Background: an optimization exercise with open tools, aiming at small area, a short achievable clock period and few clock cycles per item. Do not read the settings as production practice. RTL that was checked went through simulation tests only; none was proved equivalent to the original. Some runs may be left out. An edit can pass the tests and still lose a function that they never use. The RTL of runs 2, 3 and 7 was laid out without a check of its function.

**Run 1: I/O nets highlighted**

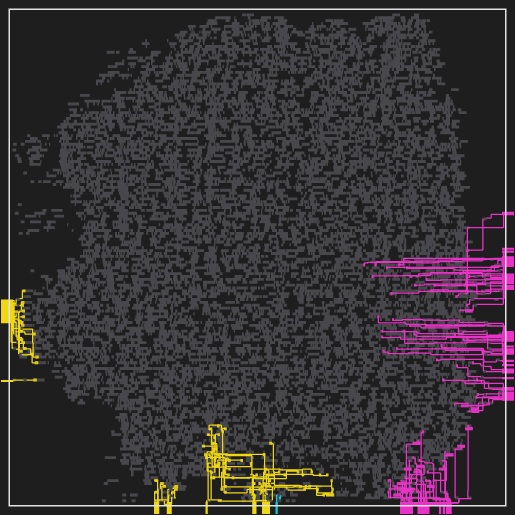
**Run 1: finished layout with every layer on**

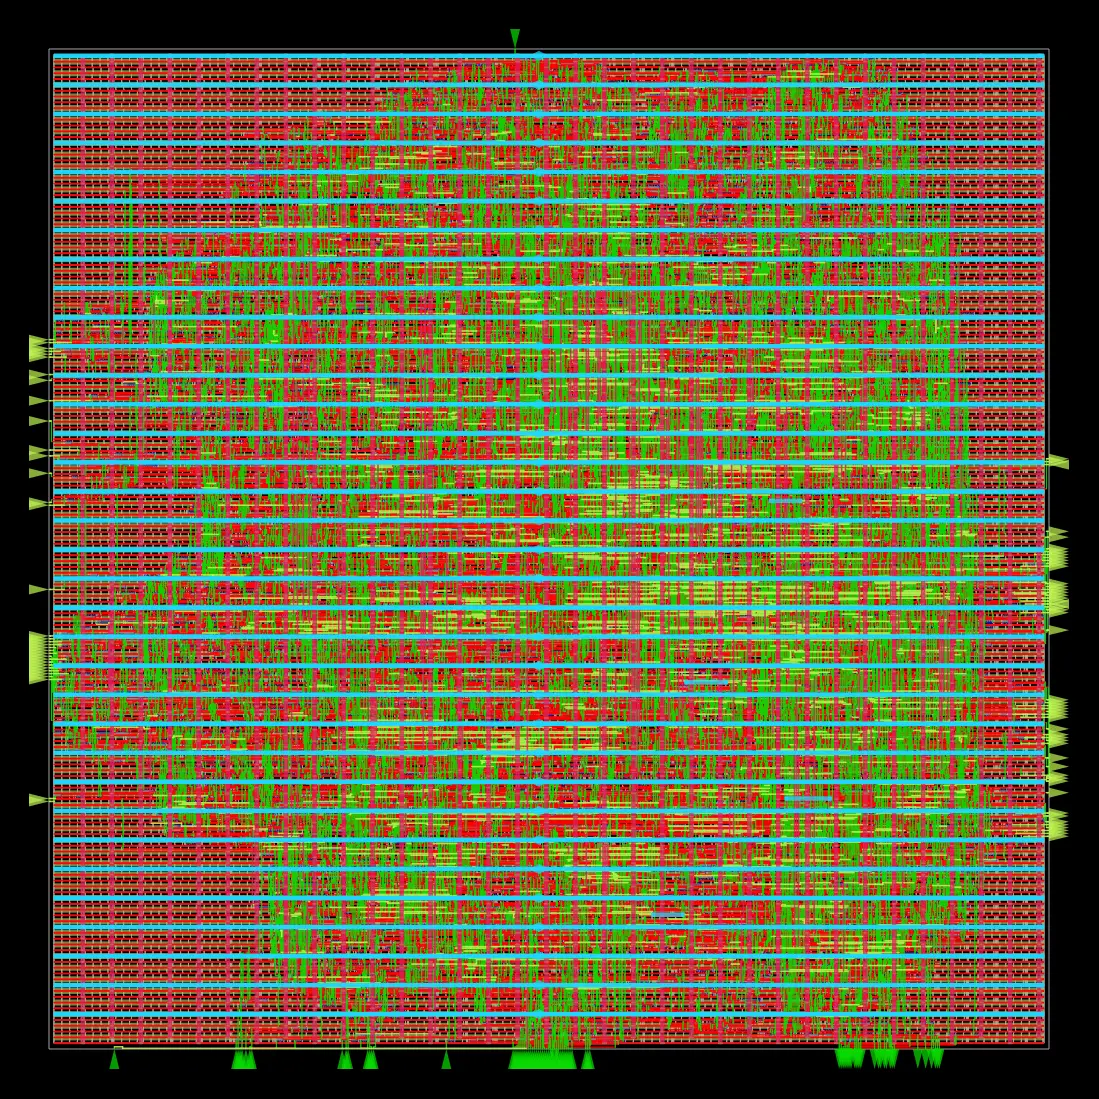
**Run 1: met2 routing**

The bar under the picture is 100 um long.
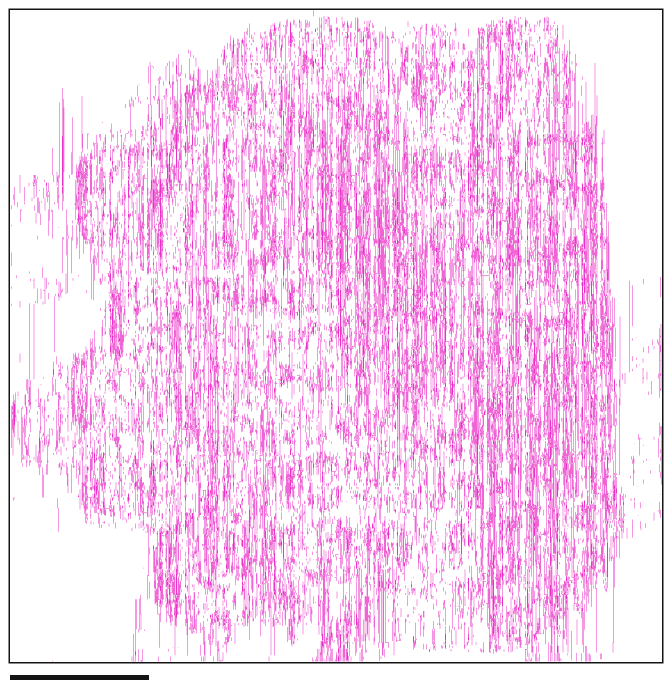
**Run 1: sequential cells grouped by signal name**

The bar under the picture is 100 um long. Other sequential cells in the stronger gray, the rest of the logic in the fainter gray.
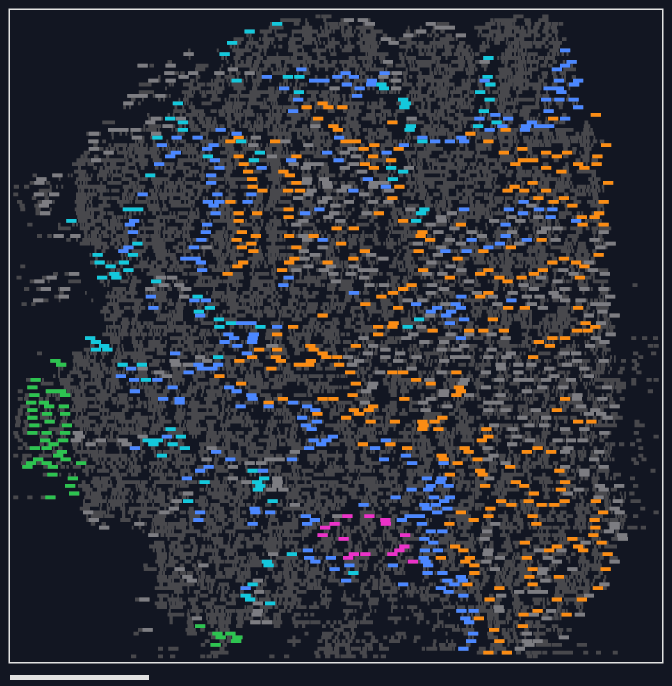
===== run.sh =====
#!/bin/bash
# synth_recipe.tcl (not shown) runs the flow's synth.tcl, then flattens the netlist and writes it again
# the make line also repeats each setting of config.mk as NAME=value (left out here)
make -C /OpenROAD-flow-scripts/flow DESIGN_CONFIG=/design/flow/config.mk WORK_HOME=/design/flow/orfs CLKGATE_MAP_FILE= SYNTH_SCRIPT=/design/flow/synth_recipe.tcl finish

===== config.mk =====
export PLATFORM = sky130hd
export DESIGN_NAME = sum_stationary
export DESIGN_NICKNAME = sum_stationary
export VERILOG_FILES = /design/flow/design.v
export SDC_FILE = /design/flow/constraint.sdc
export NUM_CORES = 4
export LEC_CHECK = 0
export CAP_MARGIN = 20
export CORE_MARGIN = 2
export CORE_UTILIZATION = 40
export PLACE_DENSITY = 0.6
export SLEW_MARGIN = 20

===== constraint.sdc =====
create_clock -name core_clock -period 6.0 [get_ports {clk}]
set_input_delay 1.2000 -clock core_clock [delete_from_list [all_inputs] [get_ports {clk}]]
set_output_delay 1.2000 -clock core_clock [all_outputs]
set_load 0.01 [all_outputs]

===== design.v =====
module sum_stationary #(
  parameter int DATA_WIDTH = 8,    
  parameter int N = 4,             
  parameter int C_DATA_WIDTH = (2 * DATA_WIDTH) + $clog2(N),   
  parameter int COUNTER_BITS = 16  
) (
  input                             clk,             
  input                             reset,           
  input                             a_input_valid,     
  input                             b_input_valid,     
  input                             output_ready,    
  output                            input_ready,     
  output logic                      output_valid,    
  input                             output_by_row,   
  input        [COUNTER_BITS-1:0]   len_input,       
  input        [N*DATA_WIDTH-1:0]   a_data,          
  input        [N*DATA_WIDTH-1:0]   b_data,          
  output logic [N*C_DATA_WIDTH-1:0] c_data_streaming  
);
  logic [COUNTER_BITS-1:0] counter;   
  logic is_first_input;   
  logic result_valid;
  assign result_valid = counter == 0;   
  logic enable;
  logic clear;
  assign clear = reset || (result_valid && !output_valid);
  always_ff @(posedge clk) begin
    if (clear) begin
      counter <= 3 * N - 1;   
      is_first_input <= 1;
    end else if (enable && is_first_input) begin   
      counter <= 2*N-1 + len_input-1;   
      is_first_input <= 0;
    end else if (enable) begin   
      counter <= counter - 1;
    end
  end
  assign enable = ((a_input_valid && b_input_valid) || (counter <= 2 * N - 1)) && !result_valid;   
  assign input_ready = (counter > 2 * N - 1) && (a_input_valid && b_input_valid);  
  logic [N*DATA_WIDTH-1:0] north_inputs;   
  logic [N*DATA_WIDTH-1:0] west_inputs;    
  input_delay_register #(
    .DATA_WIDTH(DATA_WIDTH),
    .N(N)
  ) west_delay_register (
    .clk(clk),
    .reset(clear),
    .input_valid(input_ready),   
    .enable(enable),
    .data_i(a_data),
    .data_o(west_inputs)
  );
  input_delay_register #(
    .DATA_WIDTH(DATA_WIDTH),
    .N(N)
  ) north_delay_register(
    .clk(clk),
    .reset(clear),
    .input_valid(input_ready),
    .enable(enable),
    .data_i(b_data),
    .data_o(north_inputs)
  );
  logic [DATA_WIDTH-1:0] horizontal_interconnect[N][N+1];  
  logic [DATA_WIDTH-1:0] vertical_interconnect[N+1][N];  
  logic [N*N*C_DATA_WIDTH-1:0] c_data;  
  generate
    genvar i, j;
    for (i = 0; i < N; i++) begin : row
      assign horizontal_interconnect[i][0] = west_inputs[i*DATA_WIDTH +: DATA_WIDTH];
      for (j = 0; j < N; j++) begin : col
        if (i == 0) begin : top_edge
          assign vertical_interconnect[0][j] = north_inputs[j*DATA_WIDTH +: DATA_WIDTH];
        end
        processing_unit #(
          .DATA_WIDTH(DATA_WIDTH),
          .N(N),
          .C_DATA_WIDTH(C_DATA_WIDTH)
        ) u_processing_unit (
          .clk(clk),
          .enable(enable),
          .reset(clear),
          .west_i(horizontal_interconnect[i][j]),
          .north_i(vertical_interconnect[i][j]),
          .south_o(vertical_interconnect[i+1][j]),
          .east_o(horizontal_interconnect[i][j+1]),
          .result_o(c_data[(i*N+j)*C_DATA_WIDTH +: C_DATA_WIDTH])
        );
      end
    end
  endgenerate
  output_streaming_registers #(
    .C_DATA_WIDTH(C_DATA_WIDTH),
    .N(N)
  ) u_output_streaming_registers (
    .clk(clk),
    .reset(reset),
    .result_valid(result_valid),   
    .output_by_row(output_by_row),  
    .output_ready(output_ready),   
    .output_valid(output_valid),   
    .c_data(c_data),   
    .output_data(c_data_streaming)
  );
endmodule
module processing_unit #(
  parameter int DATA_WIDTH = 8,
  parameter int N = 4,
  parameter int C_DATA_WIDTH = (2 * DATA_WIDTH) + $clog2(N),
  parameter int PRODUCT_WIDTH = (2 * DATA_WIDTH)
) (
  input                           clk,       
  input                           enable,    
  input                           reset,     
  input        [DATA_WIDTH-1:0]   west_i,    
  input        [DATA_WIDTH-1:0]   north_i,   
  output       [DATA_WIDTH-1:0]   south_o,   
  output       [DATA_WIDTH-1:0]   east_o,    
  output logic [C_DATA_WIDTH-1:0] result_o   
);
  logic [C_DATA_WIDTH-1:0] result_calc;
  logic [C_DATA_WIDTH-1:0] result_reg;
  logic [PRODUCT_WIDTH-1:0] product_calc;
  logic [PRODUCT_WIDTH-1:0] product_reg;
  logic product_calculated;
  assign result_calc = product_reg + result_reg;
  assign product_calc = north_i * west_i;
  assign result_o = result_reg;
  logic [DATA_WIDTH-1:0] north_i_reg;
  logic [DATA_WIDTH-1:0] west_i_reg;
  assign south_o = north_i_reg;
  assign east_o = west_i_reg;
  always_ff @(posedge clk) begin
    if (reset) begin
      north_i_reg <= '0;
      west_i_reg <= '0;
      result_reg <= '0;
      product_reg <= '0;
      product_calculated <= '0;
    end else begin
      if (enable) begin
        product_reg <= product_calc;
        product_calculated <= '1;
        north_i_reg <= north_i;
        west_i_reg <= west_i;
      end else begin
        product_calculated <= '0;
      end
      if (product_calculated) begin
        result_reg <= result_calc;
      end
    end
  end
endmodule
module input_delay_register #(
  parameter int DATA_WIDTH = 8,    
  parameter int N = 4              
) (
  input                           clk,             
  input                           reset,           
  input                           input_valid,     
  input                           enable,          
  input        [N*DATA_WIDTH-1:0] data_i,          
  output logic [N*DATA_WIDTH-1:0] data_o           
);
  assign data_o[0 +: DATA_WIDTH] = input_valid ? data_i[0 +: DATA_WIDTH] : '0;
  generate
    genvar i;
    for (i = 1; i < N; i++) begin : shift_reg_gen
      logic [i*DATA_WIDTH-1:0] shift_reg_i;  
      always_ff @(posedge clk) begin
        if (reset) begin
          shift_reg_i <= '0;
        end else if (enable) begin
          for (int j = i-1; j > 0; j--) begin
            shift_reg_i[j*DATA_WIDTH +: DATA_WIDTH] <= shift_reg_i[(j-1)*DATA_WIDTH +: DATA_WIDTH];
          end
          shift_reg_i[0 +: DATA_WIDTH] <= input_valid ? data_i[i*DATA_WIDTH +: DATA_WIDTH] : '0;  
        end
      end
      assign data_o[i*DATA_WIDTH +: DATA_WIDTH] = shift_reg_i[(i-1)*DATA_WIDTH +: DATA_WIDTH];  
    end
  endgenerate
endmodule
module output_streaming_registers #(
  parameter int N = 4,  
  parameter int C_DATA_WIDTH = 18
) (
  input                               clk, 
  input                               reset,
  input                               result_valid,    
  input                               output_by_row,   
  input                               output_ready,    
  output logic                        output_valid,    
  input        [N*N*C_DATA_WIDTH-1:0] c_data,          
  output logic [N*C_DATA_WIDTH-1:0]   output_data      
);
  logic [$clog2(N+1)-1:0] counter;   
  always_ff @(posedge clk) begin
    if (reset) begin
      counter <= 0;   
    end else if (result_valid && !output_valid) begin   
      counter <= N;
    end else if (output_valid && output_ready) begin   
      counter <= counter - 1; 
    end
  end
  assign output_valid = counter != 0;   
  logic output_by_row_register;
  logic output_by_row_wire;
  assign output_by_row_wire = counter == N ? output_by_row : output_by_row_register;   
  always_ff @(posedge clk) begin
    if (reset) begin
      output_by_row_register <= 0;
    end else if (output_valid && output_ready && counter == N) begin   
      output_by_row_register <= output_by_row;
    end
  end
  logic [C_DATA_WIDTH-1:0] output_registers [N][N];  
  generate
    genvar i, j;
    for (i = 0; i < N; i++) begin : output_buffer_i
      for (j = 0; j < N; j++) begin : output_buffer_j
        always_ff @(posedge clk) begin
          if (reset) begin
            output_registers[i][j] <= 0;
          end else if (result_valid && !output_valid) begin
            output_registers[i][j] <= c_data[(i*N+j)*C_DATA_WIDTH +: C_DATA_WIDTH];
          end else if (output_valid && output_ready) begin
            output_registers[i][j] <= output_by_row_wire ? (i < N-1 ? output_registers[(i+1)%N][j] : 0) : (j < N-1 ? output_registers[i][(j+1)%N] : 0);
          end
        end
      end
    end
  endgenerate
  always_comb begin
    if (output_by_row_wire) begin
      for (int j = 0; j < N; j++) begin
        output_data[j*C_DATA_WIDTH +: C_DATA_WIDTH] = output_registers[0][j];
      end
    end else begin
      for (int i = 0; i < N; i++) begin
        output_data[i*C_DATA_WIDTH +: C_DATA_WIDTH] = output_registers[i][0];
      end
    end
  end
endmodule

==> flow_summary_export.csv, run 1 <==
group,metric,value,unit
global_route,gr-usage-met3,3.93,%
logic_synthesis,avgSynthCellArea,8.13,um^2
setup_path,timing.rr.start,"counter[7]",
sta,worstMarginPinSlew,1120,ps
clock_tree,numCtsBuffers,139,
setup_path,startpoint,"counter[7]",
setup_path,crit_type,"reg2reg",
drt,viasPerCell,5.52,
clock_tree,clk_path_buf_depth,3,
setup_path,cp-end-kind,"register",
clock_tree,post_cts_buffers,0,
clock_tree,holdBufCountCts,0,
layout,fill_cells,21161,
clock_tree,htreeDepth,4,
sta,max_freq,174,MHz
drt,routed-wl-met2,118,mm
clock_tree,clkTransAtPathRegs,60,ps
logic_synthesis,synth_most_common_cell,"nand2_1",
clock_tree,clock_latency,820,ps
global_route,use_met1,36.9,%
logic_synthesis,ys_types,72,
floorplanning,die_w,468,um
drt,routed.top_layer,"met5",
sta,final-setup-viol-count,0,
logic_synthesis,ys_ff_latch,1142,
layout,final_nets,11926,
logic_synthesis,synthTopCellsByArea,"dfxtp_1 27%, fa_1 14%, ha_1 12%, nand2_1 9.1%, a21oi_1 6.2%",
logic_synthesis,synth_top_area_share,26.5,%
logic_synthesis,synth_flop_cell,"dfxtp_1",
min_path,hp-class,"reg2reg",
drt,wl_met1,131,mm
logic_synthesis,syn_nets,12128,
floorplanning,die_area,219000,um^2
sta,rsz0062_at_grt,"false",
setup_path,worstPathRequired,6740,ps
setup_path,arrival,6470,ps
floorplanning,die_h,468,um
drt,drtIter0Drc,6427,
placed_design,pre_cts_ws,-347,ps
logic_synthesis,yosysSeqAreaShare,26.5,%
global_route,met2_usage,37.4,%
global_route,antenna_found_initial,15,
clock_tree,cts_resized,0,
floorplanning,core,214000,um^2
clock_tree,cts.sinks,1142,
sta,drv_slew,0,
drt,wl_per_cell,20.9,um
setup_path,cp-start-kind,"register",
logic_synthesis,synth_cells,10613,
logic_synthesis,synth_top_area_cell,"dfxtp_1",
drt,ant_nets,0,
status,status,"complete, no violations",
placed_design,gp_congestion,0.934,
sta,finalCriticalPeriod,5740,ps
setup_path,crit_fanout,19,
global_route,grt_pass1_wl,427,mm
drt,wl_met3,20.9,mm
logic_synthesis,synth_area,86200,um^2
global_route,overflow,0,
logic_synthesis,yosys_warnings,9,
sta,finalHoldViolations,0,
logic_synthesis,async_flop_share,0,%
global_route,grt_max_degree,170,
sta,relSlewSlack,24.9,%
clock_tree,cts_tree,"yes",
clock_tree,clockRootBuffer,"clkbuf_16",
drt,drc,0,
global_route,track_usage,25.0,%
drt,first_pass_iters,8,
sta,finClkSkew,29.8,ps
placed_design,dp.final_hpwl,210,mm
layout,area_growth,10.1,%
global_route,grt_pass1_vias,70007,
Testbench counts for the RTL of run 1, summed over its fixed seeds: cycles 5,747, tiles 128.
Back to the opening pictures, 'I/O nets highlighted':
- cyan: `b_input_valid` (direction input; edge south; end cells 1; buffers 1; wire 12.1 um)
- yellow: `b_data` (direction input; edge 17 west, 15 south; end cells 96; buffers 46; wire 2,200 um)
- magenta: `c_data_streaming` (direction output; edge 47 east, 25 south; end cells 72; buffers 72; wire 5,080 um)
I/O Pins: 160
IO Port Bufs: 159

Back to the opening pictures, 'finished layout with every layer on':
Finished Cell Area: 95,000 um^2
row cnt: 170
Layout Utilization: 44.3%

Back to the opening pictures, 'met2 routing':
- longest straight run: 174 um
- main direction: vertical
DR vias: 73.8k
drt total wl: 279 mm

Back to the opening pictures, 'sequential cells grouped by signal name':
- orange: `row.col.u_processing_unit.result_reg` (placed flops 288)
- magenta: `counter` (placed flops 16; where south)
- blue: `row.col.u_processing_unit.product_reg` (placed flops 256)
- cyan: `row.col.u_processing_unit.north_i_reg` (placed flops 96)
- green: `north_delay_register.shift_reg_gen.shift_reg_i` (placed flops 48)
FF/Latch Area: 22,900 um^2
register share of the cell area: 24.1%

## run 1: through the flow
step,TNS [ps],hold WS [ps],std cells,instance area (um^2)
after floorplan,0,429,10613,86200
after global placement,-1850,439,13107,90200
after detailed placement,-1630,443,13107,90200
after CTS,0,451,13361,95000
after global routing,0,466,13363,95000
final,0,451,13363,95000
## run 1: layout make-up
cell class	count	area, um^2	share of cell area (%)
multi-input combinational	7981	57700	60.7
antenna	1	2.50	0.00263
clock buffer	201	4030	4.25
clock inverter	53	684	0.721
sequential	1142	22900	24.1
timing repair buffer	301	2980	3.14
tap	2838	3550	3.74
inverter	846	3180	3.35
## run 1: logic make-up (layout without fill, tap and decap cells)
kind of cell	Yosys count	in the layout	synth area share, %
simple gates	3755	3755	19.2
compound gates	2322	2322	16.7
buf+inv	1490	1401	6.75
fa+ha+maj	1429	1429	25.9
flops	1142	1142	26.5
xor+xnor	371	371	3.77
mux	104	104	1.21
other cells	0	1	0
## run 1: cell usage in the layout, fill, tap and decap left out, types with 88 or more instances in the layout
| cell | instances |
|---|---|
| buf_4 | 117 |
| a221oi_1 | 117 |
| xnor2_1 | 239 |
| and2_1 | 532 |
| nor2_1 | 558 |
| a22oi_1 | 125 |
| inv_1 | 844 |
| clkdlybuf4s50_1 | 158 |
| xor2_1 | 132 |
| clkbuf_16 | 141 |
| dfxtp_1 | 1141 |
| o21ai_0 | 296 |
| mux2i_1 | 101 |
| a21oi_1 | 1073 |
| nand3_1 | 168 |
| o21a_1 | 111 |
| fa_1 | 592 |
| nor2b_1 | 104 |
| a211oi_1 | 88 |
| nand2_1 | 2096 |
| ha_1 | 837 |
| a21o_1 | 113 |
## run 1: worst paths after layout
path / end / slack [ps] / depth (start not counted)
setup / recovery: row[0].col[0].u_processing_unit.product_reg[13] / 260 / 22
hold / removal: register / 450 / 2
setup reg to reg: row[0].col[0].u_processing_unit.product_reg[13] / 260 / 22
hold reg to reg: register / 450 / 2
## run 1: critical path, cell delays in order (launching register included)
cell and delay (ps):
dfxtp_1 310, or4_1 590, nor4_4 170, buf_4 200
a21oi_4 100, buf_4 220, and3_1 210, fa_1 500
fa_1 520, inv_1 60, fa_1 440, fa_1 520
inv_1 40, ha_1 280, a21oi_1 150, nor2b_1 70
a311o_1 340, a21o_1 230, a41oi_2 230, buf_4 140
xnor2_1 100, nand2_1 70, a21oi_1 160
--- run 2 (diff from run 1) ---
==> design.v (replaced) <==
module sum_stationary #(
  parameter int DATA_WIDTH = 8,
  parameter int N = 4,
  parameter int C_DATA_WIDTH = (2 * DATA_WIDTH) + $clog2(N),
  parameter int COUNTER_BITS = 16,
  parameter int LEN_BITS = 12      
) (
  input                             clk,
  input                             reset,
  input                             a_input_valid,
  input                             b_input_valid,
  input                             output_ready,
  output                            input_ready,
  output logic                      output_valid,
  input                             output_by_row,
  input        [COUNTER_BITS-1:0]   len_input,
  input        [N*DATA_WIDTH-1:0]   a_data,
  input        [N*DATA_WIDTH-1:0]   b_data,
  output logic [N*C_DATA_WIDTH-1:0] c_data_streaming
);
  localparam int DW = DATA_WIDTH;
  localparam int CW = C_DATA_WIDTH;
  logic               in_first;    
  logic [LEN_BITS-1:0] rem;        
  logic               rem_is1;     
  logic               v_r, f_r, l_r;    
  logic [N*DW-1:0]    a_r, b_r;
  logic               full;        
  logic [1:0]         beat;        
  logic               by_row_r;
  logic out_xfer;
  assign out_xfer = full && output_ready && !reset;
  assign input_ready = !in_first ||
                       (!(v_r && l_r) && (!full || (beat == 2'd3 && output_ready)));
  logic hs;
  assign hs = a_input_valid && b_input_valid && input_ready && !reset;
  logic len_is1;
  assign len_is1 = len_input[LEN_BITS-1:0] == 1;
  always_ff @(posedge clk) begin
    if (reset) begin
      in_first <= 1'b1;
      rem      <= '0;
      rem_is1  <= 1'b0;
      v_r      <= 1'b0;
      f_r      <= 1'b0;
      l_r      <= 1'b0;
    end else begin
      v_r <= hs;
      f_r <= hs && in_first;
      l_r <= hs && (in_first ? len_is1 : rem_is1);
      if (hs) begin
        if (in_first) begin
          rem      <= len_input[LEN_BITS-1:0] - 1'b1;
          rem_is1  <= len_input[LEN_BITS-1:0] == 2;
          in_first <= len_is1;
        end else begin
          rem      <= rem - 1'b1;
          rem_is1  <= rem == 2;
          in_first <= rem_is1;
        end
      end
    end
  end
  always_ff @(posedge clk) begin
    a_r <= hs ? a_data : '0;
    b_r <= b_data;
  end
  logic [CW-1:0] acc [N][N];
  generate
    genvar i, j;
    for (i = 0; i < N; i++) begin : row
      for (j = 0; j < N; j++) begin : col
        always_ff @(posedge clk) begin
          acc[i][j] <= (f_r ? {CW{1'b0}} : acc[i][j])
                       + a_r[i*DW +: DW] * b_r[j*DW +: DW];
        end
      end
    end
  endgenerate
  always_ff @(posedge clk) begin
    if (reset) begin
      full     <= 1'b0;
      beat     <= 2'd0;
      by_row_r <= 1'b0;
    end else begin
      if (out_xfer) beat <= beat + 1'b1;
      if (out_xfer && beat == 2'd0) by_row_r <= output_by_row;
      if (v_r && l_r) full <= 1'b1;
      else if (out_xfer && beat == 2'd3) full <= 1'b0;
    end
  end
  assign output_valid = full;
  always_comb begin
    for (int e = 0; e < N; e++) begin
      logic [CW-1:0] x_row, x_col, x_sel;
      x_row = acc[beat][e];
      x_col = acc[e][beat];
      x_sel = by_row_r ? x_row : x_col;
      if (beat == 2'd0)
        c_data_streaming[e*CW +: CW] = output_by_row ? acc[0][e] : acc[e][0];
      else
        c_data_streaming[e*CW +: CW] = x_sel;
    end
  end
endmodule
**Run 2: I/O nets highlighted**

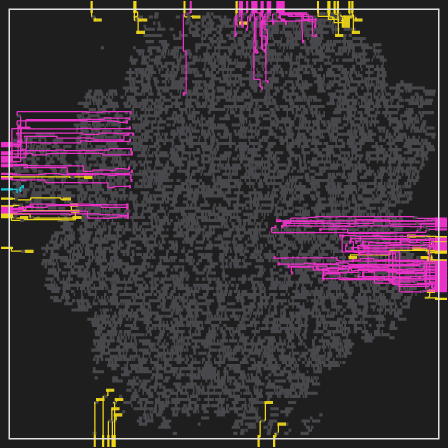
- cyan: `b_input_valid` (direction input; edge west; end cells 2; buffers 1; wire 14.0 um)
- yellow: `b_data` (direction input; edge 12 north, 7 south, 7 west, 6 east; end cells 32; buffers 32; wire 911 um)
- magenta: `c_data_streaming` (direction output; edge 34 east, 21 north, 17 west; end cells 72; buffers 72; wire 6,550 um)
IO Port Bufs: 155

==> run 2 against run 1 <==
Compared with the run above:
- synthesized area fell by 35%
- via count fell by 41%
- hold slack improved by 40 ps
- flip-flop and latch count fell by 769
- clock skew fell by 7.2 ps
- sequential share of layout area fell by 12 points
- synthesized cell count fell by 40%
- core utilization rose by 0.064 points
- critical path depth fell by 6
- cell area fell by 35%
==> flow_summary_export.csv, run 2 <==
group,metric,value,unit
status,status,"complete, no violations",
logic_synthesis,yosysSeqAreaShare,13.4,%
logic_synthesis,synthTopCellsByCount,"1,361 x inv_1, 800 x fa_1, 685 x and2_1",
logic_synthesis,synthTopCellsByArea,"fa_1 29%, ha_1 15%, dfxtp_1 13%, inv_1 9.2%, and2_1 7.7%",
setup_path,slowest_stage,"dfxtp_1",
setup_path,max_stage_delay,810,ps
setup_path,crit_fanout,17,
global_route,antenna_found_initial,13,
setup_path,cp-end-kind,"register",
min_path,hp-class,"reg2reg",
floorplanning,ioPinCount,160,
setup_path,arrival,5950,ps
clock_tree,numCtsBuffers,56,
clock_tree,htreeDepth,2,
logic_synthesis,syn_nets,7939,
global_route,grt_pass1_vias,44319,
placed_design,dp.cells,8262,
clock_tree,clk_path_buf_depth,3,
sta,finClkSkew,22.6,ps
sta,relSlewSlack,22.0,%
floorplanning,die_w,377,um
global_route,grt_pass1_wl,264,mm
logic_synthesis,synth_cells,6406,
global_route,track_usage,24.3,%
clock_tree,cts_tree,"yes",
layout,final_nets,7977,
drt,viasPerCell,5.19,
floorplanning,die_h,377,um
layout,final_util,44.4,%
floorplanning,fp-row-count,137,
floorplanning,core,139000,um^2
placed_design,dp.final_hpwl,137,mm
drt,wl_per_cell,20.3,um
sta,tns,0,ps
global_route,overflow,0,
sta,finalCriticalPeriod,5420,ps
setup_path,crit_chain,"buf_4, nand2_1, fa_1, inv_1, fa_1, inv_1, fa_1, fa_1, inv_1, ha_1, o21ai_0, o21bai_1, o2111ai_1, a21boi_0, o21ai_0, a31oi_1",
clock_tree,cts.sinks,373,
drt,drc,0,
global_route,gr-usage-met3,3.82,%
sta,fin_ws,584,ps
logic_synthesis,synth_most_common_cell,"inv_1",
floorplanning,die_area,142000,um^2
clock_tree,clockRootBuffer,"clkbuf_16",
global_route,met2_usage,38.7,%
clock_tree,holdBufCountCts,0,
logic_synthesis,async_flop_share,0,%
sta,final-setup-viol-count,0,
layout,area_growth,10.6,%
clock_tree,cts_resized,0,
setup_path,cp-start-kind,"register",
sta,worstMarginPinSlew,1170,ps
placed_design,pre_cts_ws,685,ps
sta,finalHoldViolations,0,
drt,num_vias,43449,
setup_path,timing.critical_path.mode_cell,"fa_1",
sta,max_freq,185,MHz
drt,first_pass_iters,8,
clock_tree,post_cts_buffers,0,
sta,drv_slew,0,
logic_synthesis,synth_edf_count,0,
floorplanning,floorplan.initialDensity,40.1,%
sta,rsz0062_at_grt,"false",
logic_synthesis,synth_top_area_share,28.7,%
drt,ant_nets,0,
clock_tree,clkTransAtPathRegs,60,ps
logic_synthesis,synth_flop_cell,"dfxtp_1",
drt,drtIter0Drc,3218,
job,maxCapViolations,0,
logic_synthesis,ys_ff_latch,373,
logic_synthesis,synth_area,55800,um^2
global_route,use_met1,33.8,%
drt,drt_wl_total,170,mm
placed_design,gp_congestion,0.961,
global_route,grt_max_degree,106,
clock_tree,clock_latency,670,ps
logic_synthesis,yosys_warnings,2,
setup_path,worstPathRequired,6540,ps
logic_synthesis,ys_types,79,
logic_synthesis,synth_top_area_cell,"fa_1",
setup_path,crit_type,"reg2reg",
layout,mostFrequentLayoutCells,"1,361 x inv_1, 800 x fa_1, 685 x and2_1, 643 x ha_1, 482 x nand2_1",
logic_synthesis,avgSynthCellArea,8.71,um^2
**Run 2: logic cells by family**

The bar under the picture is 100 um long.
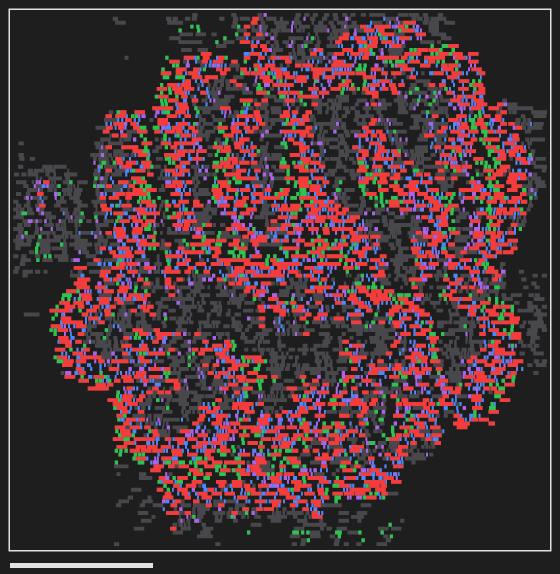
- green: AND and OR gates (cells 732; most used and2_1; where spread over the die)
- blue: inverters (cells 1,361; most used inv_1; where spread over the die)
- purple: NAND gates (cells 702; most used nand2_1; where spread over the die)
- red: adder and majority cells (cells 1,447; most used fa_1; where spread over the die)
multi-input combinational area share: 68.2%
Post-Layout Cell Count: 8,367
commonest non-fill, non-tap cell in the layout: inv_1

run 2: logic make-up (layout without fill, tap and decap cells):
| group | count (synthesis) | count (layout) | share of synthesized area (%) |
|---|---|---|---|
| and+or+nand+nor | 1759 | 1759 | 17.0 |
| buffers and inverters | 1679 | 1763 | 11.3 |
| adders and majority gates | 1447 | 1447 | 43.2 |
| AOI/OAI and AO/OA | 869 | 869 | 10.5 |
| DFF | 373 | 373 | 13.4 |
| xor gates and xnor gates | 202 | 202 | 3.17 |
| muxes | 77 | 77 | 1.42 |
| other | 0 | 1 | 0 |
run 2: routing by layer:
metal  vias up  wire length [um]  share of wire, %
met5         -                35             0.021
met4         6              5680               3.3
met3       240             12000               7.1
met2      1314             76200                45
met1     21779             75700                45
li1      20110                 -                 -
run 2: final timing paths:
check           from     endpoint  slack, ps  cells after the start
min reg2reg   rem[6]       rem[6]        490                      2
min           rem[6]       rem[6]        490                      2
max reg2reg  a_r[29]  acc[13][15]        580                     16
max          a_r[29]  acc[13][15]        580                     16
run 2: area by class of cell:
class,instances,area (um^2)
flip-flops and latches,373,7480
repair buffers,298,2710
clock inverters,31,384
fillers,13756,77300
clock buffers,73,1580
multi-input cells,4354,42100
diodes,1,2.50
inverters,1361,5110
well taps,1876,2350
run 2: critical path: cells and delay by family (launching register included):
kind                       cells  cell delay (ps)
AOI/OAI and AO/OA              6             1430
and+or+nand+nor                1              110
buffers and inverters          4              570
DFF                            1              810
adders and majority gates      5             2340
run 2: metrics by stage:
stage                     hold slack [ps]  instance area [um^2]
after floorplan                       457                 55800
final                                 491                 61700
after global routing                  509                 61700
after CTS                             490                 61700
after global placement                464                 59700
after detailed placement              483                 59700
**Run 2: sequential cells grouped by signal name**

The bar under the picture is 100 um long. Other sequential cells in the stronger gray, the rest of the logic in the fainter gray.
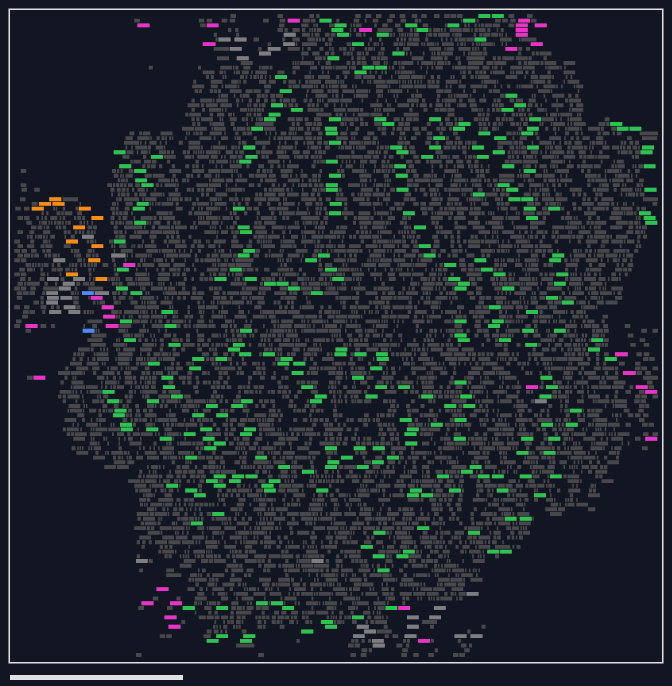

--- run 3 (diff from run 2) ---
--- a/config.mk
+++ b/config.mk
@@ -7,2 +7,3 @@
 export LEC_CHECK = 0
+export ABC_CLOCK_PERIOD_IN_PS = 3000
 export CAP_MARGIN = 20
@@ -11,2 +12,3 @@
 export PLACE_DENSITY = 0.6
+export SETUP_SLACK_MARGIN = 2.6
 export SLEW_MARGIN = 20
**Run 3: sequential cells grouped by signal name**

The bar under the picture is 100 um long. Other sequential cells in the stronger gray, the rest of the logic in the fainter gray.
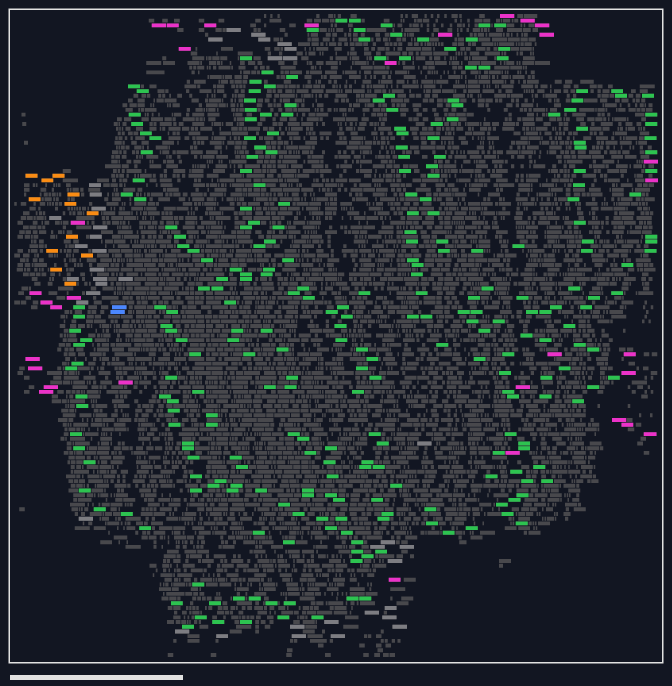
- blue: `beat` (placed flops 2)
- green: `acc` (placed flops 288; where spread over the die)
- magenta: `b_r` (placed flops 32; where spread over the die)
- orange: `rem` (placed flops 12)
- not colored: 39
register share of the cell area: 10.3%
FF/Latch Area: 7650 um^2
Layout Utilization: 53.2%

==> run 3 against run 2 <==
Compared with the run above:
- core utilization up 8.9 points
- non-clock buffer count up 473
- synthesized cell count unchanged
- flip-flop and latch count unchanged
- register-to-register slack better by 710 ps
- critical endpoint is now acc[9][13]
==> flow_summary_export.csv, run 3 <==
group,metric,value,unit
status,status,"complete, no violations",
sta,relSlewSlack,40.8,%
drt,drtIter0Drc,3794,
logic_synthesis,synth_area,55800,um^2
floorplanning,core,139000,um^2
sta,drv_slew,0,
drt,wl_per_cell,23.1,um
sta,final-setup-viol-count,0,
global_route,grt_pass1_vias,48341,
sta,tns,0,ps
layout,area_growth,32.7,%
setup_path,arrival,5330,ps
logic_synthesis,synth_top_area_cell,"fa_1",
layout,layout_commonest_cell,"inv_1",
clock_tree,numCtsBuffers,53,
setup_path,cp-start-kind,"register",
drt,first_pass_iters,8,
clock_tree,clk_path_buf_depth,3,
logic_synthesis,ys_types,79,
placed_design,pre_cts_ws,786,ps
sta,rsz0062_at_grt,"true",
drt,viasPerCell,5.39,
logic_synthesis,avgSynthCellArea,8.71,um^2
setup_path,cp-end-kind,"register",
drt,drt_wl_total,204,mm
floorplanning,die_area,142000,um^2
logic_synthesis,synthTopCellsByArea,"fa_1 29%, ha_1 15%, dfxtp_1 13%, inv_1 9.2%, and2_1 7.7%",
logic_synthesis,synth_edf_count,0,
sta,max_freq,213,MHz
logic_synthesis,async_flop_share,0,%
floorplanning,die_w,377,um
clock_tree,clkTransAtPathRegs,70,ps
floorplanning,die_h,377,um
setup_path,crit_type,"reg2reg",
sta,fin_ws,1300,ps
clock_tree,cts_tree,"yes",
logic_synthesis,yosys_warnings,2,
clock_tree,clockRootBuffer,"clkbuf_16",
placed_design,gp_congestion,0.914,
sta,finClkSkew,30.2,ps
global_route,track_usage,27.5,%
setup_path,crit_fanout,14,
**Run 3: I/O nets highlighted**

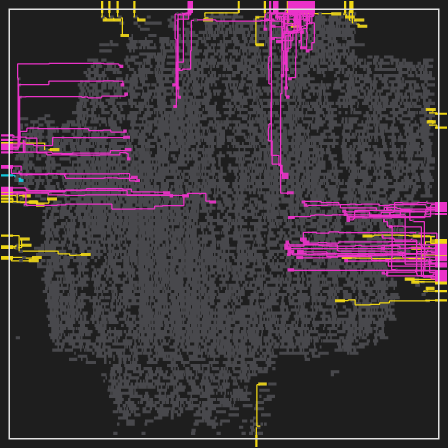
- yellow: `b_data` (direction input; edge 11 north, 10 east, 10 west, 1 south; end cells 32; buffers 32; wire 961 um)
- cyan: `b_input_valid` (direction input; edge west; end cells 2; buffers 1; wire 10.1 um)
- magenta: `c_data_streaming` (direction output; edge 32 north, 27 east, 13 west; end cells 72; buffers 72; wire 6,680 um)

run 3: layout make-up:
class,instances,area [um^2]
antenna,1,2.50
inverter,1361,5110
timing repair buffer,771,8620
sequential,373,7650
clock buffer,68,1480
clock inverter,32,468
multi-input combinational,4354,48300
tap,1876,2350
fill,12126,65000
run 3: worst max-delay path, stage by stage (launching register included):
cell and delay [ps]:
dfxtp_4 360, buf_12 170, buf_12 170, buf_6 150, nand2b_4 150, fa_1 530
inv_1 50, fa_1 460, fa_1 520, inv_1 60, fa_1 490, inv_1 70
ha_4 300, o21a_1 140, o31a_1 240, or2_1 180, buf_4 120, nand3_2 110
nand3b_1 170, xor2_1 180
run 3: path summary, 6_finish.rpt:
kind | startpoint | endpoint | slack (ps) | cells past startpoint
setup / recovery | f_r | acc[9][13] | 1300 | 19
hold / removal | rem_is1 | rem_is1 | 500 | 2
setup reg to reg | f_r | acc[9][13] | 1300 | 19
hold reg to reg | rem_is1 | rem_is1 | 500 | 2
run 3: cell families (layout without fill, tap and decap cells):
kind of cell,Yosys count,count (layout),synth area share [%]
AOI/OAI and AO/OA,869,869,10.5
buffers and inverters,1679,2232,11.3
muxes,77,77,1.42
DFF,373,373,13.4
adders and majority gates,1447,1447,43.2
other,0,1,0
xor gates and xnor gates,202,202,3.17
and+or+nand+nor,1759,1759,17.0
run 3: repair_timing:
action,CTS,global route
endpoints found under the setup margin,339,297
setup buffers,281,163
hold buffers,0,0
resized for setup,1288,508
gates cloned,25,12
pin swaps,429,472
run 3: per-stage QoR:
stage,area (um^2),util [%],hold WS [ps],std cells
2_1_floorplan,57000,-,457,6406
3_3_place_gp,60700,43.6,480,8253
3_5_place_dp,60700,43.6,490,8253
4_1_cts,70100,50.4,498,8659
5_1_grt,74000,53.2,530,8836
6_report,74000,53.2,501,8836
run 3: metal layers:
| layer | vias up | track usage [%] | wire length, um |
|---|---|---|---|
| li1 | 21045 | - | - |
| met1 | 23969 | 36.6 | 81200 |
| met2 | 2002 | 42.9 | 88600 |
| met3 | 586 | 5.25 | 20300 |
| met4 | 8 | 12.8 | 13500 |
| met5 | - | 0 | 54 |
**Run 3: finished layout with every layer on**

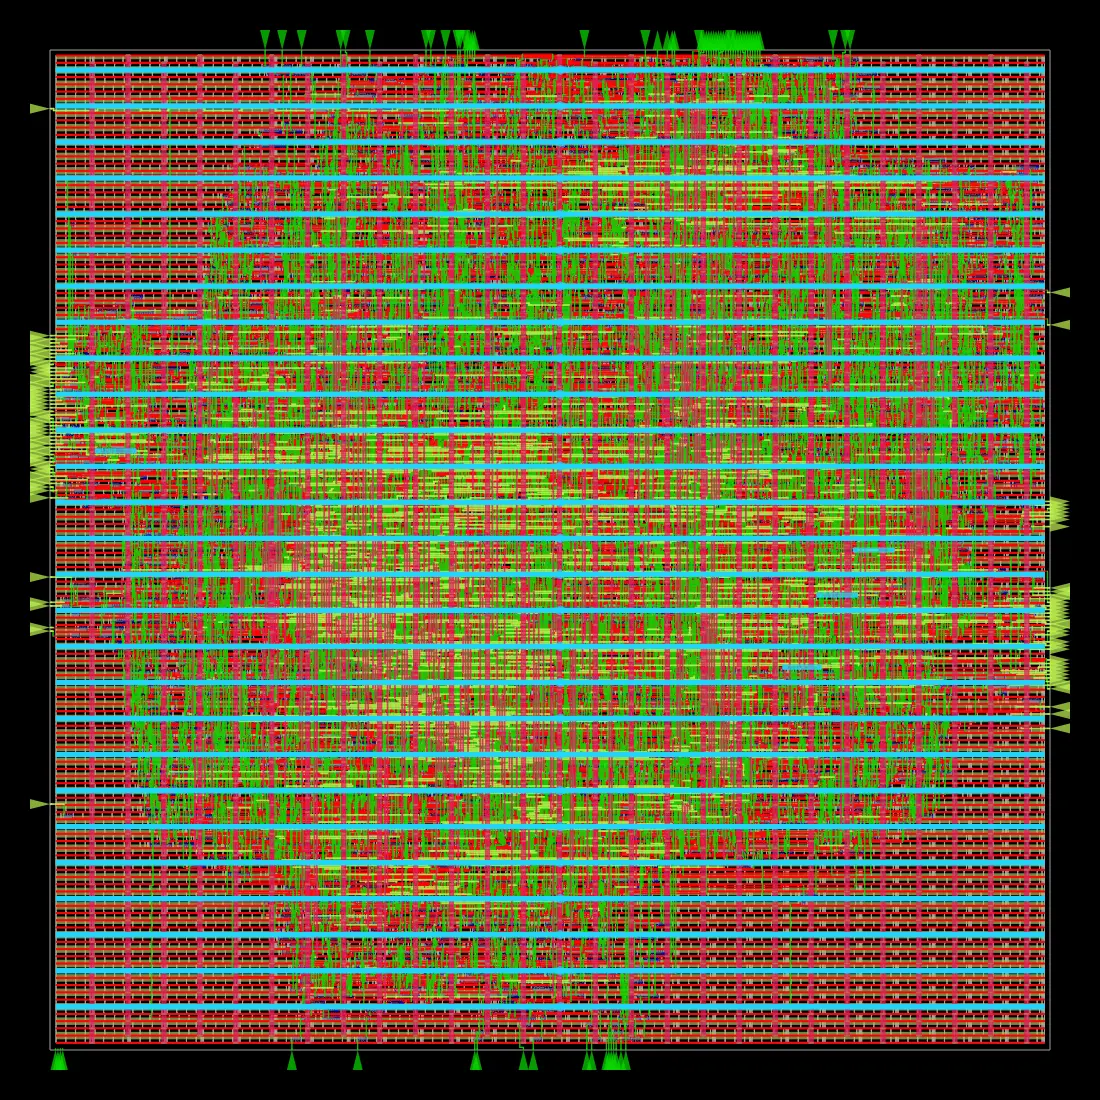

## Run 4: files that changed since run 3, shown whole
==> design.v <==
module sum_stationary #(
  parameter int DATA_WIDTH = 8,
  parameter int N = 4,
  parameter int C_DATA_WIDTH = (2 * DATA_WIDTH) + $clog2(N),
  parameter int COUNTER_BITS = 16,
  parameter int LEN_BITS = 12      
) (
  input                             clk,
  input                             reset,
  input                             a_input_valid,
  input                             b_input_valid,
  input                             output_ready,
  output                            input_ready,
  output logic                      output_valid,
  input                             output_by_row,
  input        [COUNTER_BITS-1:0]   len_input,
  input        [N*DATA_WIDTH-1:0]   a_data,
  input        [N*DATA_WIDTH-1:0]   b_data,
  output logic [N*C_DATA_WIDTH-1:0] c_data_streaming
);
  localparam int DW = DATA_WIDTH;
  localparam int CW = C_DATA_WIDTH;
  logic                in_first;   
  logic [LEN_BITS-1:0] rem;        
  logic                rem_is1;    
  logic                v_r, f_r, l_r;    
  logic [N*DW-1:0]     a_r, b_r;
  logic                full;       
  logic                b0;         
  logic [N-1:1]        rs, cs;     
  logic                last_beat;
  assign last_beat = rs[N-1] || cs[N-1];
  logic out_xfer;
  assign out_xfer = full && output_ready && !reset;
  assign input_ready = !in_first ||
                       (!(v_r && l_r) && (!full || (last_beat && output_ready)));
  logic hs;
  assign hs = a_input_valid && b_input_valid && input_ready && !reset;
  logic len_is1;
  assign len_is1 = len_input[LEN_BITS-1:0] == 1;
  always_ff @(posedge clk) begin
    if (reset) begin
      in_first <= 1'b1;
      rem      <= '0;
      rem_is1  <= 1'b0;
      v_r      <= 1'b0;
      f_r      <= 1'b0;
      l_r      <= 1'b0;
    end else begin
      v_r <= hs;
      f_r <= hs && in_first;
      l_r <= hs && (in_first ? len_is1 : rem_is1);
      if (hs) begin
        if (in_first) begin
          rem      <= len_input[LEN_BITS-1:0] - 1'b1;
          rem_is1  <= len_input[LEN_BITS-1:0] == 2;
          in_first <= len_is1;
        end else begin
          rem      <= rem - 1'b1;
          rem_is1  <= rem == 2;
          in_first <= rem_is1;
        end
      end
    end
  end
  always_ff @(posedge clk) begin
    a_r <= hs ? a_data : '0;
    b_r <= b_data;
  end
  logic [CW-1:0] acc [N][N];
  generate
    genvar i, j;
    for (i = 0; i < N; i++) begin : row
      for (j = 0; j < N; j++) begin : col
        logic [CW-1:0] acc_in, acc_nx;
        assign acc_in = f_r ? {CW{1'b0}} : acc[i][j];
        ss_mac18 u_mac (
          .a(a_r[i*DW +: DW]),
          .b(b_r[j*DW +: DW]),
          .c(acc_in),
          .y(acc_nx)
        );
        always_ff @(posedge clk) acc[i][j] <= acc_nx;
      end
    end
  endgenerate
  always_ff @(posedge clk) begin
    if (reset) begin
      full <= 1'b0;
      b0   <= 1'b1;
      rs   <= '0;
      cs   <= '0;
    end else begin
      if (out_xfer) begin
        b0 <= last_beat;
        rs <= {rs[N-2:1], b0 && output_by_row};
        cs <= {cs[N-2:1], b0 && !output_by_row};
      end
      if (v_r && l_r) full <= 1'b1;
      else if (out_xfer && last_beat) full <= 1'b0;
    end
  end
  assign output_valid = full;
  always_comb begin
    for (int e = 0; e < N; e++) begin
      c_data_streaming[e*CW +: CW] = b0 ? (output_by_row ? acc[0][e] : acc[e][0]) : '0;
      for (int r = 1; r < N; r++) begin
        c_data_streaming[e*CW +: CW] = c_data_streaming[e*CW +: CW]
                                      | ({CW{rs[r]}} & acc[r][e])
                                      | ({CW{cs[r]}} & acc[e][r]);
      end
    end
  end
endmodule
module ss_mac18 (input [7:0] a, input [7:0] b, input [17:0] c, output [17:0] y);
  wire t1, t2, t3, t4, t5, t6, t7, t8, t9, t10, t11, t12, t13, t14, t15, t16, t17, t18, t19, t20, t21, t22, t23, t24, t25, t26, t27, t28, t29, t30, t31, t32, t33, t34, t35, t36, t37, t38, t39, t40, t41, t42, t43, t44, t45, t46, t47, t48, t49, t50, t51, t52, t53, t54, t55, t56, t57, t58, t59, t60, t61, t62, t63, t64, t65, t66, t67, t68, t69, t70, t71, t72, t73, t74, t75, t76, t77, t78, t79, t80, t81, t82, t83, t84, t85, t86, t87, t88, t89, t90, t91, t92, t93, t94, t95, t96, t97, t98, t99, t100, t101, t102, t103, t104, t105, t106, t107, t108, t109, t110, t111, t112;
  assign t1 = (a[0] & b[5]) ^ (a[1] & b[4]);
  assign t2 = (a[0] & b[5]) & (a[1] & b[4]);
  assign t3 = (a[0] & b[6]) ^ (a[1] & b[5]) ^ (a[2] & b[4]);
  assign t4 = ((a[0] & b[6]) & (a[1] & b[5])) | ((a[0] & b[6]) & (a[2] & b[4])) | ((a[1] & b[5]) & (a[2] & b[4]));
  assign t5 = (a[3] & b[3]) ^ (a[4] & b[2]);
  assign t6 = (a[3] & b[3]) & (a[4] & b[2]);
  assign t7 = (a[0] & b[7]) ^ (a[1] & b[6]) ^ (a[2] & b[5]);
  assign t8 = ((a[0] & b[7]) & (a[1] & b[6])) | ((a[0] & b[7]) & (a[2] & b[5])) | ((a[1] & b[6]) & (a[2] & b[5]));
  assign t9 = (a[3] & b[4]) ^ (a[4] & b[3]) ^ (a[5] & b[2]);
  assign t10 = ((a[3] & b[4]) & (a[4] & b[3])) | ((a[3] & b[4]) & (a[5] & b[2])) | ((a[4] & b[3]) & (a[5] & b[2]));
  assign t11 = (a[6] & b[1]) ^ (a[7] & b[0]);
  assign t12 = (a[6] & b[1]) & (a[7] & b[0]);
  assign t13 = (a[1] & b[7]) ^ (a[2] & b[6]) ^ (a[3] & b[5]);
  assign t14 = ((a[1] & b[7]) & (a[2] & b[6])) | ((a[1] & b[7]) & (a[3] & b[5])) | ((a[2] & b[6]) & (a[3] & b[5]));
  assign t15 = (a[4] & b[4]) ^ (a[5] & b[3]) ^ (a[6] & b[2]);
  assign t16 = ((a[4] & b[4]) & (a[5] & b[3])) | ((a[4] & b[4]) & (a[6] & b[2])) | ((a[5] & b[3]) & (a[6] & b[2]));
  assign t17 = (a[7] & b[1]) ^ c[8];
  assign t18 = (a[7] & b[1]) & c[8];
  assign t19 = (a[2] & b[7]) ^ (a[3] & b[6]) ^ (a[4] & b[5]);
  assign t20 = ((a[2] & b[7]) & (a[3] & b[6])) | ((a[2] & b[7]) & (a[4] & b[5])) | ((a[3] & b[6]) & (a[4] & b[5]));
  assign t21 = (a[5] & b[4]) ^ (a[6] & b[3]) ^ (a[7] & b[2]);
  assign t22 = ((a[5] & b[4]) & (a[6] & b[3])) | ((a[5] & b[4]) & (a[7] & b[2])) | ((a[6] & b[3]) & (a[7] & b[2]));
  assign t23 = (a[3] & b[7]) ^ (a[4] & b[6]) ^ (a[5] & b[5]);
  assign t24 = ((a[3] & b[7]) & (a[4] & b[6])) | ((a[3] & b[7]) & (a[5] & b[5])) | ((a[4] & b[6]) & (a[5] & b[5]));
  assign t25 = (a[0] & b[3]) ^ (a[1] & b[2]);
  assign t26 = (a[0] & b[3]) & (a[1] & b[2]);
  assign t27 = (a[0] & b[4]) ^ (a[1] & b[3]) ^ (a[2] & b[2]);
  assign t28 = ((a[0] & b[4]) & (a[1] & b[3])) | ((a[0] & b[4]) & (a[2] & b[2])) | ((a[1] & b[3]) & (a[2] & b[2]));
  assign t29 = (a[3] & b[1]) ^ (a[4] & b[0]);
  assign t30 = (a[3] & b[1]) & (a[4] & b[0]);
  assign t31 = (a[2] & b[3]) ^ (a[3] & b[2]) ^ (a[4] & b[1]);
  assign t32 = ((a[2] & b[3]) & (a[3] & b[2])) | ((a[2] & b[3]) & (a[4] & b[1])) | ((a[3] & b[2]) & (a[4] & b[1]));
  assign t33 = (a[5] & b[0]) ^ c[5] ^ t1;
  assign t34 = ((a[5] & b[0]) & c[5]) | ((a[5] & b[0]) & t1) | (c[5] & t1);
  assign t35 = (a[5] & b[1]) ^ (a[6] & b[0]) ^ c[6];
  assign t36 = ((a[5] & b[1]) & (a[6] & b[0])) | ((a[5] & b[1]) & c[6]) | ((a[6] & b[0]) & c[6]);
  assign t37 = t3 ^ t5 ^ t2;
  assign t38 = (t3 & t5) | (t3 & t2) | (t5 & t2);
  assign t39 = c[7] ^ t7 ^ t9;
  assign t40 = (c[7] & t7) | (c[7] & t9) | (t7 & t9);
  assign t41 = t11 ^ t4 ^ t6;
  assign t42 = (t11 & t4) | (t11 & t6) | (t4 & t6);
  assign t43 = t13 ^ t15 ^ t17;
  assign t44 = (t13 & t15) | (t13 & t17) | (t15 & t17);
  assign t45 = t8 ^ t10 ^ t12;
  assign t46 = (t8 & t10) | (t8 & t12) | (t10 & t12);
  assign t47 = c[9] ^ t19 ^ t21;
  assign t48 = (c[9] & t19) | (c[9] & t21) | (t19 & t21);
  assign t49 = t14 ^ t16 ^ t18;
  assign t50 = (t14 & t16) | (t14 & t18) | (t16 & t18);
  assign t51 = (a[6] & b[4]) ^ (a[7] & b[3]) ^ c[10];
  assign t52 = ((a[6] & b[4]) & (a[7] & b[3])) | ((a[6] & b[4]) & c[10]) | ((a[7] & b[3]) & c[10]);
  assign t53 = t23 ^ t20 ^ t22;
  assign t54 = (t23 & t20) | (t23 & t22) | (t20 & t22);
  assign t55 = (a[4] & b[7]) ^ (a[5] & b[6]) ^ (a[6] & b[5]);
  assign t56 = ((a[4] & b[7]) & (a[5] & b[6])) | ((a[4] & b[7]) & (a[6] & b[5])) | ((a[5] & b[6]) & (a[6] & b[5]));
  assign t57 = (a[7] & b[4]) ^ c[11] ^ t24;
  assign t58 = ((a[7] & b[4]) & c[11]) | ((a[7] & b[4]) & t24) | (c[11] & t24);
  assign t59 = (a[5] & b[7]) ^ (a[6] & b[6]) ^ (a[7] & b[5]);
  assign t60 = ((a[5] & b[7]) & (a[6] & b[6])) | ((a[5] & b[7]) & (a[7] & b[5])) | ((a[6] & b[6]) & (a[7] & b[5]));
  assign t61 = (a[0] & b[2]) ^ (a[1] & b[1]);
  assign t62 = (a[0] & b[2]) & (a[1] & b[1]);
  assign t63 = (a[2] & b[1]) ^ (a[3] & b[0]) ^ c[3];
  assign t64 = ((a[2] & b[1]) & (a[3] & b[0])) | ((a[2] & b[1]) & c[3]) | ((a[3] & b[0]) & c[3]);
  assign t65 = c[4] ^ t27 ^ t29;
  assign t66 = (c[4] & t27) | (c[4] & t29) | (t27 & t29);
  assign t67 = t31 ^ t33 ^ t28;
  assign t68 = (t31 & t33) | (t31 & t28) | (t33 & t28);
  assign t69 = t35 ^ t37 ^ t32;
  assign t70 = (t35 & t37) | (t35 & t32) | (t37 & t32);
  assign t71 = t39 ^ t41 ^ t36;
  assign t72 = (t39 & t41) | (t39 & t36) | (t41 & t36);
  assign t73 = t43 ^ t45 ^ t40;
  assign t74 = (t43 & t45) | (t43 & t40) | (t45 & t40);
  assign t75 = t47 ^ t49 ^ t44;
  assign t76 = (t47 & t49) | (t47 & t44) | (t49 & t44);
  assign t77 = t51 ^ t53 ^ t48;
  assign t78 = (t51 & t53) | (t51 & t48) | (t53 & t48);
  assign t79 = t55 ^ t57 ^ t52;
  assign t80 = (t55 & t57) | (t55 & t52) | (t57 & t52);
  assign t81 = c[12] ^ t59 ^ t56;
  assign t82 = (c[12] & t59) | (c[12] & t56) | (t59 & t56);
  assign t83 = (a[6] & b[7]) ^ (a[7] & b[6]) ^ c[13];
  assign t84 = ((a[6] & b[7]) & (a[7] & b[6])) | ((a[6] & b[7]) & c[13]) | ((a[7] & b[6]) & c[13]);
  assign t85 = (a[0] & b[1]) ^ (a[1] & b[0]);
  assign t86 = (a[0] & b[1]) & (a[1] & b[0]);
  assign t87 = (a[2] & b[0]) ^ c[2] ^ t61;
  assign t88 = ((a[2] & b[0]) & c[2]) | ((a[2] & b[0]) & t61) | (c[2] & t61);
  assign t89 = t25 ^ t63 ^ t62;
  assign t90 = (t25 & t63) | (t25 & t62) | (t63 & t62);
  assign t91 = t26 ^ t65 ^ t64;
  assign t92 = (t26 & t65) | (t26 & t64) | (t65 & t64);
  assign t93 = t30 ^ t67 ^ t66;
  assign t94 = (t30 & t67) | (t30 & t66) | (t67 & t66);
  assign t95 = t34 ^ t69 ^ t68;
  assign t96 = (t34 & t69) | (t34 & t68) | (t69 & t68);
  assign t97 = t38 ^ t71 ^ t70;
  assign t98 = (t38 & t71) | (t38 & t70) | (t71 & t70);
  assign t99 = t42 ^ t73 ^ t72;
  assign t100 = (t42 & t73) | (t42 & t72) | (t73 & t72);
  assign t101 = t46 ^ t75 ^ t74;
  assign t102 = (t46 & t75) | (t46 & t74) | (t75 & t74);
  assign t103 = t50 ^ t77 ^ t76;
  assign t104 = (t50 & t77) | (t50 & t76) | (t77 & t76);
  assign t105 = t54 ^ t79 ^ t78;
  assign t106 = (t54 & t79) | (t54 & t78) | (t79 & t78);
  assign t107 = t58 ^ t81 ^ t80;
  assign t108 = (t58 & t81) | (t58 & t80) | (t81 & t80);
  assign t109 = t60 ^ t83 ^ t82;
  assign t110 = (t60 & t83) | (t60 & t82) | (t83 & t82);
  assign t111 = (a[7] & b[7]) ^ c[14] ^ t84;
  assign t112 = ((a[7] & b[7]) & c[14]) | ((a[7] & b[7]) & t84) | (c[14] & t84);
  wire [17:0] r0 = {c[17], c[16], c[15], t111, t109, t107, t105, t103, t101, t99, t97, t95, t93, t91, t89, t87, c[1], (a[0] & b[0])};
  wire [17:0] r1 = {1'b0, 1'b0, t112, t110, t108, t106, t104, t102, t100, t98, t96, t94, t92, t90, t88, t86, t85, c[0]};
  assign y = r0 + r1;
endmodule
==> config.mk <==
export PLATFORM = sky130hd
export DESIGN_NAME = sum_stationary
export DESIGN_NICKNAME = sum_stationary
export VERILOG_FILES = /design/flow/design.v
export SDC_FILE = /design/flow/constraint.sdc
export NUM_CORES = 4
export LEC_CHECK = 0
export CAP_MARGIN = 20
export CORE_MARGIN = 2
export CORE_UTILIZATION = 40
export PLACE_DENSITY = 0.6
export SETUP_SLACK_MARGIN = 0.6
export SLEW_MARGIN = 20
**Run 4: finished layout with every layer on**

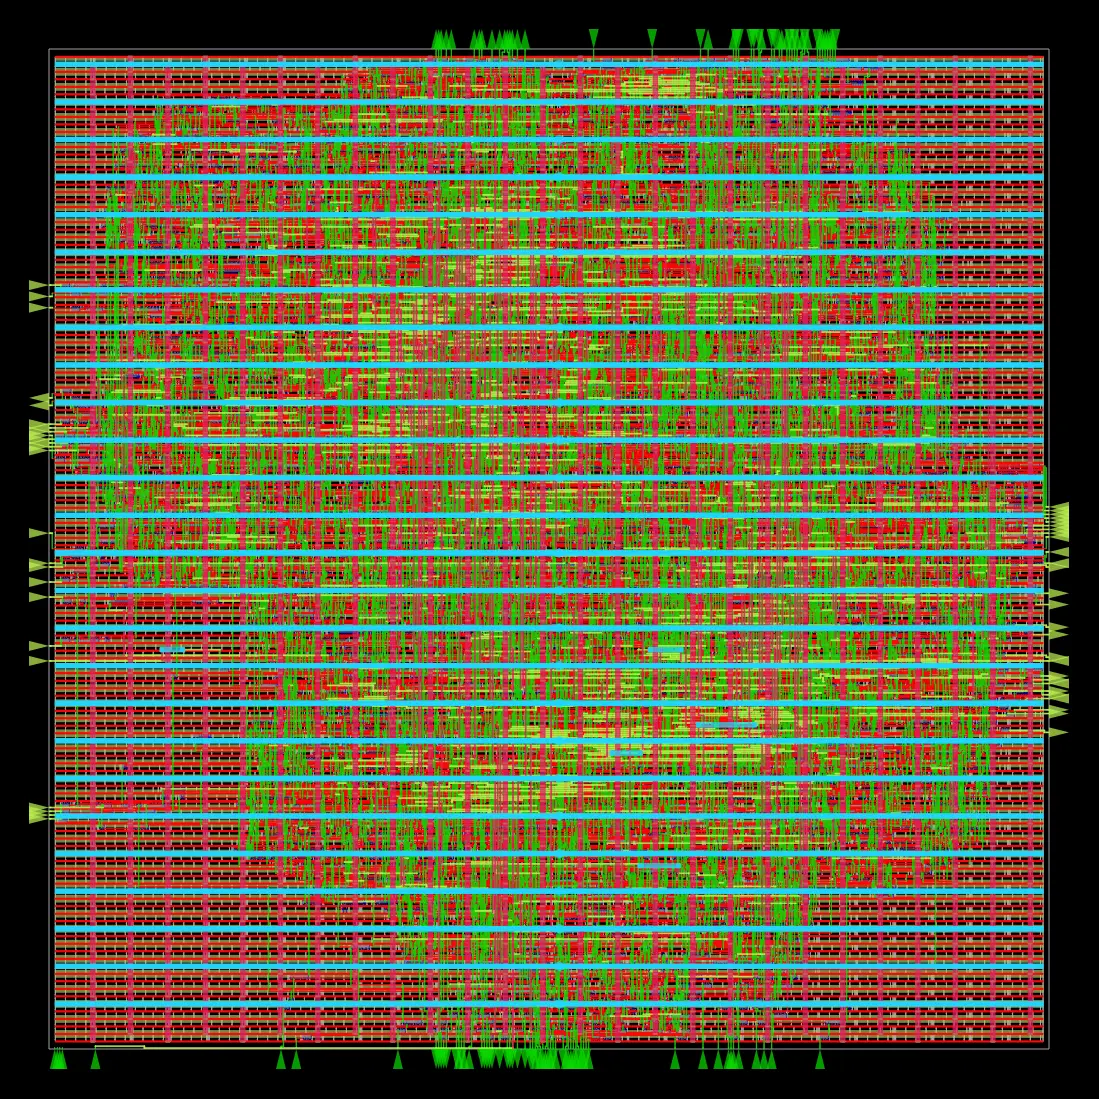
die area: 131,000 um^2
Layout Utilization: 44.8%
row cnt: 131
die extent in y: 362 um

**Run 4: logic cells by family**

The bar under the picture is 100 um long.
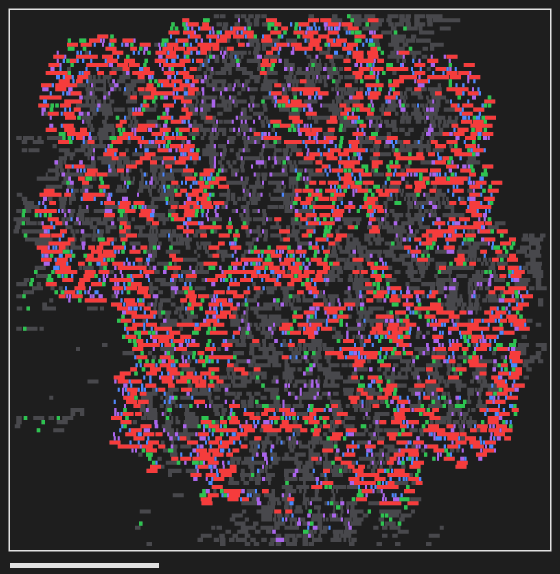
- blue: inverters (cells 759; most used inv_1; where spread over the die)
- green: AND and OR gates (cells 617; most used and2_1; where spread over the die)
- purple: NAND gates (cells 892; most used nand2_1; where spread over the die)
- red: adder and majority cells (cells 1,171; most used fa_1; where spread over the die)
commonest non-fill, non-tap cell in the layout: fa_1
Post-Layout Cell Count: 7,544
multi-input combinational area share: 69.5%

==> run 4 against run 3 <==
Compared with the run above:
- still clean on timing, DRC and antenna
- synthesized cell count decreased by 9.7%
- clock skew increased by 6.9 ps
- sequential share of layout area increased by 2.9 points
- wire length decreased by 14%
- cell area decreased by 23%
- count of clock-buffer cells in the layout increased by 2
- critical path depth decreased by 5
- register-to-register slack got worse by 480 ps
- maximum frequency decreased by 9.3%
==> flow_summary_export.csv, run 4 <==
group,metric,value,unit
placed_design,dp.final_hpwl,134,mm
layout,final_nets,7088,
global_route,grt_pass1_vias,42759,
logic_synthesis,synthTopCellsByArea,"fa_1 31%, dfxtp_1 15%, ha_1 9.5%, and2_1 6.9%, inv_1 5.6%",
placed_design,gp_congestion,0.973,
logic_synthesis,synth_top_area_share,30.6,%
sta,drv_slew,0,
clock_tree,clkTransAtPathRegs,60,ps
setup_path,cp-end-kind,"register",
placed_design,port_buffers,155,
setup_path,crit_fanout,14,
clock_tree,cts_tree,"yes",
logic_synthesis,synthTopCellsByCount,"784 x fa_1, 759 x inv_1, 664 x nand2_1",
logic_synthesis,synth_edf_count,0,
sta,relSlewSlack,29.5,%
drt,viasPerCell,5.52,
global_route,grt_pass1_wl,266,mm
logic_synthesis,yosysSeqAreaShare,14.7,%
logic_synthesis,yosys_warnings,2,
global_route,track_usage,26.9,%
setup_path,arrival,5740,ps
floorplanning,floorplan.initialDensity,40.2,%
sta,worst_hold_slack,494,ps
setup_path,rrSetupSlack,820,ps
sta,tns,0,ps
drt,num_vias,41674,
sta,final-setup-viol-count,0,
setup_path,crit_path_end,"acc[14][17]",
job,maxCapViolations,0,
clock_tree,htreeDepth,2,
logic_synthesis,avgSynthCellArea,8.86,um^2
drt,drtIter0Drc,3517,
layout,mostFrequentLayoutCells,"784 x fa_1, 758 x inv_1, 664 x nand2_1, 563 x and2_1, 387 x ha_1",
logic_synthesis,async_flop_share,0,%
sta,finalHoldViolations,0,
sta,finalCriticalPeriod,5180,ps
floorplanning,ioPinCount,160,
clock_tree,holdBufCountCts,0,
clock_tree,cts.sinks,377,
logic_synthesis,synth_top_area_cell,"fa_1",
min_path,hp-class,"reg2reg",
placed_design,dp.cells,7436,
clock_tree,clk_path_buf_depth,3,
drt,ant_nets,0,
logic_synthesis,syn_nets,7041,
setup_path,cp-start-kind,"register",
logic_synthesis,synth_area,51200,um^2
placed_design,pre_cts_ws,828,ps
layout,final_area,57000,um^2
status,status,"complete, no violations",
sta,worstMarginPinSlew,1060,ps
sta,fin_ws,815,ps
logic_synthesis,synth_cells,5784,
drt,wl_per_cell,23.2,um
clock_tree,clockRootBuffer,"clkbuf_16",
drt,first_pass_iters,6,
setup_path,crit_type,"reg2reg",
setup_path,worstPathRequired,6560,ps
sta,finClkSkew,37.1,ps
clock_tree,numCtsBuffers,55,
global_route,grt_max_degree,70,
global_route,antenna_found_initial,12,
drt,drt_wl_total,175,mm
Testbench counts for the RTL of run 4, summed over its fixed seeds: cycles 5,211, tiles 128.
## run 4: cells by family after synthesis
logic type,share of synthesized area [%]
simple gates,19.7
fa+ha+maj,40.1
mux,1.42
buf+inv,7.83
flops,14.7
compound gates,12.3
xor+xnor,3.93
## run 4: repair_timing
| action | 4_1_cts | 5_1_grt |
|---|---|---|
| buffers inserted | 0 | 0 |
| endpoints found under the setup margin | 0 | 4 |
| gates resized for setup | 0 | 1 |
## run 4: worst min-delay path by stage
stage / start / to / slack (ps) / cells after the start
after global placement: rem_is1 / rem_is1 / 470 / 2
after global routing: rem[7] / rem[7] / 520 / 2
after floorplan: rem_is1 / rem_is1 / 450 / 2
after CTS: rem[10] / rem[10] / 490 / 2
final: rem[10] / rem[10] / 490 / 2
after detailed placement: rem[7] / rem[7] / 480 / 2
## run 4: layout make-up
| type | count | area [um^2] |
|---|---|---|
| multi-input combinational | 4339 | 39700 |
| clock inverter | 32 | 475 |
| sequential | 377 | 7560 |
| timing repair buffer | 299 | 2850 |
| clock buffer | 70 | 1550 |
| inverter | 759 | 2850 |
| fill | 12330 | 70300 |
| tap | 1662 | 2080 |
| antenna | 6 | 15.0 |
## run 4: per-layer routing
layer / share of wire [%] / vias to the layer above / routed length, um / track usage [%]
met4: 5.6 / 10 / 9730 / 13.5
li1: - / 18721 / - / -
met2: 45 / 1519 / 78400 / 42.4
met1: 42 / 21056 / 72600 / 35.0
met3: 7.9 / 368 / 13800 / 5.75
met5: 0.035 / - / 62 / 0
## run 4: worst max-delay path: stages, from the launching register on
cell and delay (ps):
dfxtp_1 960, nand2_1 170, fa_1 540, inv_1 50
fa_1 490, inv_1 50, fa_1 480, fa_1 530
inv_1 40, ha_1 380, and3_1 180, a221oi_1 590
o22ai_1 320, xnor2_1 210, nor2_1 50
**Run 4: sequential cells grouped by signal name**

The bar under the picture is 100 um long. Other sequential cells in the stronger gray, the rest of the logic in the fainter gray.
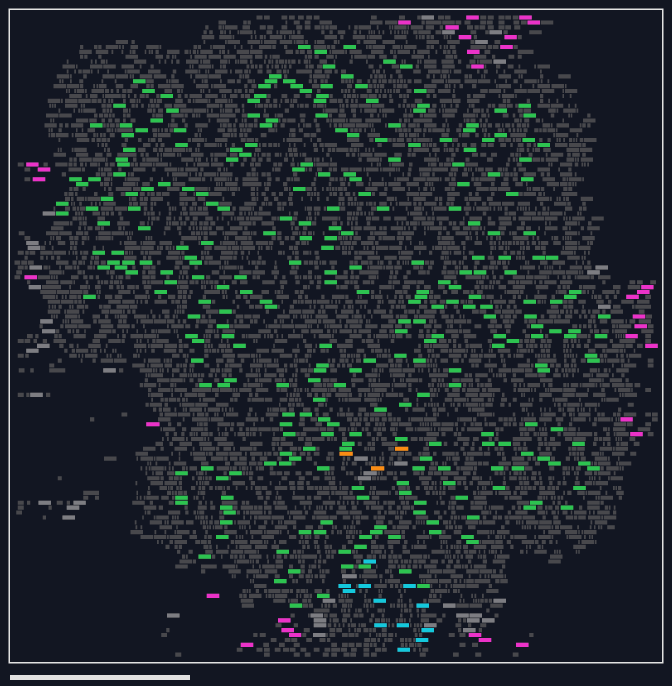

--- run 5 (diff from run 4) ---
--- a/config.mk
+++ b/config.mk
@@ -11,3 +11,3 @@
 export PLACE_DENSITY = 0.6
-export SETUP_SLACK_MARGIN = 0.6
+export SETUP_SLACK_MARGIN = 1.2
 export SLEW_MARGIN = 20
**Run 5: sequential cells grouped by signal name**

The bar under the picture is 100 um long. Other sequential cells in the stronger gray, the rest of the logic in the fainter gray.
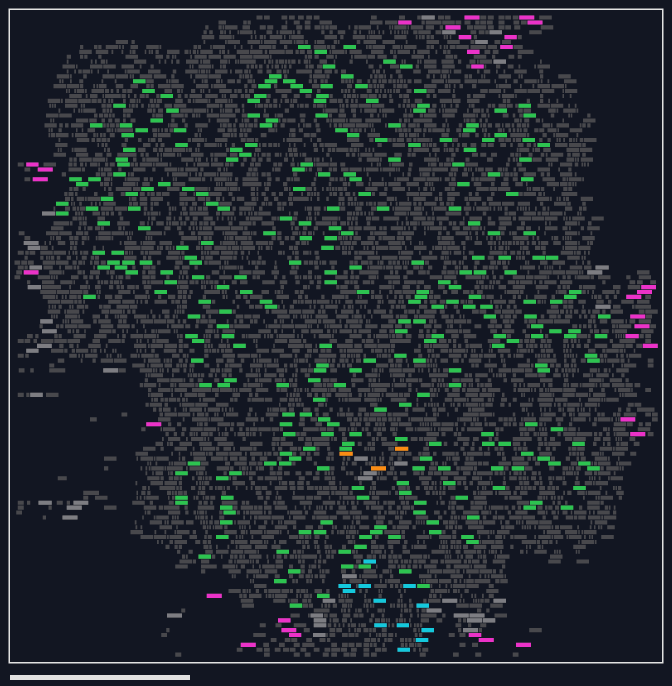
- cyan: `rem` (placed flops 12; where south)
- magenta: `b_r` (placed flops 32; where spread over the die)
- green: `acc` (placed flops 288)
- orange: `rs` (placed flops 3)
FF/Latch Area: 7710 um^2
register share of the cell area: 13.0%
Layout Utilization: 46.6%

**Run 5: met2 routing**

The bar under the picture is 100 um long.
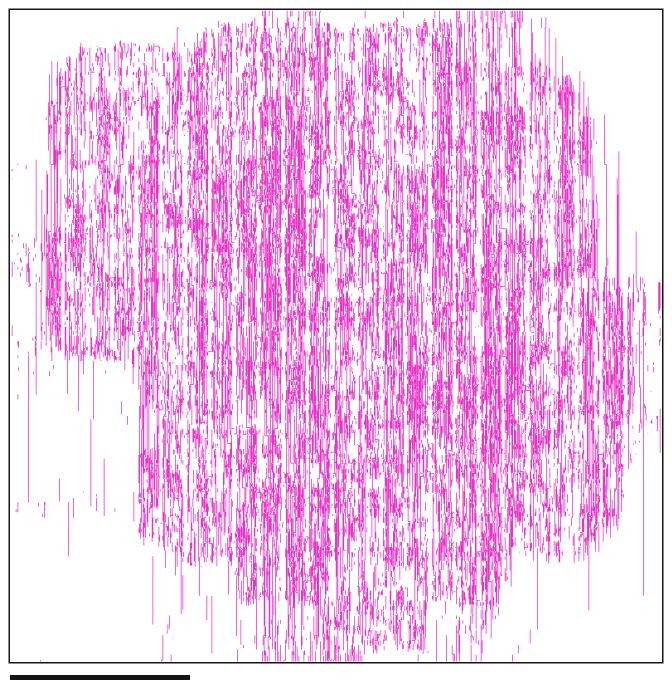
- share of all routed wire: 44%
- nets with wire on the layer: 6,169
- longest straight run: 170 um
- wire length on this layer: 85.0 mm
met2 GRT Util: 42.4%
drt total wl: 192 mm
DR vias: 43.0k

==> run 5 against run 4 <==
Compared with the run above:
- wire length rose by 9.9%
- critical endpoint is now acc[2][17]
- setup slack improved by 440 ps
- cell area rose by 4.1%
- maximum frequency rose by 9.2%
- highest routed layer unchanged
- cell count rose by 1.4%
- critical path depth did not move
- critical path type unchanged
- synthesized cell count did not move
==> flow_summary_export.csv, run 5 <==
group,metric,value,unit
status,status,"complete, no violations",
sta,max_freq,211,MHz
layout,area_growth,15.9,%
min_path,hp-class,"reg2reg",
global_route,use_met1,35.2,%
floorplanning,ioPinCount,160,
logic_synthesis,synth_area,51200,um^2
placed_design,gp_congestion,0.973,
floorplanning,floorplan.initialDensity,40.2,%
sta,finClkSkew,31.6,ps
global_route,antenna_found_initial,16,
logic_synthesis,yosys_warnings,2,
logic_synthesis,syn_nets,7041,
clock_tree,htreeDepth,2,
floorplanning,fp-row-count,131,
logic_synthesis,avgSynthCellArea,8.86,um^2
clock_tree,clockRootBuffer,"clkbuf_16",
sta,period_share,79.1,%
sta,relSlewSlack,28.7,%
floorplanning,die_area,131000,um^2
clock_tree,holdBufCountCts,0,
clock_tree,numCtsBuffers,55,
clock_tree,clock_latency,700,ps
placed_design,pre_cts_ws,828,ps
setup_path,crit_fanout,8,
drt,ant_nets,0,
clock_tree,clkTransAtPathRegs,60,ps
global_route,gr-usage-met3,5.88,%
drt,drtIter0Drc,4006,
floorplanning,die_w,362,um
floorplanning,core,127000,um^2
global_route,grt_max_degree,70,
logic_synthesis,ys_types,85,
layout,final_nets,7184,
sta,tns,0,ps
sta,fin_ws,1250,ps
logic_synthesis,async_flop_share,0,%
sta,finalHoldViolations,0,
sta,rsz0062_at_grt,"true",
floorplanning,die_h,362,um
global_route,overflow,0,
layout,top_register,"acc",
sta,finalCriticalPeriod,4750,ps
setup_path,worstPathRequired,6590,ps
setup_path,cp-start-kind,"register",
sta,final-setup-viol-count,0,
logic_synthesis,ys_ff_latch,377,
layout,layout_commonest_cell,"fa_1",
logic_synthesis,synth_flop_cell,"dfxtp_1",
sta,drv_slew,0,
logic_synthesis,yosysSeqAreaShare,14.7,%
global_route,track_usage,27.2,%
logic_synthesis,synthTopCellsByCount,"784 x fa_1, 759 x inv_1, 664 x nand2_1",
layout,fill_cells,12107,
logic_synthesis,synth_top_area_share,30.6,%
drt,first_pass_iters,6,
layout,mostFrequentLayoutCells,"782 x fa_1, 756 x inv_1, 664 x nand2_1, 560 x and2_1, 364 x ha_1",
clock_tree,clk_path_buf_depth,3,
setup_path,crit_type,"reg2reg",
global_route,grt_pass1_wl,268,mm
job,maxCapViolations,0,
clock_tree,cts.sinks,377,
setup_path,cp-end-kind,"register",
layout,largest_register_ffs,288,
setup_path,arrival,5330,ps
logic_synthesis,synth_top_area_cell,"fa_1",
global_route,grt_pass1_vias,42855,
layout,final_layout_size_suffix_gt1_share,9.18,%
clock_tree,cts_tree,"yes",
logic_synthesis,synth_cells,5784,
sta,worstMarginPinSlew,1070,ps
global_route,grt.busiest_layer,"met2",
logic_synthesis,synthTopCellsByArea,"fa_1 31%, dfxtp_1 15%, ha_1 9.5%, and2_1 6.9%, inv_1 5.6%",
drt,drc,0,
logic_synthesis,synth_edf_count,0,
drt,viasPerCell,5.62,
logic_synthesis,synth_most_common_cell,"fa_1",
placed_design,port_buffers,155,
placed_design,dp.final_hpwl,134,mm
drt,wl_per_cell,25.1,um
[run 5: what timing repair did]
item,in CTS,in global routing
resized for setup,65,190
buffers inserted,6,67
setup endpoints to repair,89,70
pin swaps,3,26
cloned,2,21
[run 5: path summary, 6_finish.rpt]
kind | start | endpoint | slack, ps | depth (start not counted)
max | b_r[21] | acc[2][17] | 1250 | 14
min | rem[11] | rem[11] | 500 | 2
max reg2reg | b_r[21] | acc[2][17] | 1250 | 14
min reg2reg | rem[11] | rem[11] | 500 | 2
[run 5: metrics by stage]
step / util [%] / area, um^2 / instances / hold slack, ps
finish: 46.6 / 59400 / 7648 / 496
global route: 46.6 / 59300 / 7637 / 521
CTS: 45.0 / 57300 / 7546 / 494
detailed placement: 43.2 / 55000 / 7436 / 480
global placement: 43.2 / 55000 / 7436 / 469
floorplan: - / 51200 / 5784 / 452
[run 5: metal layers]
layer	wire (um)	vias to the layer above
li1	-	18950
met1	76200	21796
met2	85000	1787
met3	18000	447
met4	12800	6
met5	43	-
[run 5: cell type report]
cell class / count / area (um^2) / share of cell area (%)
clock buffers: 70 / 1550 / 2.60
multi-input cells: 4339 / 40100 / 67.5
inverters: 759 / 2850 / 4.80
diodes: 14 / 35.0 / 0.0590
clock inverters: 32 / 475 / 0.801
well taps: 1662 / 2080 / 3.50
flip-flops and latches: 377 / 7710 / 13.0
repair buffers: 395 / 4570 / 7.70
[run 5: critical path: stages (launching register included)]
cell      delay, ps
dfxtp_4         420
buf_12          210
and2_4          170
fa_1            440
fa_1            530
fa_1            600
fa_1            480
ha_4            310
nand3_2          80
or4b_1          470
o211ai_1        190
o31ai_4         130
nor3b_2         170
o31a_1          150
mux2_4          290
[run 5: kinds of logic (layout without fill, tap and decap cells)]
family,Yosys count,after routing,share of synthesized area [%]
DFF,377,377,14.7
and+or+nand+nor,1966,1966,19.7
adders and majority gates,1171,1171,40.1
other,0,14,0
xor gates and xnor gates,230,230,3.93
AOI/OAI and AO/OA,907,907,12.3
muxes,65,65,1.42
buffers and inverters,1068,1256,7.83
**Run 5: logic cells by family**

The bar under the picture is 100 um long.
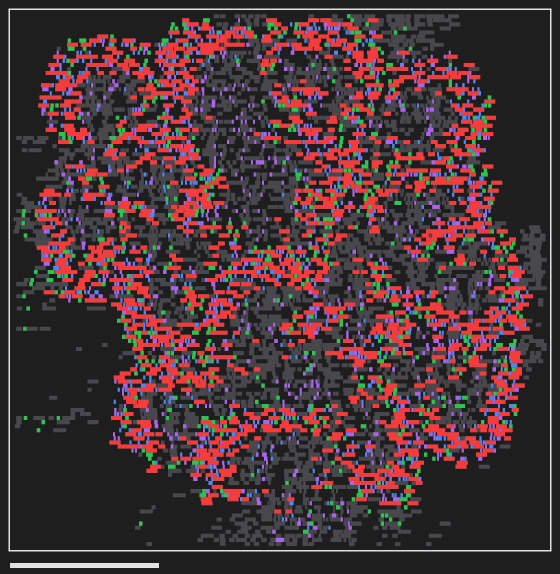

--- run 6 (diff from run 5) ---
--- a/config.mk
+++ b/config.mk
@@ -11,3 +11,2 @@
 export PLACE_DENSITY = 0.6
-export SETUP_SLACK_MARGIN = 1.2
 export SLEW_MARGIN = 20
**Run 6: logic cells by family**

The bar under the picture is 100 um long.
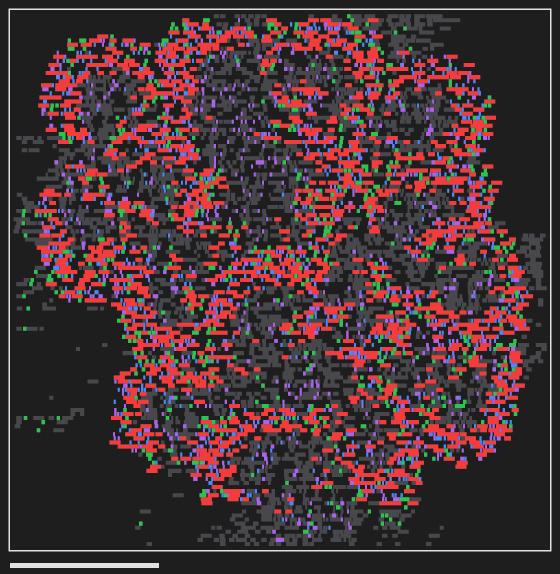
- green: AND and OR gates (cells 617; most used and2_1; where spread over the die)
- red: adder and majority cells (cells 1,171; most used fa_1; where spread over the die)
- purple: NAND gates (cells 892; most used nand2_1; where spread over the die)
- blue: inverters (cells 759; most used inv_1; where spread over the die)
multi-input combinational area share: 69.5%
Post-Layout Cell Count: 7,545

**Run 6: met2 routing**

The bar under the picture is 100 um long.
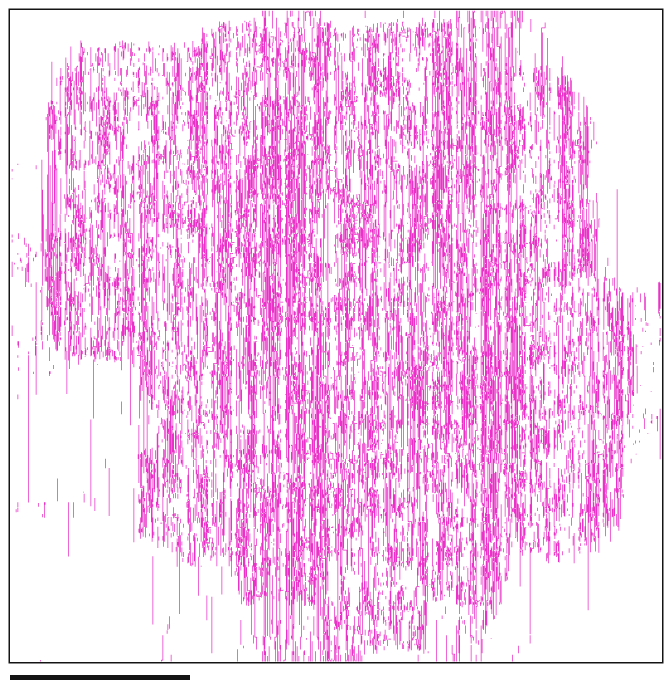
- share of all routed wire: 45%
- longest straight run: 116 um
- main direction: vertical
- wire length on this layer: 78.6 mm
drt total wl: 175 mm
DR vias: 41.7k
met2 GRT Util: 42.4%

==> run 6 against run 5 <==
Compared with the run above:
- register-to-register slack lost 510 ps
- first-iteration DRC count shrank 11%
- non-clock buffer count shrank 96
- highest routed layer unchanged
- synthesized cell count is the same
- maximum frequency shrank 9.7%
- hold slack lost 2.3 ps
- count of clock-buffer cells in the layout is the same
==> flow_summary_export.csv, run 6 <==
group,metric,value,unit
status,status,"complete, no violations",
clock_tree,clockRootBuffer,"clkbuf_16",
logic_synthesis,synth_top_family_by_area,"adder cells",
sta,worst_hold_slack,494,ps
logic_synthesis,synth_fa_ha_area_share,40.1,%
clock_tree,clkTransAtPathRegs,60,ps
logic_synthesis,synthTopCellsByCount,"784 x fa_1, 759 x inv_1, 664 x nand2_1",
placed_design,gp_congestion,0.973,
logic_synthesis,synthXorXnorAreaFrac,3.93,%
logic_synthesis,avgSynthCellArea,8.86,um^2
setup_path,worstPathRequired,6560,ps
sta,tns,0,ps
clock_tree,clock_latency,690,ps
logic_synthesis,synth_area,51200,um^2
sta,fin_ws,744,ps
logic_synthesis,synth_edf_count,0,
sta,worstMarginPinSlew,1140,ps
layout,mostFrequentLayoutCells,"784 x fa_1, 758 x inv_1, 664 x nand2_1, 563 x and2_1, 387 x ha_1",
floorplanning,ioPinCount,160,
clock_tree,cts.sinks,377,
setup_path,max_stage_delay,680,ps
drt,ant_nets,0,
setup_path,arrival,5820,ps
logic_synthesis,ys_types,85,
logic_synthesis,synth_top_area_cell,"fa_1",
placed_design,pre_cts_ws,828,ps
logic_synthesis,synth_flop_cell,"dfxtp_1",
clock_tree,cts_tree,"yes",
drt,drc,0,
placed_design,dp.final_hpwl,134,mm
sta,finalCriticalPeriod,5260,ps
sta,relSlewSlack,24.2,%
sta,max_freq,190,MHz
setup_path,crit_type,"reg2reg",
layout,final_nets,7088,
floorplanning,die_area,131000,um^2
logic_synthesis,synth_top_area_share,30.6,%
drt,wl_met3,14.1,mm
setup_path,crit_fanout,18,
placed_design,dpl_cell_area,55000,um^2
setup_path,cp-start-kind,"register",
logic_synthesis,syn_nets,7041,
clock_tree,clk_path_buf_depth,3,
layout,final_layout_size_suffix_gt1_share,5.82,%
placed_design,port_buffers,155,
logic_synthesis,synth_cells,5784,
setup_path,cp-end-kind,"register",
setup_path,slowest_stage,"dfxtp_1",
clock_tree,cts_resized,0,
logic_synthesis,async_flop_share,0,%
drt,routed.top_layer,"met5",
global_route,grt_max_degree,70,
sta,drv_slew,0,
drt,first_pass_iters,6,
floorplanning,core,127000,um^2
setup_path,timing.critical_path.mode_cell,"fa_1",
sta,period_share,87.6,%
clock_tree,holdBufCountCts,0,
sta,rsz0062_at_grt,"false",
layout,top_register,"acc",
layout,fill_cells,12328,
drt,drtIter0Drc,3580,
run 6: cell counts after synthesis:
No cell type changed its count.
run 6: layout make-up:
class                   instances  area (um^2)  share of cell area [%]
diodes                          7         17.5                  0.0307
clock buffers                  70         1550                    2.71
clock inverters                32          475                   0.833
inverters                     759         2850                    4.99
multi-input cells            4339        39700                    69.5
flip-flops and latches        377         7560                    13.3
well taps                    1662         2080                    3.65
repair buffers                299         2850                    5.00
run 6: path summary, 6_finish.rpt:
kind         depth (start not counted)    endpoint  slack, ps     from
min reg2reg                          2     rem[10]        490  rem[10]
max                                 17  acc[6][16]        740  b_r[20]
min                                  2     rem[10]        490  rem[10]
max reg2reg                         17  acc[6][16]        740  b_r[20]
run 6: stage by stage:
step / instances / util [%]
after floorplan: 5784 / -
after global placement: 7436 / 43.2
after detailed placement: 7436 / 43.2
after CTS: 7538 / 44.8
after global routing: 7539 / 44.8
final: 7545 / 44.8
run 6: kinds of logic after synthesis:
logic type	count (synthesis)
DFF	377
xor gates and xnor gates	230
adders and majority gates	1171
AOI/OAI and AO/OA	907
buffers and inverters	1068
muxes	65
and+or+nand+nor	1966
run 6: metal layers:
metal | vias to the layer above | GRT usage (%)
met4 | 8 | 13.5
li1 | 18732 | -
met1 | 21069 | 35.0
met3 | 357 | 5.75
met2 | 1573 | 42.4
met5 | - | 0
run 6: critical path: cells and delay by family, from the launching register on:
kind	cells	cell delay [ps]
AOI/OAI and AO/OA	4	760
buffers and inverters	4	570
and+or+nand+nor	4	720
adders and majority gates	5	2390
DFF	1	680
**Run 6: finished layout with every layer on**

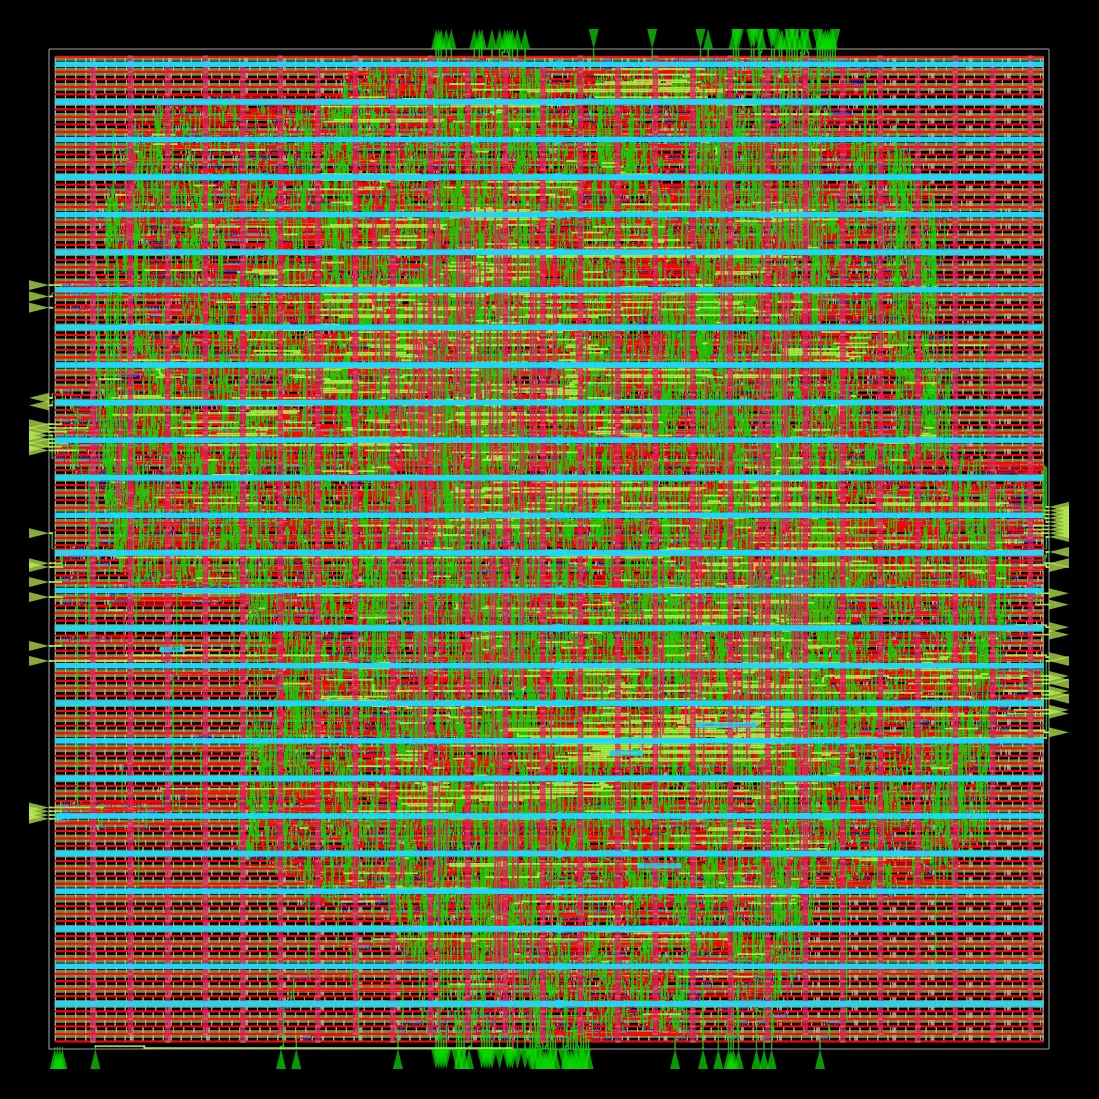

==> run 7: a larger rewrite; changed files in full <==
==> design.v <==
module sum_stationary #(
  parameter int DATA_WIDTH = 8,
  parameter int N = 4,
  parameter int C_DATA_WIDTH = (2 * DATA_WIDTH) + $clog2(N),
  parameter int COUNTER_BITS = 16,
  parameter int LEN_BITS = 12      
) (
  input                             clk,
  input                             reset,
  input                             a_input_valid,
  input                             b_input_valid,
  input                             output_ready,
  output                            input_ready,
  output logic                      output_valid,
  input                             output_by_row,
  input        [COUNTER_BITS-1:0]   len_input,
  input        [N*DATA_WIDTH-1:0]   a_data,
  input        [N*DATA_WIDTH-1:0]   b_data,
  output logic [N*C_DATA_WIDTH-1:0] c_data_streaming
);
  localparam int DW = DATA_WIDTH;
  localparam int CW = C_DATA_WIDTH;
  logic                in_first;   
  logic [LEN_BITS-1:0] rem;        
  logic                rem_is1;    
  logic                v_r, f_r, l_r;    
  logic [N*DW-1:0]     a_r;              
  logic [N*10-1:0]     t_r;              
  logic [N*4-1:0]      s1_r, s2_r, s3_r;  
  logic                full;       
  logic                b0;         
  logic [N-1:1]        rs, cs;     
  logic                last_beat;
  assign last_beat = rs[N-1] || cs[N-1];
  logic out_xfer;
  assign out_xfer = full && output_ready && !reset;
  assign input_ready = !in_first ||
                       (!(v_r && l_r) && (!full || (last_beat && output_ready)));
  logic hs;
  assign hs = a_input_valid && b_input_valid && input_ready && !reset;
  logic len_is1;
  assign len_is1 = len_input[LEN_BITS-1:0] == 1;
  always_ff @(posedge clk) begin
    if (reset) begin
      in_first <= 1'b1;
      rem      <= '0;
      rem_is1  <= 1'b0;
      v_r      <= 1'b0;
      f_r      <= 1'b0;
      l_r      <= 1'b0;
    end else begin
      v_r <= hs;
      f_r <= hs && in_first;
      l_r <= hs && (in_first ? len_is1 : rem_is1);
      if (hs) begin
        if (in_first) begin
          rem      <= len_input[LEN_BITS-1:0] - 1'b1;
          rem_is1  <= len_input[LEN_BITS-1:0] == 2;
          in_first <= len_is1;
        end else begin
          rem      <= rem - 1'b1;
          rem_is1  <= rem == 2;
          in_first <= rem_is1;
        end
      end
    end
  end
  always_ff @(posedge clk) begin
    a_r <= a_data;
    for (int r = 0; r < N; r++)
      t_r[r*10 +: 10] <= {2'b00, a_data[r*DW +: DW]} + {1'b0, a_data[r*DW +: DW], 1'b0};
    for (int c = 0; c < N; c++)
      for (int k = 0; k < 4; k++) begin
        s1_r[4*c+k] <= hs && b_data[c*DW + 2*k +: 2] == 2'd1;
        s2_r[4*c+k] <= hs && b_data[c*DW + 2*k +: 2] == 2'd2;
        s3_r[4*c+k] <= hs && b_data[c*DW + 2*k +: 2] == 2'd3;
      end
  end
  logic [CW-1:0] acc [N][N];
  generate
    genvar i, j;
    for (i = 0; i < N; i++) begin : row
      for (j = 0; j < N; j++) begin : col
        logic [CW-1:0] acc_in, acc_nx;
        assign acc_in = f_r ? {CW{1'b0}} : acc[i][j];
        ss_mac18 u_mac (
          .a(a_r[i*DW +: DW]),
          .t(t_r[i*10 +: 10]),
          .s1(s1_r[4*j +: 4]),
          .s2(s2_r[4*j +: 4]),
          .s3(s3_r[4*j +: 4]),
          .c(acc_in),
          .y(acc_nx)
        );
        always_ff @(posedge clk) acc[i][j] <= acc_nx;
      end
    end
  endgenerate
  always_ff @(posedge clk) begin
    if (reset) begin
      full <= 1'b0;
      b0   <= 1'b1;
      rs   <= '0;
      cs   <= '0;
    end else begin
      if (out_xfer) begin
        b0 <= last_beat;
        rs <= {rs[N-2:1], b0 && output_by_row};
        cs <= {cs[N-2:1], b0 && !output_by_row};
      end
      if (v_r && l_r) full <= 1'b1;
      else if (out_xfer && last_beat) full <= 1'b0;
    end
  end
  assign output_valid = full;
  always_comb begin
    for (int e = 0; e < N; e++) begin
      c_data_streaming[e*CW +: CW] = b0 ? (output_by_row ? acc[0][e] : acc[e][0]) : '0;
      for (int r = 1; r < N; r++) begin
        c_data_streaming[e*CW +: CW] = c_data_streaming[e*CW +: CW]
                                      | ({CW{rs[r]}} & acc[r][e])
                                      | ({CW{cs[r]}} & acc[e][r]);
      end
    end
  end
endmodule
module ss_mac18 (input [7:0] a, input [9:0] t, input [3:0] s1, input [3:0] s2, input [3:0] s3, input [17:0] c, output [17:0] y);
  wire t1, t2, t3, t4, t5, t6, t7, t8, t9, t10, t11, t12, t13, t14, t15, t16, t17, t18, t19, t20, t21, t22, t23, t24, t25, t26, t27, t28, t29, t30, t31, t32, t33, t34, t35, t36, t37, t38, t39, t40, t41, t42, t43, t44, t45, t46, t47, t48, t49, t50, t51, t52, t53, t54, t55, t56, t57, t58, t59, t60;
  assign t1 = ((s1[0] & a[6]) | (s2[0] & a[5]) | (s3[0] & t[6])) ^ ((s1[1] & a[4]) | (s2[1] & a[3]) | (s3[1] & t[4]));
  assign t2 = ((s1[0] & a[6]) | (s2[0] & a[5]) | (s3[0] & t[6])) & ((s1[1] & a[4]) | (s2[1] & a[3]) | (s3[1] & t[4]));
  assign t3 = ((s1[0] & a[7]) | (s2[0] & a[6]) | (s3[0] & t[7])) ^ ((s1[1] & a[5]) | (s2[1] & a[4]) | (s3[1] & t[5])) ^ ((s1[2] & a[3]) | (s2[2] & a[2]) | (s3[2] & t[3]));
  assign t4 = (((s1[0] & a[7]) | (s2[0] & a[6]) | (s3[0] & t[7])) & ((s1[1] & a[5]) | (s2[1] & a[4]) | (s3[1] & t[5]))) | (((s1[0] & a[7]) | (s2[0] & a[6]) | (s3[0] & t[7])) & ((s1[2] & a[3]) | (s2[2] & a[2]) | (s3[2] & t[3]))) | (((s1[1] & a[5]) | (s2[1] & a[4]) | (s3[1] & t[5])) & ((s1[2] & a[3]) | (s2[2] & a[2]) | (s3[2] & t[3])));
  assign t5 = ((s2[0] & a[7]) | (s3[0] & t[8])) ^ ((s1[1] & a[6]) | (s2[1] & a[5]) | (s3[1] & t[6])) ^ ((s1[2] & a[4]) | (s2[2] & a[3]) | (s3[2] & t[4]));
  assign t6 = (((s2[0] & a[7]) | (s3[0] & t[8])) & ((s1[1] & a[6]) | (s2[1] & a[5]) | (s3[1] & t[6]))) | (((s2[0] & a[7]) | (s3[0] & t[8])) & ((s1[2] & a[4]) | (s2[2] & a[3]) | (s3[2] & t[4]))) | (((s1[1] & a[6]) | (s2[1] & a[5]) | (s3[1] & t[6])) & ((s1[2] & a[4]) | (s2[2] & a[3]) | (s3[2] & t[4])));
  assign t7 = ((s3[0] & t[9])) ^ ((s1[1] & a[7]) | (s2[1] & a[6]) | (s3[1] & t[7])) ^ ((s1[2] & a[5]) | (s2[2] & a[4]) | (s3[2] & t[5]));
  assign t8 = (((s3[0] & t[9])) & ((s1[1] & a[7]) | (s2[1] & a[6]) | (s3[1] & t[7]))) | (((s3[0] & t[9])) & ((s1[2] & a[5]) | (s2[2] & a[4]) | (s3[2] & t[5]))) | (((s1[1] & a[7]) | (s2[1] & a[6]) | (s3[1] & t[7])) & ((s1[2] & a[5]) | (s2[2] & a[4]) | (s3[2] & t[5])));
  assign t9 = ((s2[1] & a[7]) | (s3[1] & t[8])) ^ ((s1[2] & a[6]) | (s2[2] & a[5]) | (s3[2] & t[6]));
  assign t10 = ((s2[1] & a[7]) | (s3[1] & t[8])) & ((s1[2] & a[6]) | (s2[2] & a[5]) | (s3[2] & t[6]));
  assign t11 = ((s3[1] & t[9])) ^ ((s1[2] & a[7]) | (s2[2] & a[6]) | (s3[2] & t[7]));
  assign t12 = ((s3[1] & t[9])) & ((s1[2] & a[7]) | (s2[2] & a[6]) | (s3[2] & t[7]));
  assign t13 = ((s1[0] & a[4]) | (s2[0] & a[3]) | (s3[0] & t[4])) ^ ((s1[1] & a[2]) | (s2[1] & a[1]) | (s3[1] & t[2]));
  assign t14 = ((s1[0] & a[4]) | (s2[0] & a[3]) | (s3[0] & t[4])) & ((s1[1] & a[2]) | (s2[1] & a[1]) | (s3[1] & t[2]));
  assign t15 = ((s1[0] & a[5]) | (s2[0] & a[4]) | (s3[0] & t[5])) ^ ((s1[1] & a[3]) | (s2[1] & a[2]) | (s3[1] & t[3])) ^ ((s1[2] & a[1]) | (s2[2] & a[0]) | (s3[2] & t[1]));
  assign t16 = (((s1[0] & a[5]) | (s2[0] & a[4]) | (s3[0] & t[5])) & ((s1[1] & a[3]) | (s2[1] & a[2]) | (s3[1] & t[3]))) | (((s1[0] & a[5]) | (s2[0] & a[4]) | (s3[0] & t[5])) & ((s1[2] & a[1]) | (s2[2] & a[0]) | (s3[2] & t[1]))) | (((s1[1] & a[3]) | (s2[1] & a[2]) | (s3[1] & t[3])) & ((s1[2] & a[1]) | (s2[2] & a[0]) | (s3[2] & t[1])));
  assign t17 = ((s1[2] & a[2]) | (s2[2] & a[1]) | (s3[2] & t[2])) ^ ((s1[3] & a[0]) | (s3[3] & t[0])) ^ c[6];
  assign t18 = (((s1[2] & a[2]) | (s2[2] & a[1]) | (s3[2] & t[2])) & ((s1[3] & a[0]) | (s3[3] & t[0]))) | (((s1[2] & a[2]) | (s2[2] & a[1]) | (s3[2] & t[2])) & c[6]) | (((s1[3] & a[0]) | (s3[3] & t[0])) & c[6]);
  assign t19 = ((s1[3] & a[1]) | (s2[3] & a[0]) | (s3[3] & t[1])) ^ c[7] ^ t3;
  assign t20 = (((s1[3] & a[1]) | (s2[3] & a[0]) | (s3[3] & t[1])) & c[7]) | (((s1[3] & a[1]) | (s2[3] & a[0]) | (s3[3] & t[1])) & t3) | (c[7] & t3);
  assign t21 = ((s1[3] & a[2]) | (s2[3] & a[1]) | (s3[3] & t[2])) ^ c[8] ^ t5;
  assign t22 = (((s1[3] & a[2]) | (s2[3] & a[1]) | (s3[3] & t[2])) & c[8]) | (((s1[3] & a[2]) | (s2[3] & a[1]) | (s3[3] & t[2])) & t5) | (c[8] & t5);
  assign t23 = ((s1[3] & a[3]) | (s2[3] & a[2]) | (s3[3] & t[3])) ^ c[9] ^ t7;
  assign t24 = (((s1[3] & a[3]) | (s2[3] & a[2]) | (s3[3] & t[3])) & c[9]) | (((s1[3] & a[3]) | (s2[3] & a[2]) | (s3[3] & t[3])) & t7) | (c[9] & t7);
  assign t25 = ((s1[3] & a[4]) | (s2[3] & a[3]) | (s3[3] & t[4])) ^ c[10] ^ t9;
  assign t26 = (((s1[3] & a[4]) | (s2[3] & a[3]) | (s3[3] & t[4])) & c[10]) | (((s1[3] & a[4]) | (s2[3] & a[3]) | (s3[3] & t[4])) & t9) | (c[10] & t9);
  assign t27 = ((s1[3] & a[5]) | (s2[3] & a[4]) | (s3[3] & t[5])) ^ c[11] ^ t11;
  assign t28 = (((s1[3] & a[5]) | (s2[3] & a[4]) | (s3[3] & t[5])) & c[11]) | (((s1[3] & a[5]) | (s2[3] & a[4]) | (s3[3] & t[5])) & t11) | (c[11] & t11);
  assign t29 = ((s2[2] & a[7]) | (s3[2] & t[8])) ^ ((s1[3] & a[6]) | (s2[3] & a[5]) | (s3[3] & t[6])) ^ c[12];
  assign t30 = (((s2[2] & a[7]) | (s3[2] & t[8])) & ((s1[3] & a[6]) | (s2[3] & a[5]) | (s3[3] & t[6]))) | (((s2[2] & a[7]) | (s3[2] & t[8])) & c[12]) | (((s1[3] & a[6]) | (s2[3] & a[5]) | (s3[3] & t[6])) & c[12]);
  assign t31 = ((s3[2] & t[9])) ^ ((s1[3] & a[7]) | (s2[3] & a[6]) | (s3[3] & t[7]));
  assign t32 = ((s3[2] & t[9])) & ((s1[3] & a[7]) | (s2[3] & a[6]) | (s3[3] & t[7]));
  assign t33 = ((s1[0] & a[2]) | (s2[0] & a[1]) | (s3[0] & t[2])) ^ ((s1[1] & a[0]) | (s3[1] & t[0]));
  assign t34 = ((s1[0] & a[2]) | (s2[0] & a[1]) | (s3[0] & t[2])) & ((s1[1] & a[0]) | (s3[1] & t[0]));
  assign t35 = ((s1[0] & a[3]) | (s2[0] & a[2]) | (s3[0] & t[3])) ^ ((s1[1] & a[1]) | (s2[1] & a[0]) | (s3[1] & t[1])) ^ c[3];
  assign t36 = (((s1[0] & a[3]) | (s2[0] & a[2]) | (s3[0] & t[3])) & ((s1[1] & a[1]) | (s2[1] & a[0]) | (s3[1] & t[1]))) | (((s1[0] & a[3]) | (s2[0] & a[2]) | (s3[0] & t[3])) & c[3]) | (((s1[1] & a[1]) | (s2[1] & a[0]) | (s3[1] & t[1])) & c[3]);
  assign t37 = ((s1[2] & a[0]) | (s3[2] & t[0])) ^ c[4] ^ t13;
  assign t38 = (((s1[2] & a[0]) | (s3[2] & t[0])) & c[4]) | (((s1[2] & a[0]) | (s3[2] & t[0])) & t13) | (c[4] & t13);
  assign t39 = c[5] ^ t15 ^ t14;
  assign t40 = (c[5] & t15) | (c[5] & t14) | (t15 & t14);
  assign t41 = t1 ^ t17 ^ t16;
  assign t42 = (t1 & t17) | (t1 & t16) | (t17 & t16);
  assign t43 = t2 ^ t19 ^ t18;
  assign t44 = (t2 & t19) | (t2 & t18) | (t19 & t18);
  assign t45 = t4 ^ t21 ^ t20;
  assign t46 = (t4 & t21) | (t4 & t20) | (t21 & t20);
  assign t47 = t6 ^ t23 ^ t22;
  assign t48 = (t6 & t23) | (t6 & t22) | (t23 & t22);
  assign t49 = t8 ^ t25 ^ t24;
  assign t50 = (t8 & t25) | (t8 & t24) | (t25 & t24);
  assign t51 = t10 ^ t27 ^ t26;
  assign t52 = (t10 & t27) | (t10 & t26) | (t27 & t26);
  assign t53 = t12 ^ t29 ^ t28;
  assign t54 = (t12 & t29) | (t12 & t28) | (t29 & t28);
  assign t55 = c[13] ^ t31 ^ t30;
  assign t56 = (c[13] & t31) | (c[13] & t30) | (t31 & t30);
  assign t57 = ((s2[3] & a[7]) | (s3[3] & t[8])) ^ c[14] ^ t32;
  assign t58 = (((s2[3] & a[7]) | (s3[3] & t[8])) & c[14]) | (((s2[3] & a[7]) | (s3[3] & t[8])) & t32) | (c[14] & t32);
  assign t59 = ((s3[3] & t[9])) ^ c[15];
  assign t60 = ((s3[3] & t[9])) & c[15];
  wire [17:0] r0 = {c[17], c[16], t59, t57, t55, t53, t51, t49, t47, t45, t43, t41, t39, t37, t35, c[2], ((s1[0] & a[1]) | (s2[0] & a[0]) | (s3[0] & t[1])), ((s1[0] & a[0]) | (s3[0] & t[0]))};
  wire [17:0] r1 = {1'b0, t60, t58, t56, t54, t52, t50, t48, t46, t44, t42, t40, t38, t36, t34, t33, c[1], c[0]};
  assign y = r0 + r1;
endmodule
**Run 7: finished layout with every layer on**

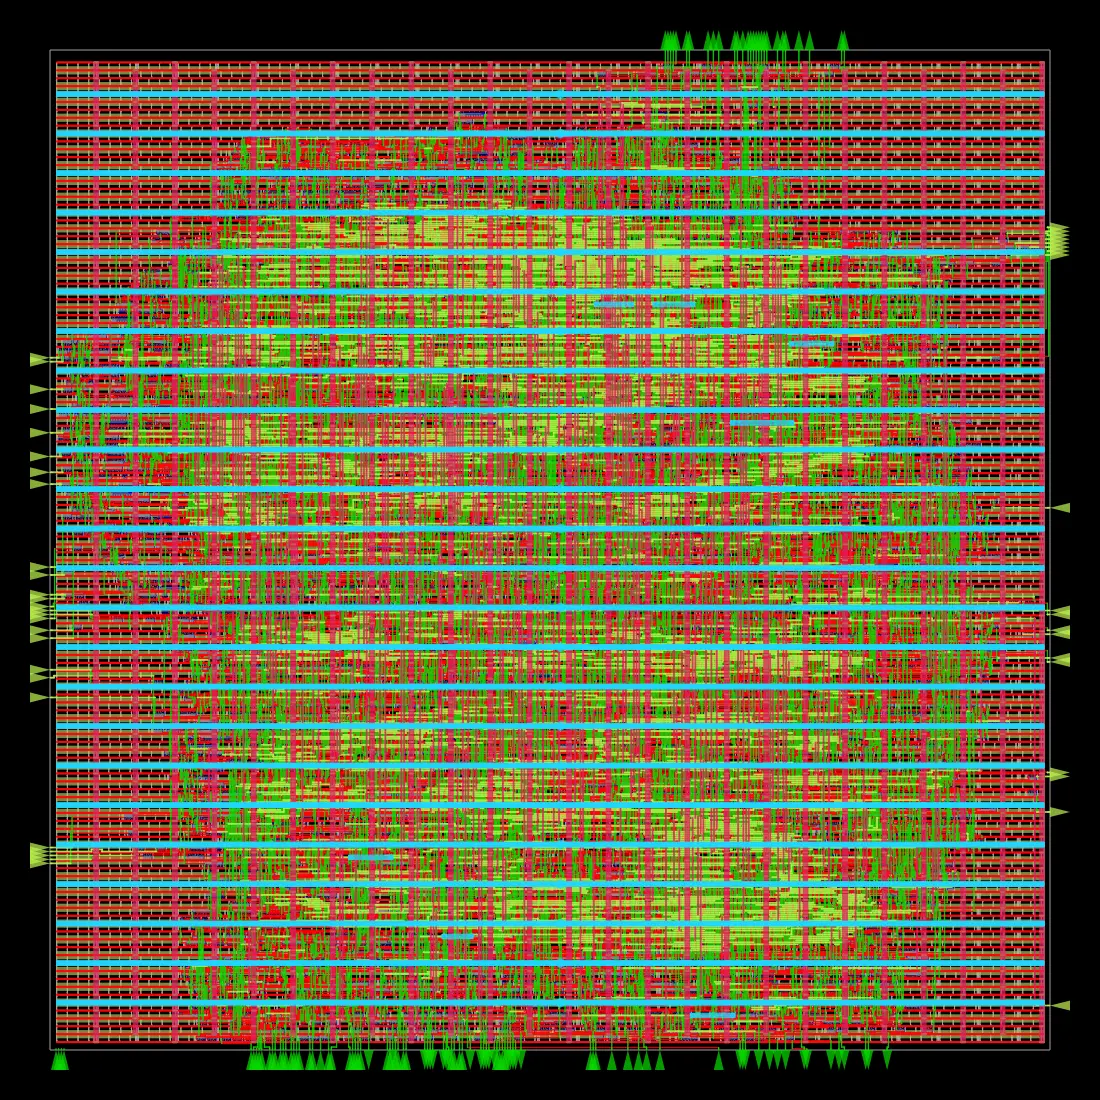
Finished Cell Area: 51,800 um^2
Post-Layout Cell Count: 6,797

==> run 7 against run 6 <==
Compared with the run above:
- register-to-register slack gained 110 ps
- hold slack got worse by 12 ps
- cell area fell by 9.2%
- critical endpoint is now acc[4][16]
- highest routed layer unchanged
==> flow_summary_export.csv, run 7 <==
group,metric,value,unit
layout,final_layout_size_suffix_gt1_share,7.55,%
setup_path,reg2regPathDepth,16,
layout,mostFrequentLayoutCells,"715 x inv_1, 466 x a222oi_1, 423 x ha_1, 411 x dfxtp_1, 388 x fa_1",
setup_path,cp-end-kind,"register",
setup_path,crit_chain,"buf_4, a222oi_1, fa_1, inv_1, fa_1, inv_1, fa_1, inv_1, ha_1, a21o_1, a21oi_1, nor2b_1, o311ai_0, a21oi_1, nor3_1, xnor2_1",
sta,tns,0,ps
drt,ant_nets,0,
logic_synthesis,yosysSeqAreaShare,18.5,%
layout,area_growth,11.9,%
sta,worst_hold_slack,482,ps
global_route,grt_pass1_vias,42102,
clock_tree,numCtsBuffers,57,
setup_path,slowest_stage,"dfxtp_1",
setup_path,crit_fanout,17,
clock_tree,holdBufCountCts,0,
logic_synthesis,synth_cells,5253,
logic_synthesis,ys_ff_latch,429,
setup_path,crit_type,"reg2reg",
drt,drc,0,
logic_synthesis,ys_types,83,
floorplanning,fp-row-count,124,
logic_synthesis,synth_edf_count,0,
placed_design,pre_cts_ws,1100,ps
placed_design,port_buffers,155,
clock_tree,cts_tree,"yes",
clock_tree,clockRootBuffer,"clkbuf_16",
logic_synthesis,synth_most_common_cell,"inv_1",
setup_path,max_stage_delay,1100,ps
clock_tree,post_cts_buffers,0,
setup_path,arrival,5770,ps
placed_design,dp.final_hpwl,143,mm
layout,top_register,"acc",
logic_synthesis,yosys_warnings,2,
drt,first_pass_iters,22,
logic_synthesis,synth_flop_cell,"dfxtp_1",
clock_tree,clock_latency,710,ps
placed_design,dpl_cell_area,49800,um^2
sta,fin_ws,851,ps
sta,worstMarginPinSlew,1190,ps
min_path,hp-class,"reg2reg",
floorplanning,die_h,344,um
sta,final-setup-viol-count,0,
drt,viasPerCell,6.41,
global_route,overflow,0,
logic_synthesis,synth_top_area_cell,"dfxtp_1",
setup_path,path_depth,16,
global_route,antenna_found_initial,9,
sta,period_share,85.8,%
drt,wl_per_cell,27.9,um
global_route,track_usage,31.6,%
logic_synthesis,async_flop_share,0,%
floorplanning,floorplan.initialDensity,40.4,%
floorplanning,die_area,119000,um^2
clock_tree,cts.sinks,429,
logic_synthesis,synth_area,46300,um^2
global_route,grt_max_degree,57,
logic_synthesis,avgSynthCellArea,8.82,um^2
sta,max_freq,194,MHz
layout,n_antenna_cell,0,
layout,largest_register_ffs,288,
sta,finalCriticalPeriod,5150,ps
clock_tree,clk_path_buf_depth,3,
sta,finClkSkew,36.4,ps
drt,drtIter0Drc,9039,
sta,finalHoldViolations,0,
logic_synthesis,synth_top_area_share,18.5,%
layout,final_nets,6136,
setup_path,path_delay_family,"adder cells",
job,maxCapViolations,0,
logic_synthesis,synthTopCellsByArea,"dfxtp_1 19%, fa_1 17%, ha_1 11%, a222oi_1 10%, inv_1 5.8%",
logic_synthesis,synthTopCellsByCount,"715 x inv_1, 466 x a222oi_1, 429 x dfxtp_1",
global_route,grt_pass1_wl,279,mm
sta,rsz0062_at_grt,"false",
setup_path,critPathBufInv,4,
floorplanning,core,115000,um^2
floorplanning,ioPinCount,160,
clock_tree,htreeDepth,2,
clock_tree,clkTransAtPathRegs,60,ps
setup_path,cp-start-kind,"register",
placed_design,gp_congestion,1.00,
clock_tree,cts_resized,0,
sta,relSlewSlack,20.4,%
status,status,"complete, no violations",
setup_path,worstPathRequired,6620,ps
floorplanning,die_w,344,um
layout,layout_commonest_cell,"inv_1",
logic_synthesis,syn_nets,6150,
min_path,min_path_cells,2,
**Run 7: met2 routing**

The bar under the picture is 100 um long.
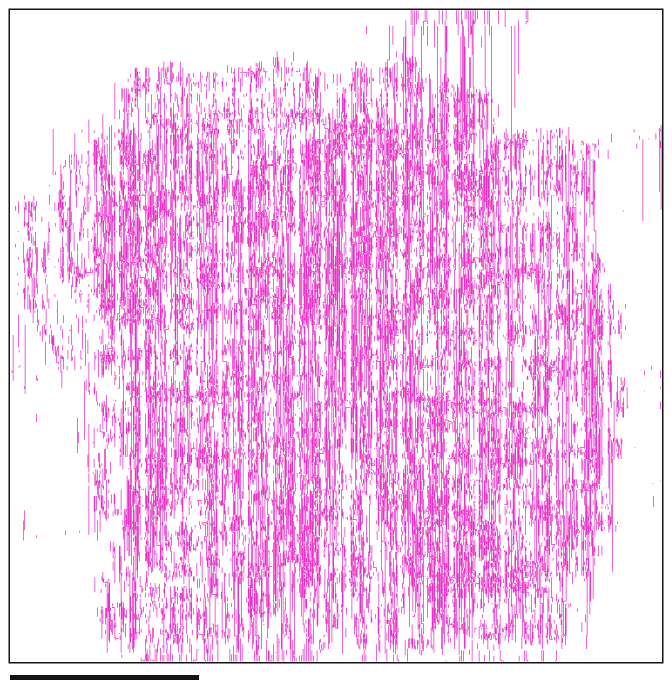
- share of all routed wire: 40%
- wire length on this layer: 75.6 mm
- nets with wire on the layer: 5,140
- main direction: vertical
DR vias: 43.6k
drt total wl: 190 mm
met2 GRT Util: 44.9%

run 7: metal layers:
layer  track usage [%]  up-vias  wire length [um]
met4              21.1       14             15900
met1              40.3    20941             71700
met5                 0        -                95
met3              10.8      625             26600
met2              44.9     3007             75600
li1                  -    19001                 -
run 7: stage by stage:
step | util [%] | std cells
finish | 45.2 | 6797
global route | 45.2 | 6797
CTS | 45.2 | 6797
detailed placement | 43.4 | 6692
global placement | 43.4 | 6692
floorplan | - | 5253
run 7: cell families (layout without fill, tap and decap cells):
| family | Yosys count | in the layout | synth area share (%) |
|---|---|---|---|
| adders and majority gates | 811 | 811 | 28.2 |
| buffers and inverters | 1138 | 1170 | 9.23 |
| xor gates and xnor gates | 253 | 253 | 4.78 |
| AOI/OAI and AO/OA | 1458 | 1458 | 25.0 |
| muxes | 63 | 63 | 1.51 |
| DFF | 429 | 429 | 18.5 |
| and+or+nand+nor | 1101 | 1101 | 12.7 |
run 7: cell type report:
cell class                 instances  area [um^2]
multi-input combinational       3686        33500
tap                             1512         1890
timing repair buffer             350         3170
clock inverter                    34          460
clock buffer                      71         1550
inverter                         715         2680
fill                           11116        62800
sequential                       429         8610
run 7: worst min-delay path, stage by stage, from the launching register on:
cell,delay [ps]
dfxtp_1,310
o21ai_0,70
a21oi_1,60
run 7: final timing paths:
kind	start	end	slack, ps
worst max-delay path	a_r[14]	acc[4][16]	850
worst min-delay path	rem[9]	rem[9]	480
worst max register to register	a_r[14]	acc[4][16]	850
worst min register to register	rem[9]	rem[9]	480
**Run 7: I/O nets highlighted**

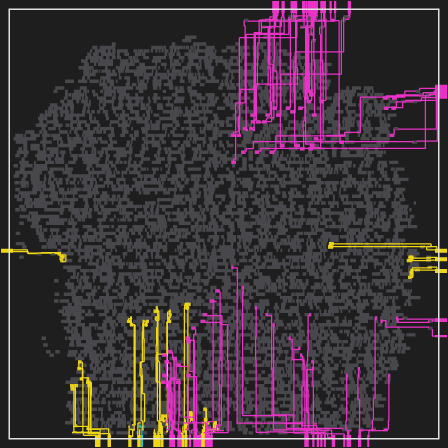

--- run 8 (diff from run 7) ---
--- a/design.v
+++ b/design.v
@@ -5,3 +5,4 @@
   parameter int COUNTER_BITS = 16,
-  parameter int LEN_BITS = 12      
+  parameter int LEN_BITS = 12,     
+  parameter int SPLIT = 13         
 ) (
@@ -79,2 +80,4 @@
   logic [CW-1:0] acc [N][N];
+  logic          cp [N][N];
+  logic [CW-1:0] res [N][N];      
   generate
@@ -84,4 +87,8 @@
         logic [CW-1:0] acc_in, acc_nx;
+        logic cp_nx;
         assign acc_in = f_r ? {CW{1'b0}} : acc[i][j];
+        assign res[i][j] = {acc[i][j][CW-1:SPLIT] + cp[i][j], acc[i][j][SPLIT-1:0]};
         ss_mac18 u_mac (
+          .cp(!f_r && cp[i][j]),
+          .co(cp_nx),
           .a(a_r[i*DW +: DW]),
@@ -94,3 +101,6 @@
         );
-        always_ff @(posedge clk) acc[i][j] <= acc_nx;
+        always_ff @(posedge clk) begin
+          acc[i][j] <= acc_nx;
+          cp[i][j]  <= cp_nx;
+        end
       end
@@ -117,3 +127,3 @@
     for (int e = 0; e < N; e++) begin
-      c_data_streaming[e*CW +: CW] = b0 ? (output_by_row ? acc[0][e] : acc[e][0]) : '0;
+      c_data_streaming[e*CW +: CW] = b0 ? (output_by_row ? res[0][e] : res[e][0]) : '0;
       for (int r = 1; r < N; r++) begin
@@ -126,3 +136,3 @@
 endmodule
-module ss_mac18 (input [7:0] a, input [9:0] t, input [3:0] s1, input [3:0] s2, input [3:0] s3, input [17:0] c, output [17:0] y);
+module ss_mac18 (input [7:0] a, input [9:0] t, input [3:0] s1, input [3:0] s2, input [3:0] s3, input [17:0] c, input cp, output co, output [17:0] y);
   wire t1, t2, t3, t4, t5, t6, t7, t8, t9, t10, t11, t12, t13, t14, t15, t16, t17, t18, t19, t20, t21, t22, t23, t24, t25, t26, t27, t28, t29, t30, t31, t32, t33, t34, t35, t36, t37, t38, t39, t40, t41, t42, t43, t44, t45, t46, t47, t48, t49, t50, t51, t52, t53, t54, t55, t56, t57, t58, t59, t60;
@@ -158,4 +168,4 @@
   assign t30 = (((s2[2] & a[7]) | (s3[2] & t[8])) & ((s1[3] & a[6]) | (s2[3] & a[5]) | (s3[3] & t[6]))) | (((s2[2] & a[7]) | (s3[2] & t[8])) & c[12]) | (((s1[3] & a[6]) | (s2[3] & a[5]) | (s3[3] & t[6])) & c[12]);
-  assign t31 = ((s3[2] & t[9])) ^ ((s1[3] & a[7]) | (s2[3] & a[6]) | (s3[3] & t[7]));
-  assign t32 = ((s3[2] & t[9])) & ((s1[3] & a[7]) | (s2[3] & a[6]) | (s3[3] & t[7]));
+  assign t31 = ((s3[2] & t[9])) ^ ((s1[3] & a[7]) | (s2[3] & a[6]) | (s3[3] & t[7])) ^ c[13];
+  assign t32 = (((s3[2] & t[9])) & ((s1[3] & a[7]) | (s2[3] & a[6]) | (s3[3] & t[7]))) | (((s3[2] & t[9])) & c[13]) | (((s1[3] & a[7]) | (s2[3] & a[6]) | (s3[3] & t[7])) & c[13]);
   assign t33 = ((s1[0] & a[2]) | (s2[0] & a[1]) | (s3[0] & t[2])) ^ ((s1[1] & a[0]) | (s3[1] & t[0]));
@@ -182,4 +192,4 @@
   assign t54 = (t12 & t29) | (t12 & t28) | (t29 & t28);
-  assign t55 = c[13] ^ t31 ^ t30;
-  assign t56 = (c[13] & t31) | (c[13] & t30) | (t31 & t30);
+  assign t55 = cp ^ t31 ^ t30;
+  assign t56 = (cp & t31) | (cp & t30) | (t31 & t30);
   assign t57 = ((s2[3] & a[7]) | (s3[3] & t[8])) ^ c[14] ^ t32;
@@ -190,3 +200,6 @@
   wire [17:0] r1 = {1'b0, t60, t58, t56, t54, t52, t50, t48, t46, t44, t42, t40, t38, t36, t34, t33, c[1], c[0]};
-  assign y = r0 + r1;
+  wire [13:0] ylo = r0[12:0] + r1[12:0];
+  assign y[12:0] = ylo[12:0];
+  assign co = ylo[13];
+  assign y[17:13] = r0[17:13] + r1[17:13];
 endmodule
--- a/config.mk
+++ b/config.mk
@@ -7,2 +7,3 @@
 export LEC_CHECK = 0
+export ABC_AREA = 1
 export CAP_MARGIN = 20
**Run 8: I/O nets highlighted**

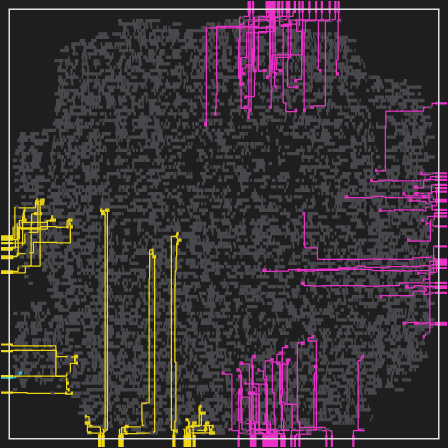
- yellow: `b_data` (direction input; edge 18 south, 14 west; end cells 64; buffers 32; wire 2,170 um)
- cyan: `b_input_valid` (direction input; edge west; end cells 1; buffers 1; wire 9.20 um)
- magenta: `c_data_streaming` (direction output; edge 25 east, 24 north, 23 south; end cells 72; buffers 72; wire 4,880 um)

**Run 8: sequential cells grouped by signal name**

The bar under the picture is 100 um long. Other sequential cells in the stronger gray, the rest of the logic in the fainter gray.
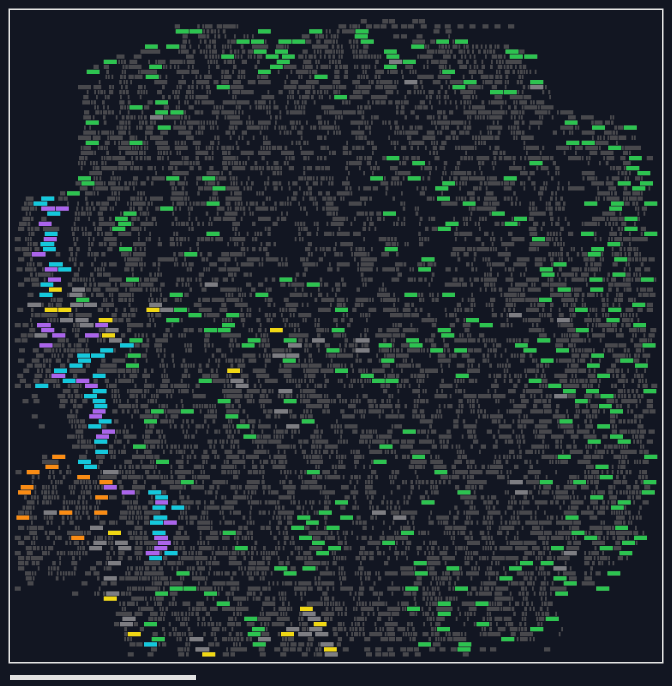
- green: `acc` (placed flops 288; where spread over the die)
- yellow: `s2_r` (placed flops 16)
- purple: `a_r` (placed flops 28)
- orange: `rem` (placed flops 12; where south-west)
- cyan: `t_r` (placed flops 40)
- not colored: 61
FF/Latch Area: 8940 um^2
Layout Utilization: 45.2%
register share of the cell area: 16.7%

==> run 8 against run 7 <==
Compared with the run above:
- global-route usage increased by 7.2 points
- count of clock-buffer cells in the layout increased by 8
- first-iteration DRC count decreased by 28%
- critical path depth decreased by 11
- register-to-register slack improved by 530 ps
==> flow_summary_export.csv, run 8 <==
group,metric,value,unit
clock_tree,numCtsBuffers,59,
layout,mostFrequentLayoutCells,"1,479 x nand2_1, 904 x inv_1, 488 x nand3_1, 485 x a21oi_1, 482 x nor2_1",
sta,worstMarginPinSlew,1310,ps
sta,finClkSkew,58.8,ps
setup_path,arrival,3910,ps
floorplanning,ioPinCount,160,
global_route,grt_max_degree,79,
logic_synthesis,yosys_warnings,4,
clock_tree,clkTransAtPathRegs,60,ps
setup_path,startpoint,"cs[3]",
sta,relSlewSlack,12.9,%
status,status,"complete, no violations",
logic_synthesis,synth_flop_cell,"dfxtp_1",
floorplanning,floorplan.initialDensity,40.5,%
floorplanning,die_w,350,um
sta,drv_slew,0,
drt,viasPerCell,5.98,
global_route,grt_pass1_wl,342,mm
drt,first_pass_iters,8,
placed_design,pre_cts_ws,1030,ps
global_route,overflow,0,
logic_synthesis,synth_area,47900,um^2
logic_synthesis,synthTopCellsByCount,"1,479 x nand2_1, 904 x inv_1, 488 x nand3_1",
drt,drc,0,
clock_tree,clk_path_buf_depth,3,
layout,largest_register_ffs,288,
setup_path,cp-end-kind,"output port",
drt,drtIter0Drc,6547,
layout,final_nets,7555,
layout,fill_cells,12240,
floorplanning,core,118000,um^2
job,maxCapViolations,0,
min_path,hp-class,"reg2reg",
floorplanning,die_area,123000,um^2
clock_tree,post_cts_buffers,0,
clock_tree,clockRootBuffer,"clkbuf_16",
clock_tree,holdBufCountCts,0,
layout,area_growth,11.7,%
min_path,hp-start,"rem_is1",
setup_path,timing.rr.start,"a_r[18]",
layout,top_register,"acc",
drt,drt_wl_total,240,mm
placed_design,gp_congestion,1.06,
clock_tree,htreeDepth,2,
global_route,grt_pass1_vias,47731,
sta,finalHoldViolations,0,
logic_synthesis,async_flop_share,0,%
logic_synthesis,synth_most_common_cell,"nand2_1",
sta,tns,0,ps
global_route,track_usage,38.8,%
setup_path,rrSetupSlack,1380,ps
clock_tree,cts_resized,0,
layout,layout_commonest_cell,"nand2_1",
setup_path,crit_type,"reg2out",
placed_design,dp.final_hpwl,179,mm
drt,ant_nets,0,
logic_synthesis,yosysSeqAreaShare,18.6,%
placed_design,port_buffers,155,
sta,final-setup-viol-count,0,
sta,rsz0062_at_grt,"false",
logic_synthesis,synth_top_area_cell,"dfxtp_1",
logic_synthesis,synthTopCellsByArea,"dfxtp_1 19%, fa_1 18%, nand2_1 12%, ha_1 11%, inv_1 7.1%",
logic_synthesis,syn_nets,7567,
floorplanning,fp-row-count,126,
drt,wl_per_cell,29.0,um
sta,finalCriticalPeriod,5110,ps
clock_tree,cts.sinks,445,
layout,final_layout_size_suffix_gt1_share,5.08,%
drt,num_vias,49588,
global_route,antenna_found_initial,11,
Testbench counts for the RTL of run 8, summed over its fixed seeds: cycles 5,211, tiles 128.
[run 8: worst max-delay path, cell delays in order (launching register included)]
cell and delay [ps]:
dfxtp_2 320, inv_1 680, o22ai_1 430, a221oi_1 920, nand3_1 240, clkdlybuf4s50_1 560
[run 8: cell type report]
type | count | area, um^2 | area share (%)
inverter | 909 | 3410 | 6.37
antenna | 14 | 35.0 | 0.0655
multi-input combinational | 4867 | 34000 | 63.5
tap | 1600 | 2000 | 3.74
clock inverter | 30 | 484 | 0.905
timing repair buffer | 346 | 3050 | 5.69
clock buffer | 79 | 1630 | 3.05
sequential | 445 | 8940 | 16.7
[run 8: kinds of logic (layout without fill, tap and decap cells)]
logic type	after synthesis	count (layout)	synth area share, %
simple gates	2579	2579	22.1
compound gates	1204	1204	15.8
xor+xnor	242	242	4.42
mux	1	1	0.0209
flops	445	445	18.6
other cells	0	14	0
fa+ha+maj	841	841	28.5
buf+inv	1328	1364	10.5
[run 8: path summary, 6_finish.rpt]
check,cells past startpoint,end
worst max-delay path,5,c_data_streaming[45]
worst max register to register,14,acc[11][8]
worst min-delay path,2,rem_is1
worst min register to register,2,rem_is1
[run 8: through the flow]
stage	hold slack (ps)	utilization [%]	cells	area, um^2
after floorplan	444	-	6640	47900
after global placement	457	43.4	8165	51400
after detailed placement	466	43.4	8165	51400
after CTS	476	45.2	8274	53500
after global routing	497	45.2	8276	53500
final	477	45.2	8290	53500
[run 8: per-layer routing]
metal	global-route usage (%)	vias up	share of wire, %
met4	26.4	10	8.0
met2	53.8	3563	39
met5	1.22	-	0.10
met3	15.2	814	14
li1	-	21624	-
met1	49.0	23577	38

==> separate check: timing with driven ports <==
The flow's constraints put no driver on any port. The routed layouts listed below were extracted and timed again, unchanged, in two steps. Step 1: set_driving_cell puts a clkbuf_16 on clk and a buf_2 on each other input, an assumption about the parent block. Step 2, shift: input delay + t, output delay - t, t = (earliest + latest rising clock arrival at the registers) / 2. This alone moves slack from input paths to output paths. a / b / c = ideal ports / drivers / drivers and shift; a / b = the first two.
run	t (ns)	slack for setup (ns)	worst hold slack (ns)	worst setup path after step 2	clock arrival spread, ns
run 1	0.891	0.264 / 0.264 / -0.364	0.451 / 0.451 / 0.451	input to register	0.031 / 0.031
run 2	0.741	0.584 / 0.584 / 0.584	0.491 / 0.491 / 0.491	register to register	0.025 / 0.024
run 3	0.759	1.295 / 1.295 / 1.295	0.501 / 0.501 / 0.501	register to register	0.030 / 0.030
run 4	0.751	0.815 / 0.815 / 0.815	0.494 / 0.494 / 0.494	register to register	0.039 / 0.040
run 5	0.756	1.253 / 1.214 / 1.214	0.496 / 0.496 / 0.496	input to output	0.032 / 0.032
run 6	0.750	0.744 / 0.744 / 0.744	0.494 / 0.494 / 0.494	register to register	0.036 / 0.037
run 7	0.766	0.851 / 0.851 / 0.851	0.482 / 0.482 / 0.482	register to register	0.039 / 0.039
run 8	0.806	0.893 / 0.810 / 0.945	0.477 / 0.477 / 0.477	input to output	0.063 / 0.063
Met with ideal ports but missed after step 2: setup timing in run 1. For run 1, which loses most, drivers alone change the setup slack by 0.000 ns; drivers and shift together by -0.628 ns.
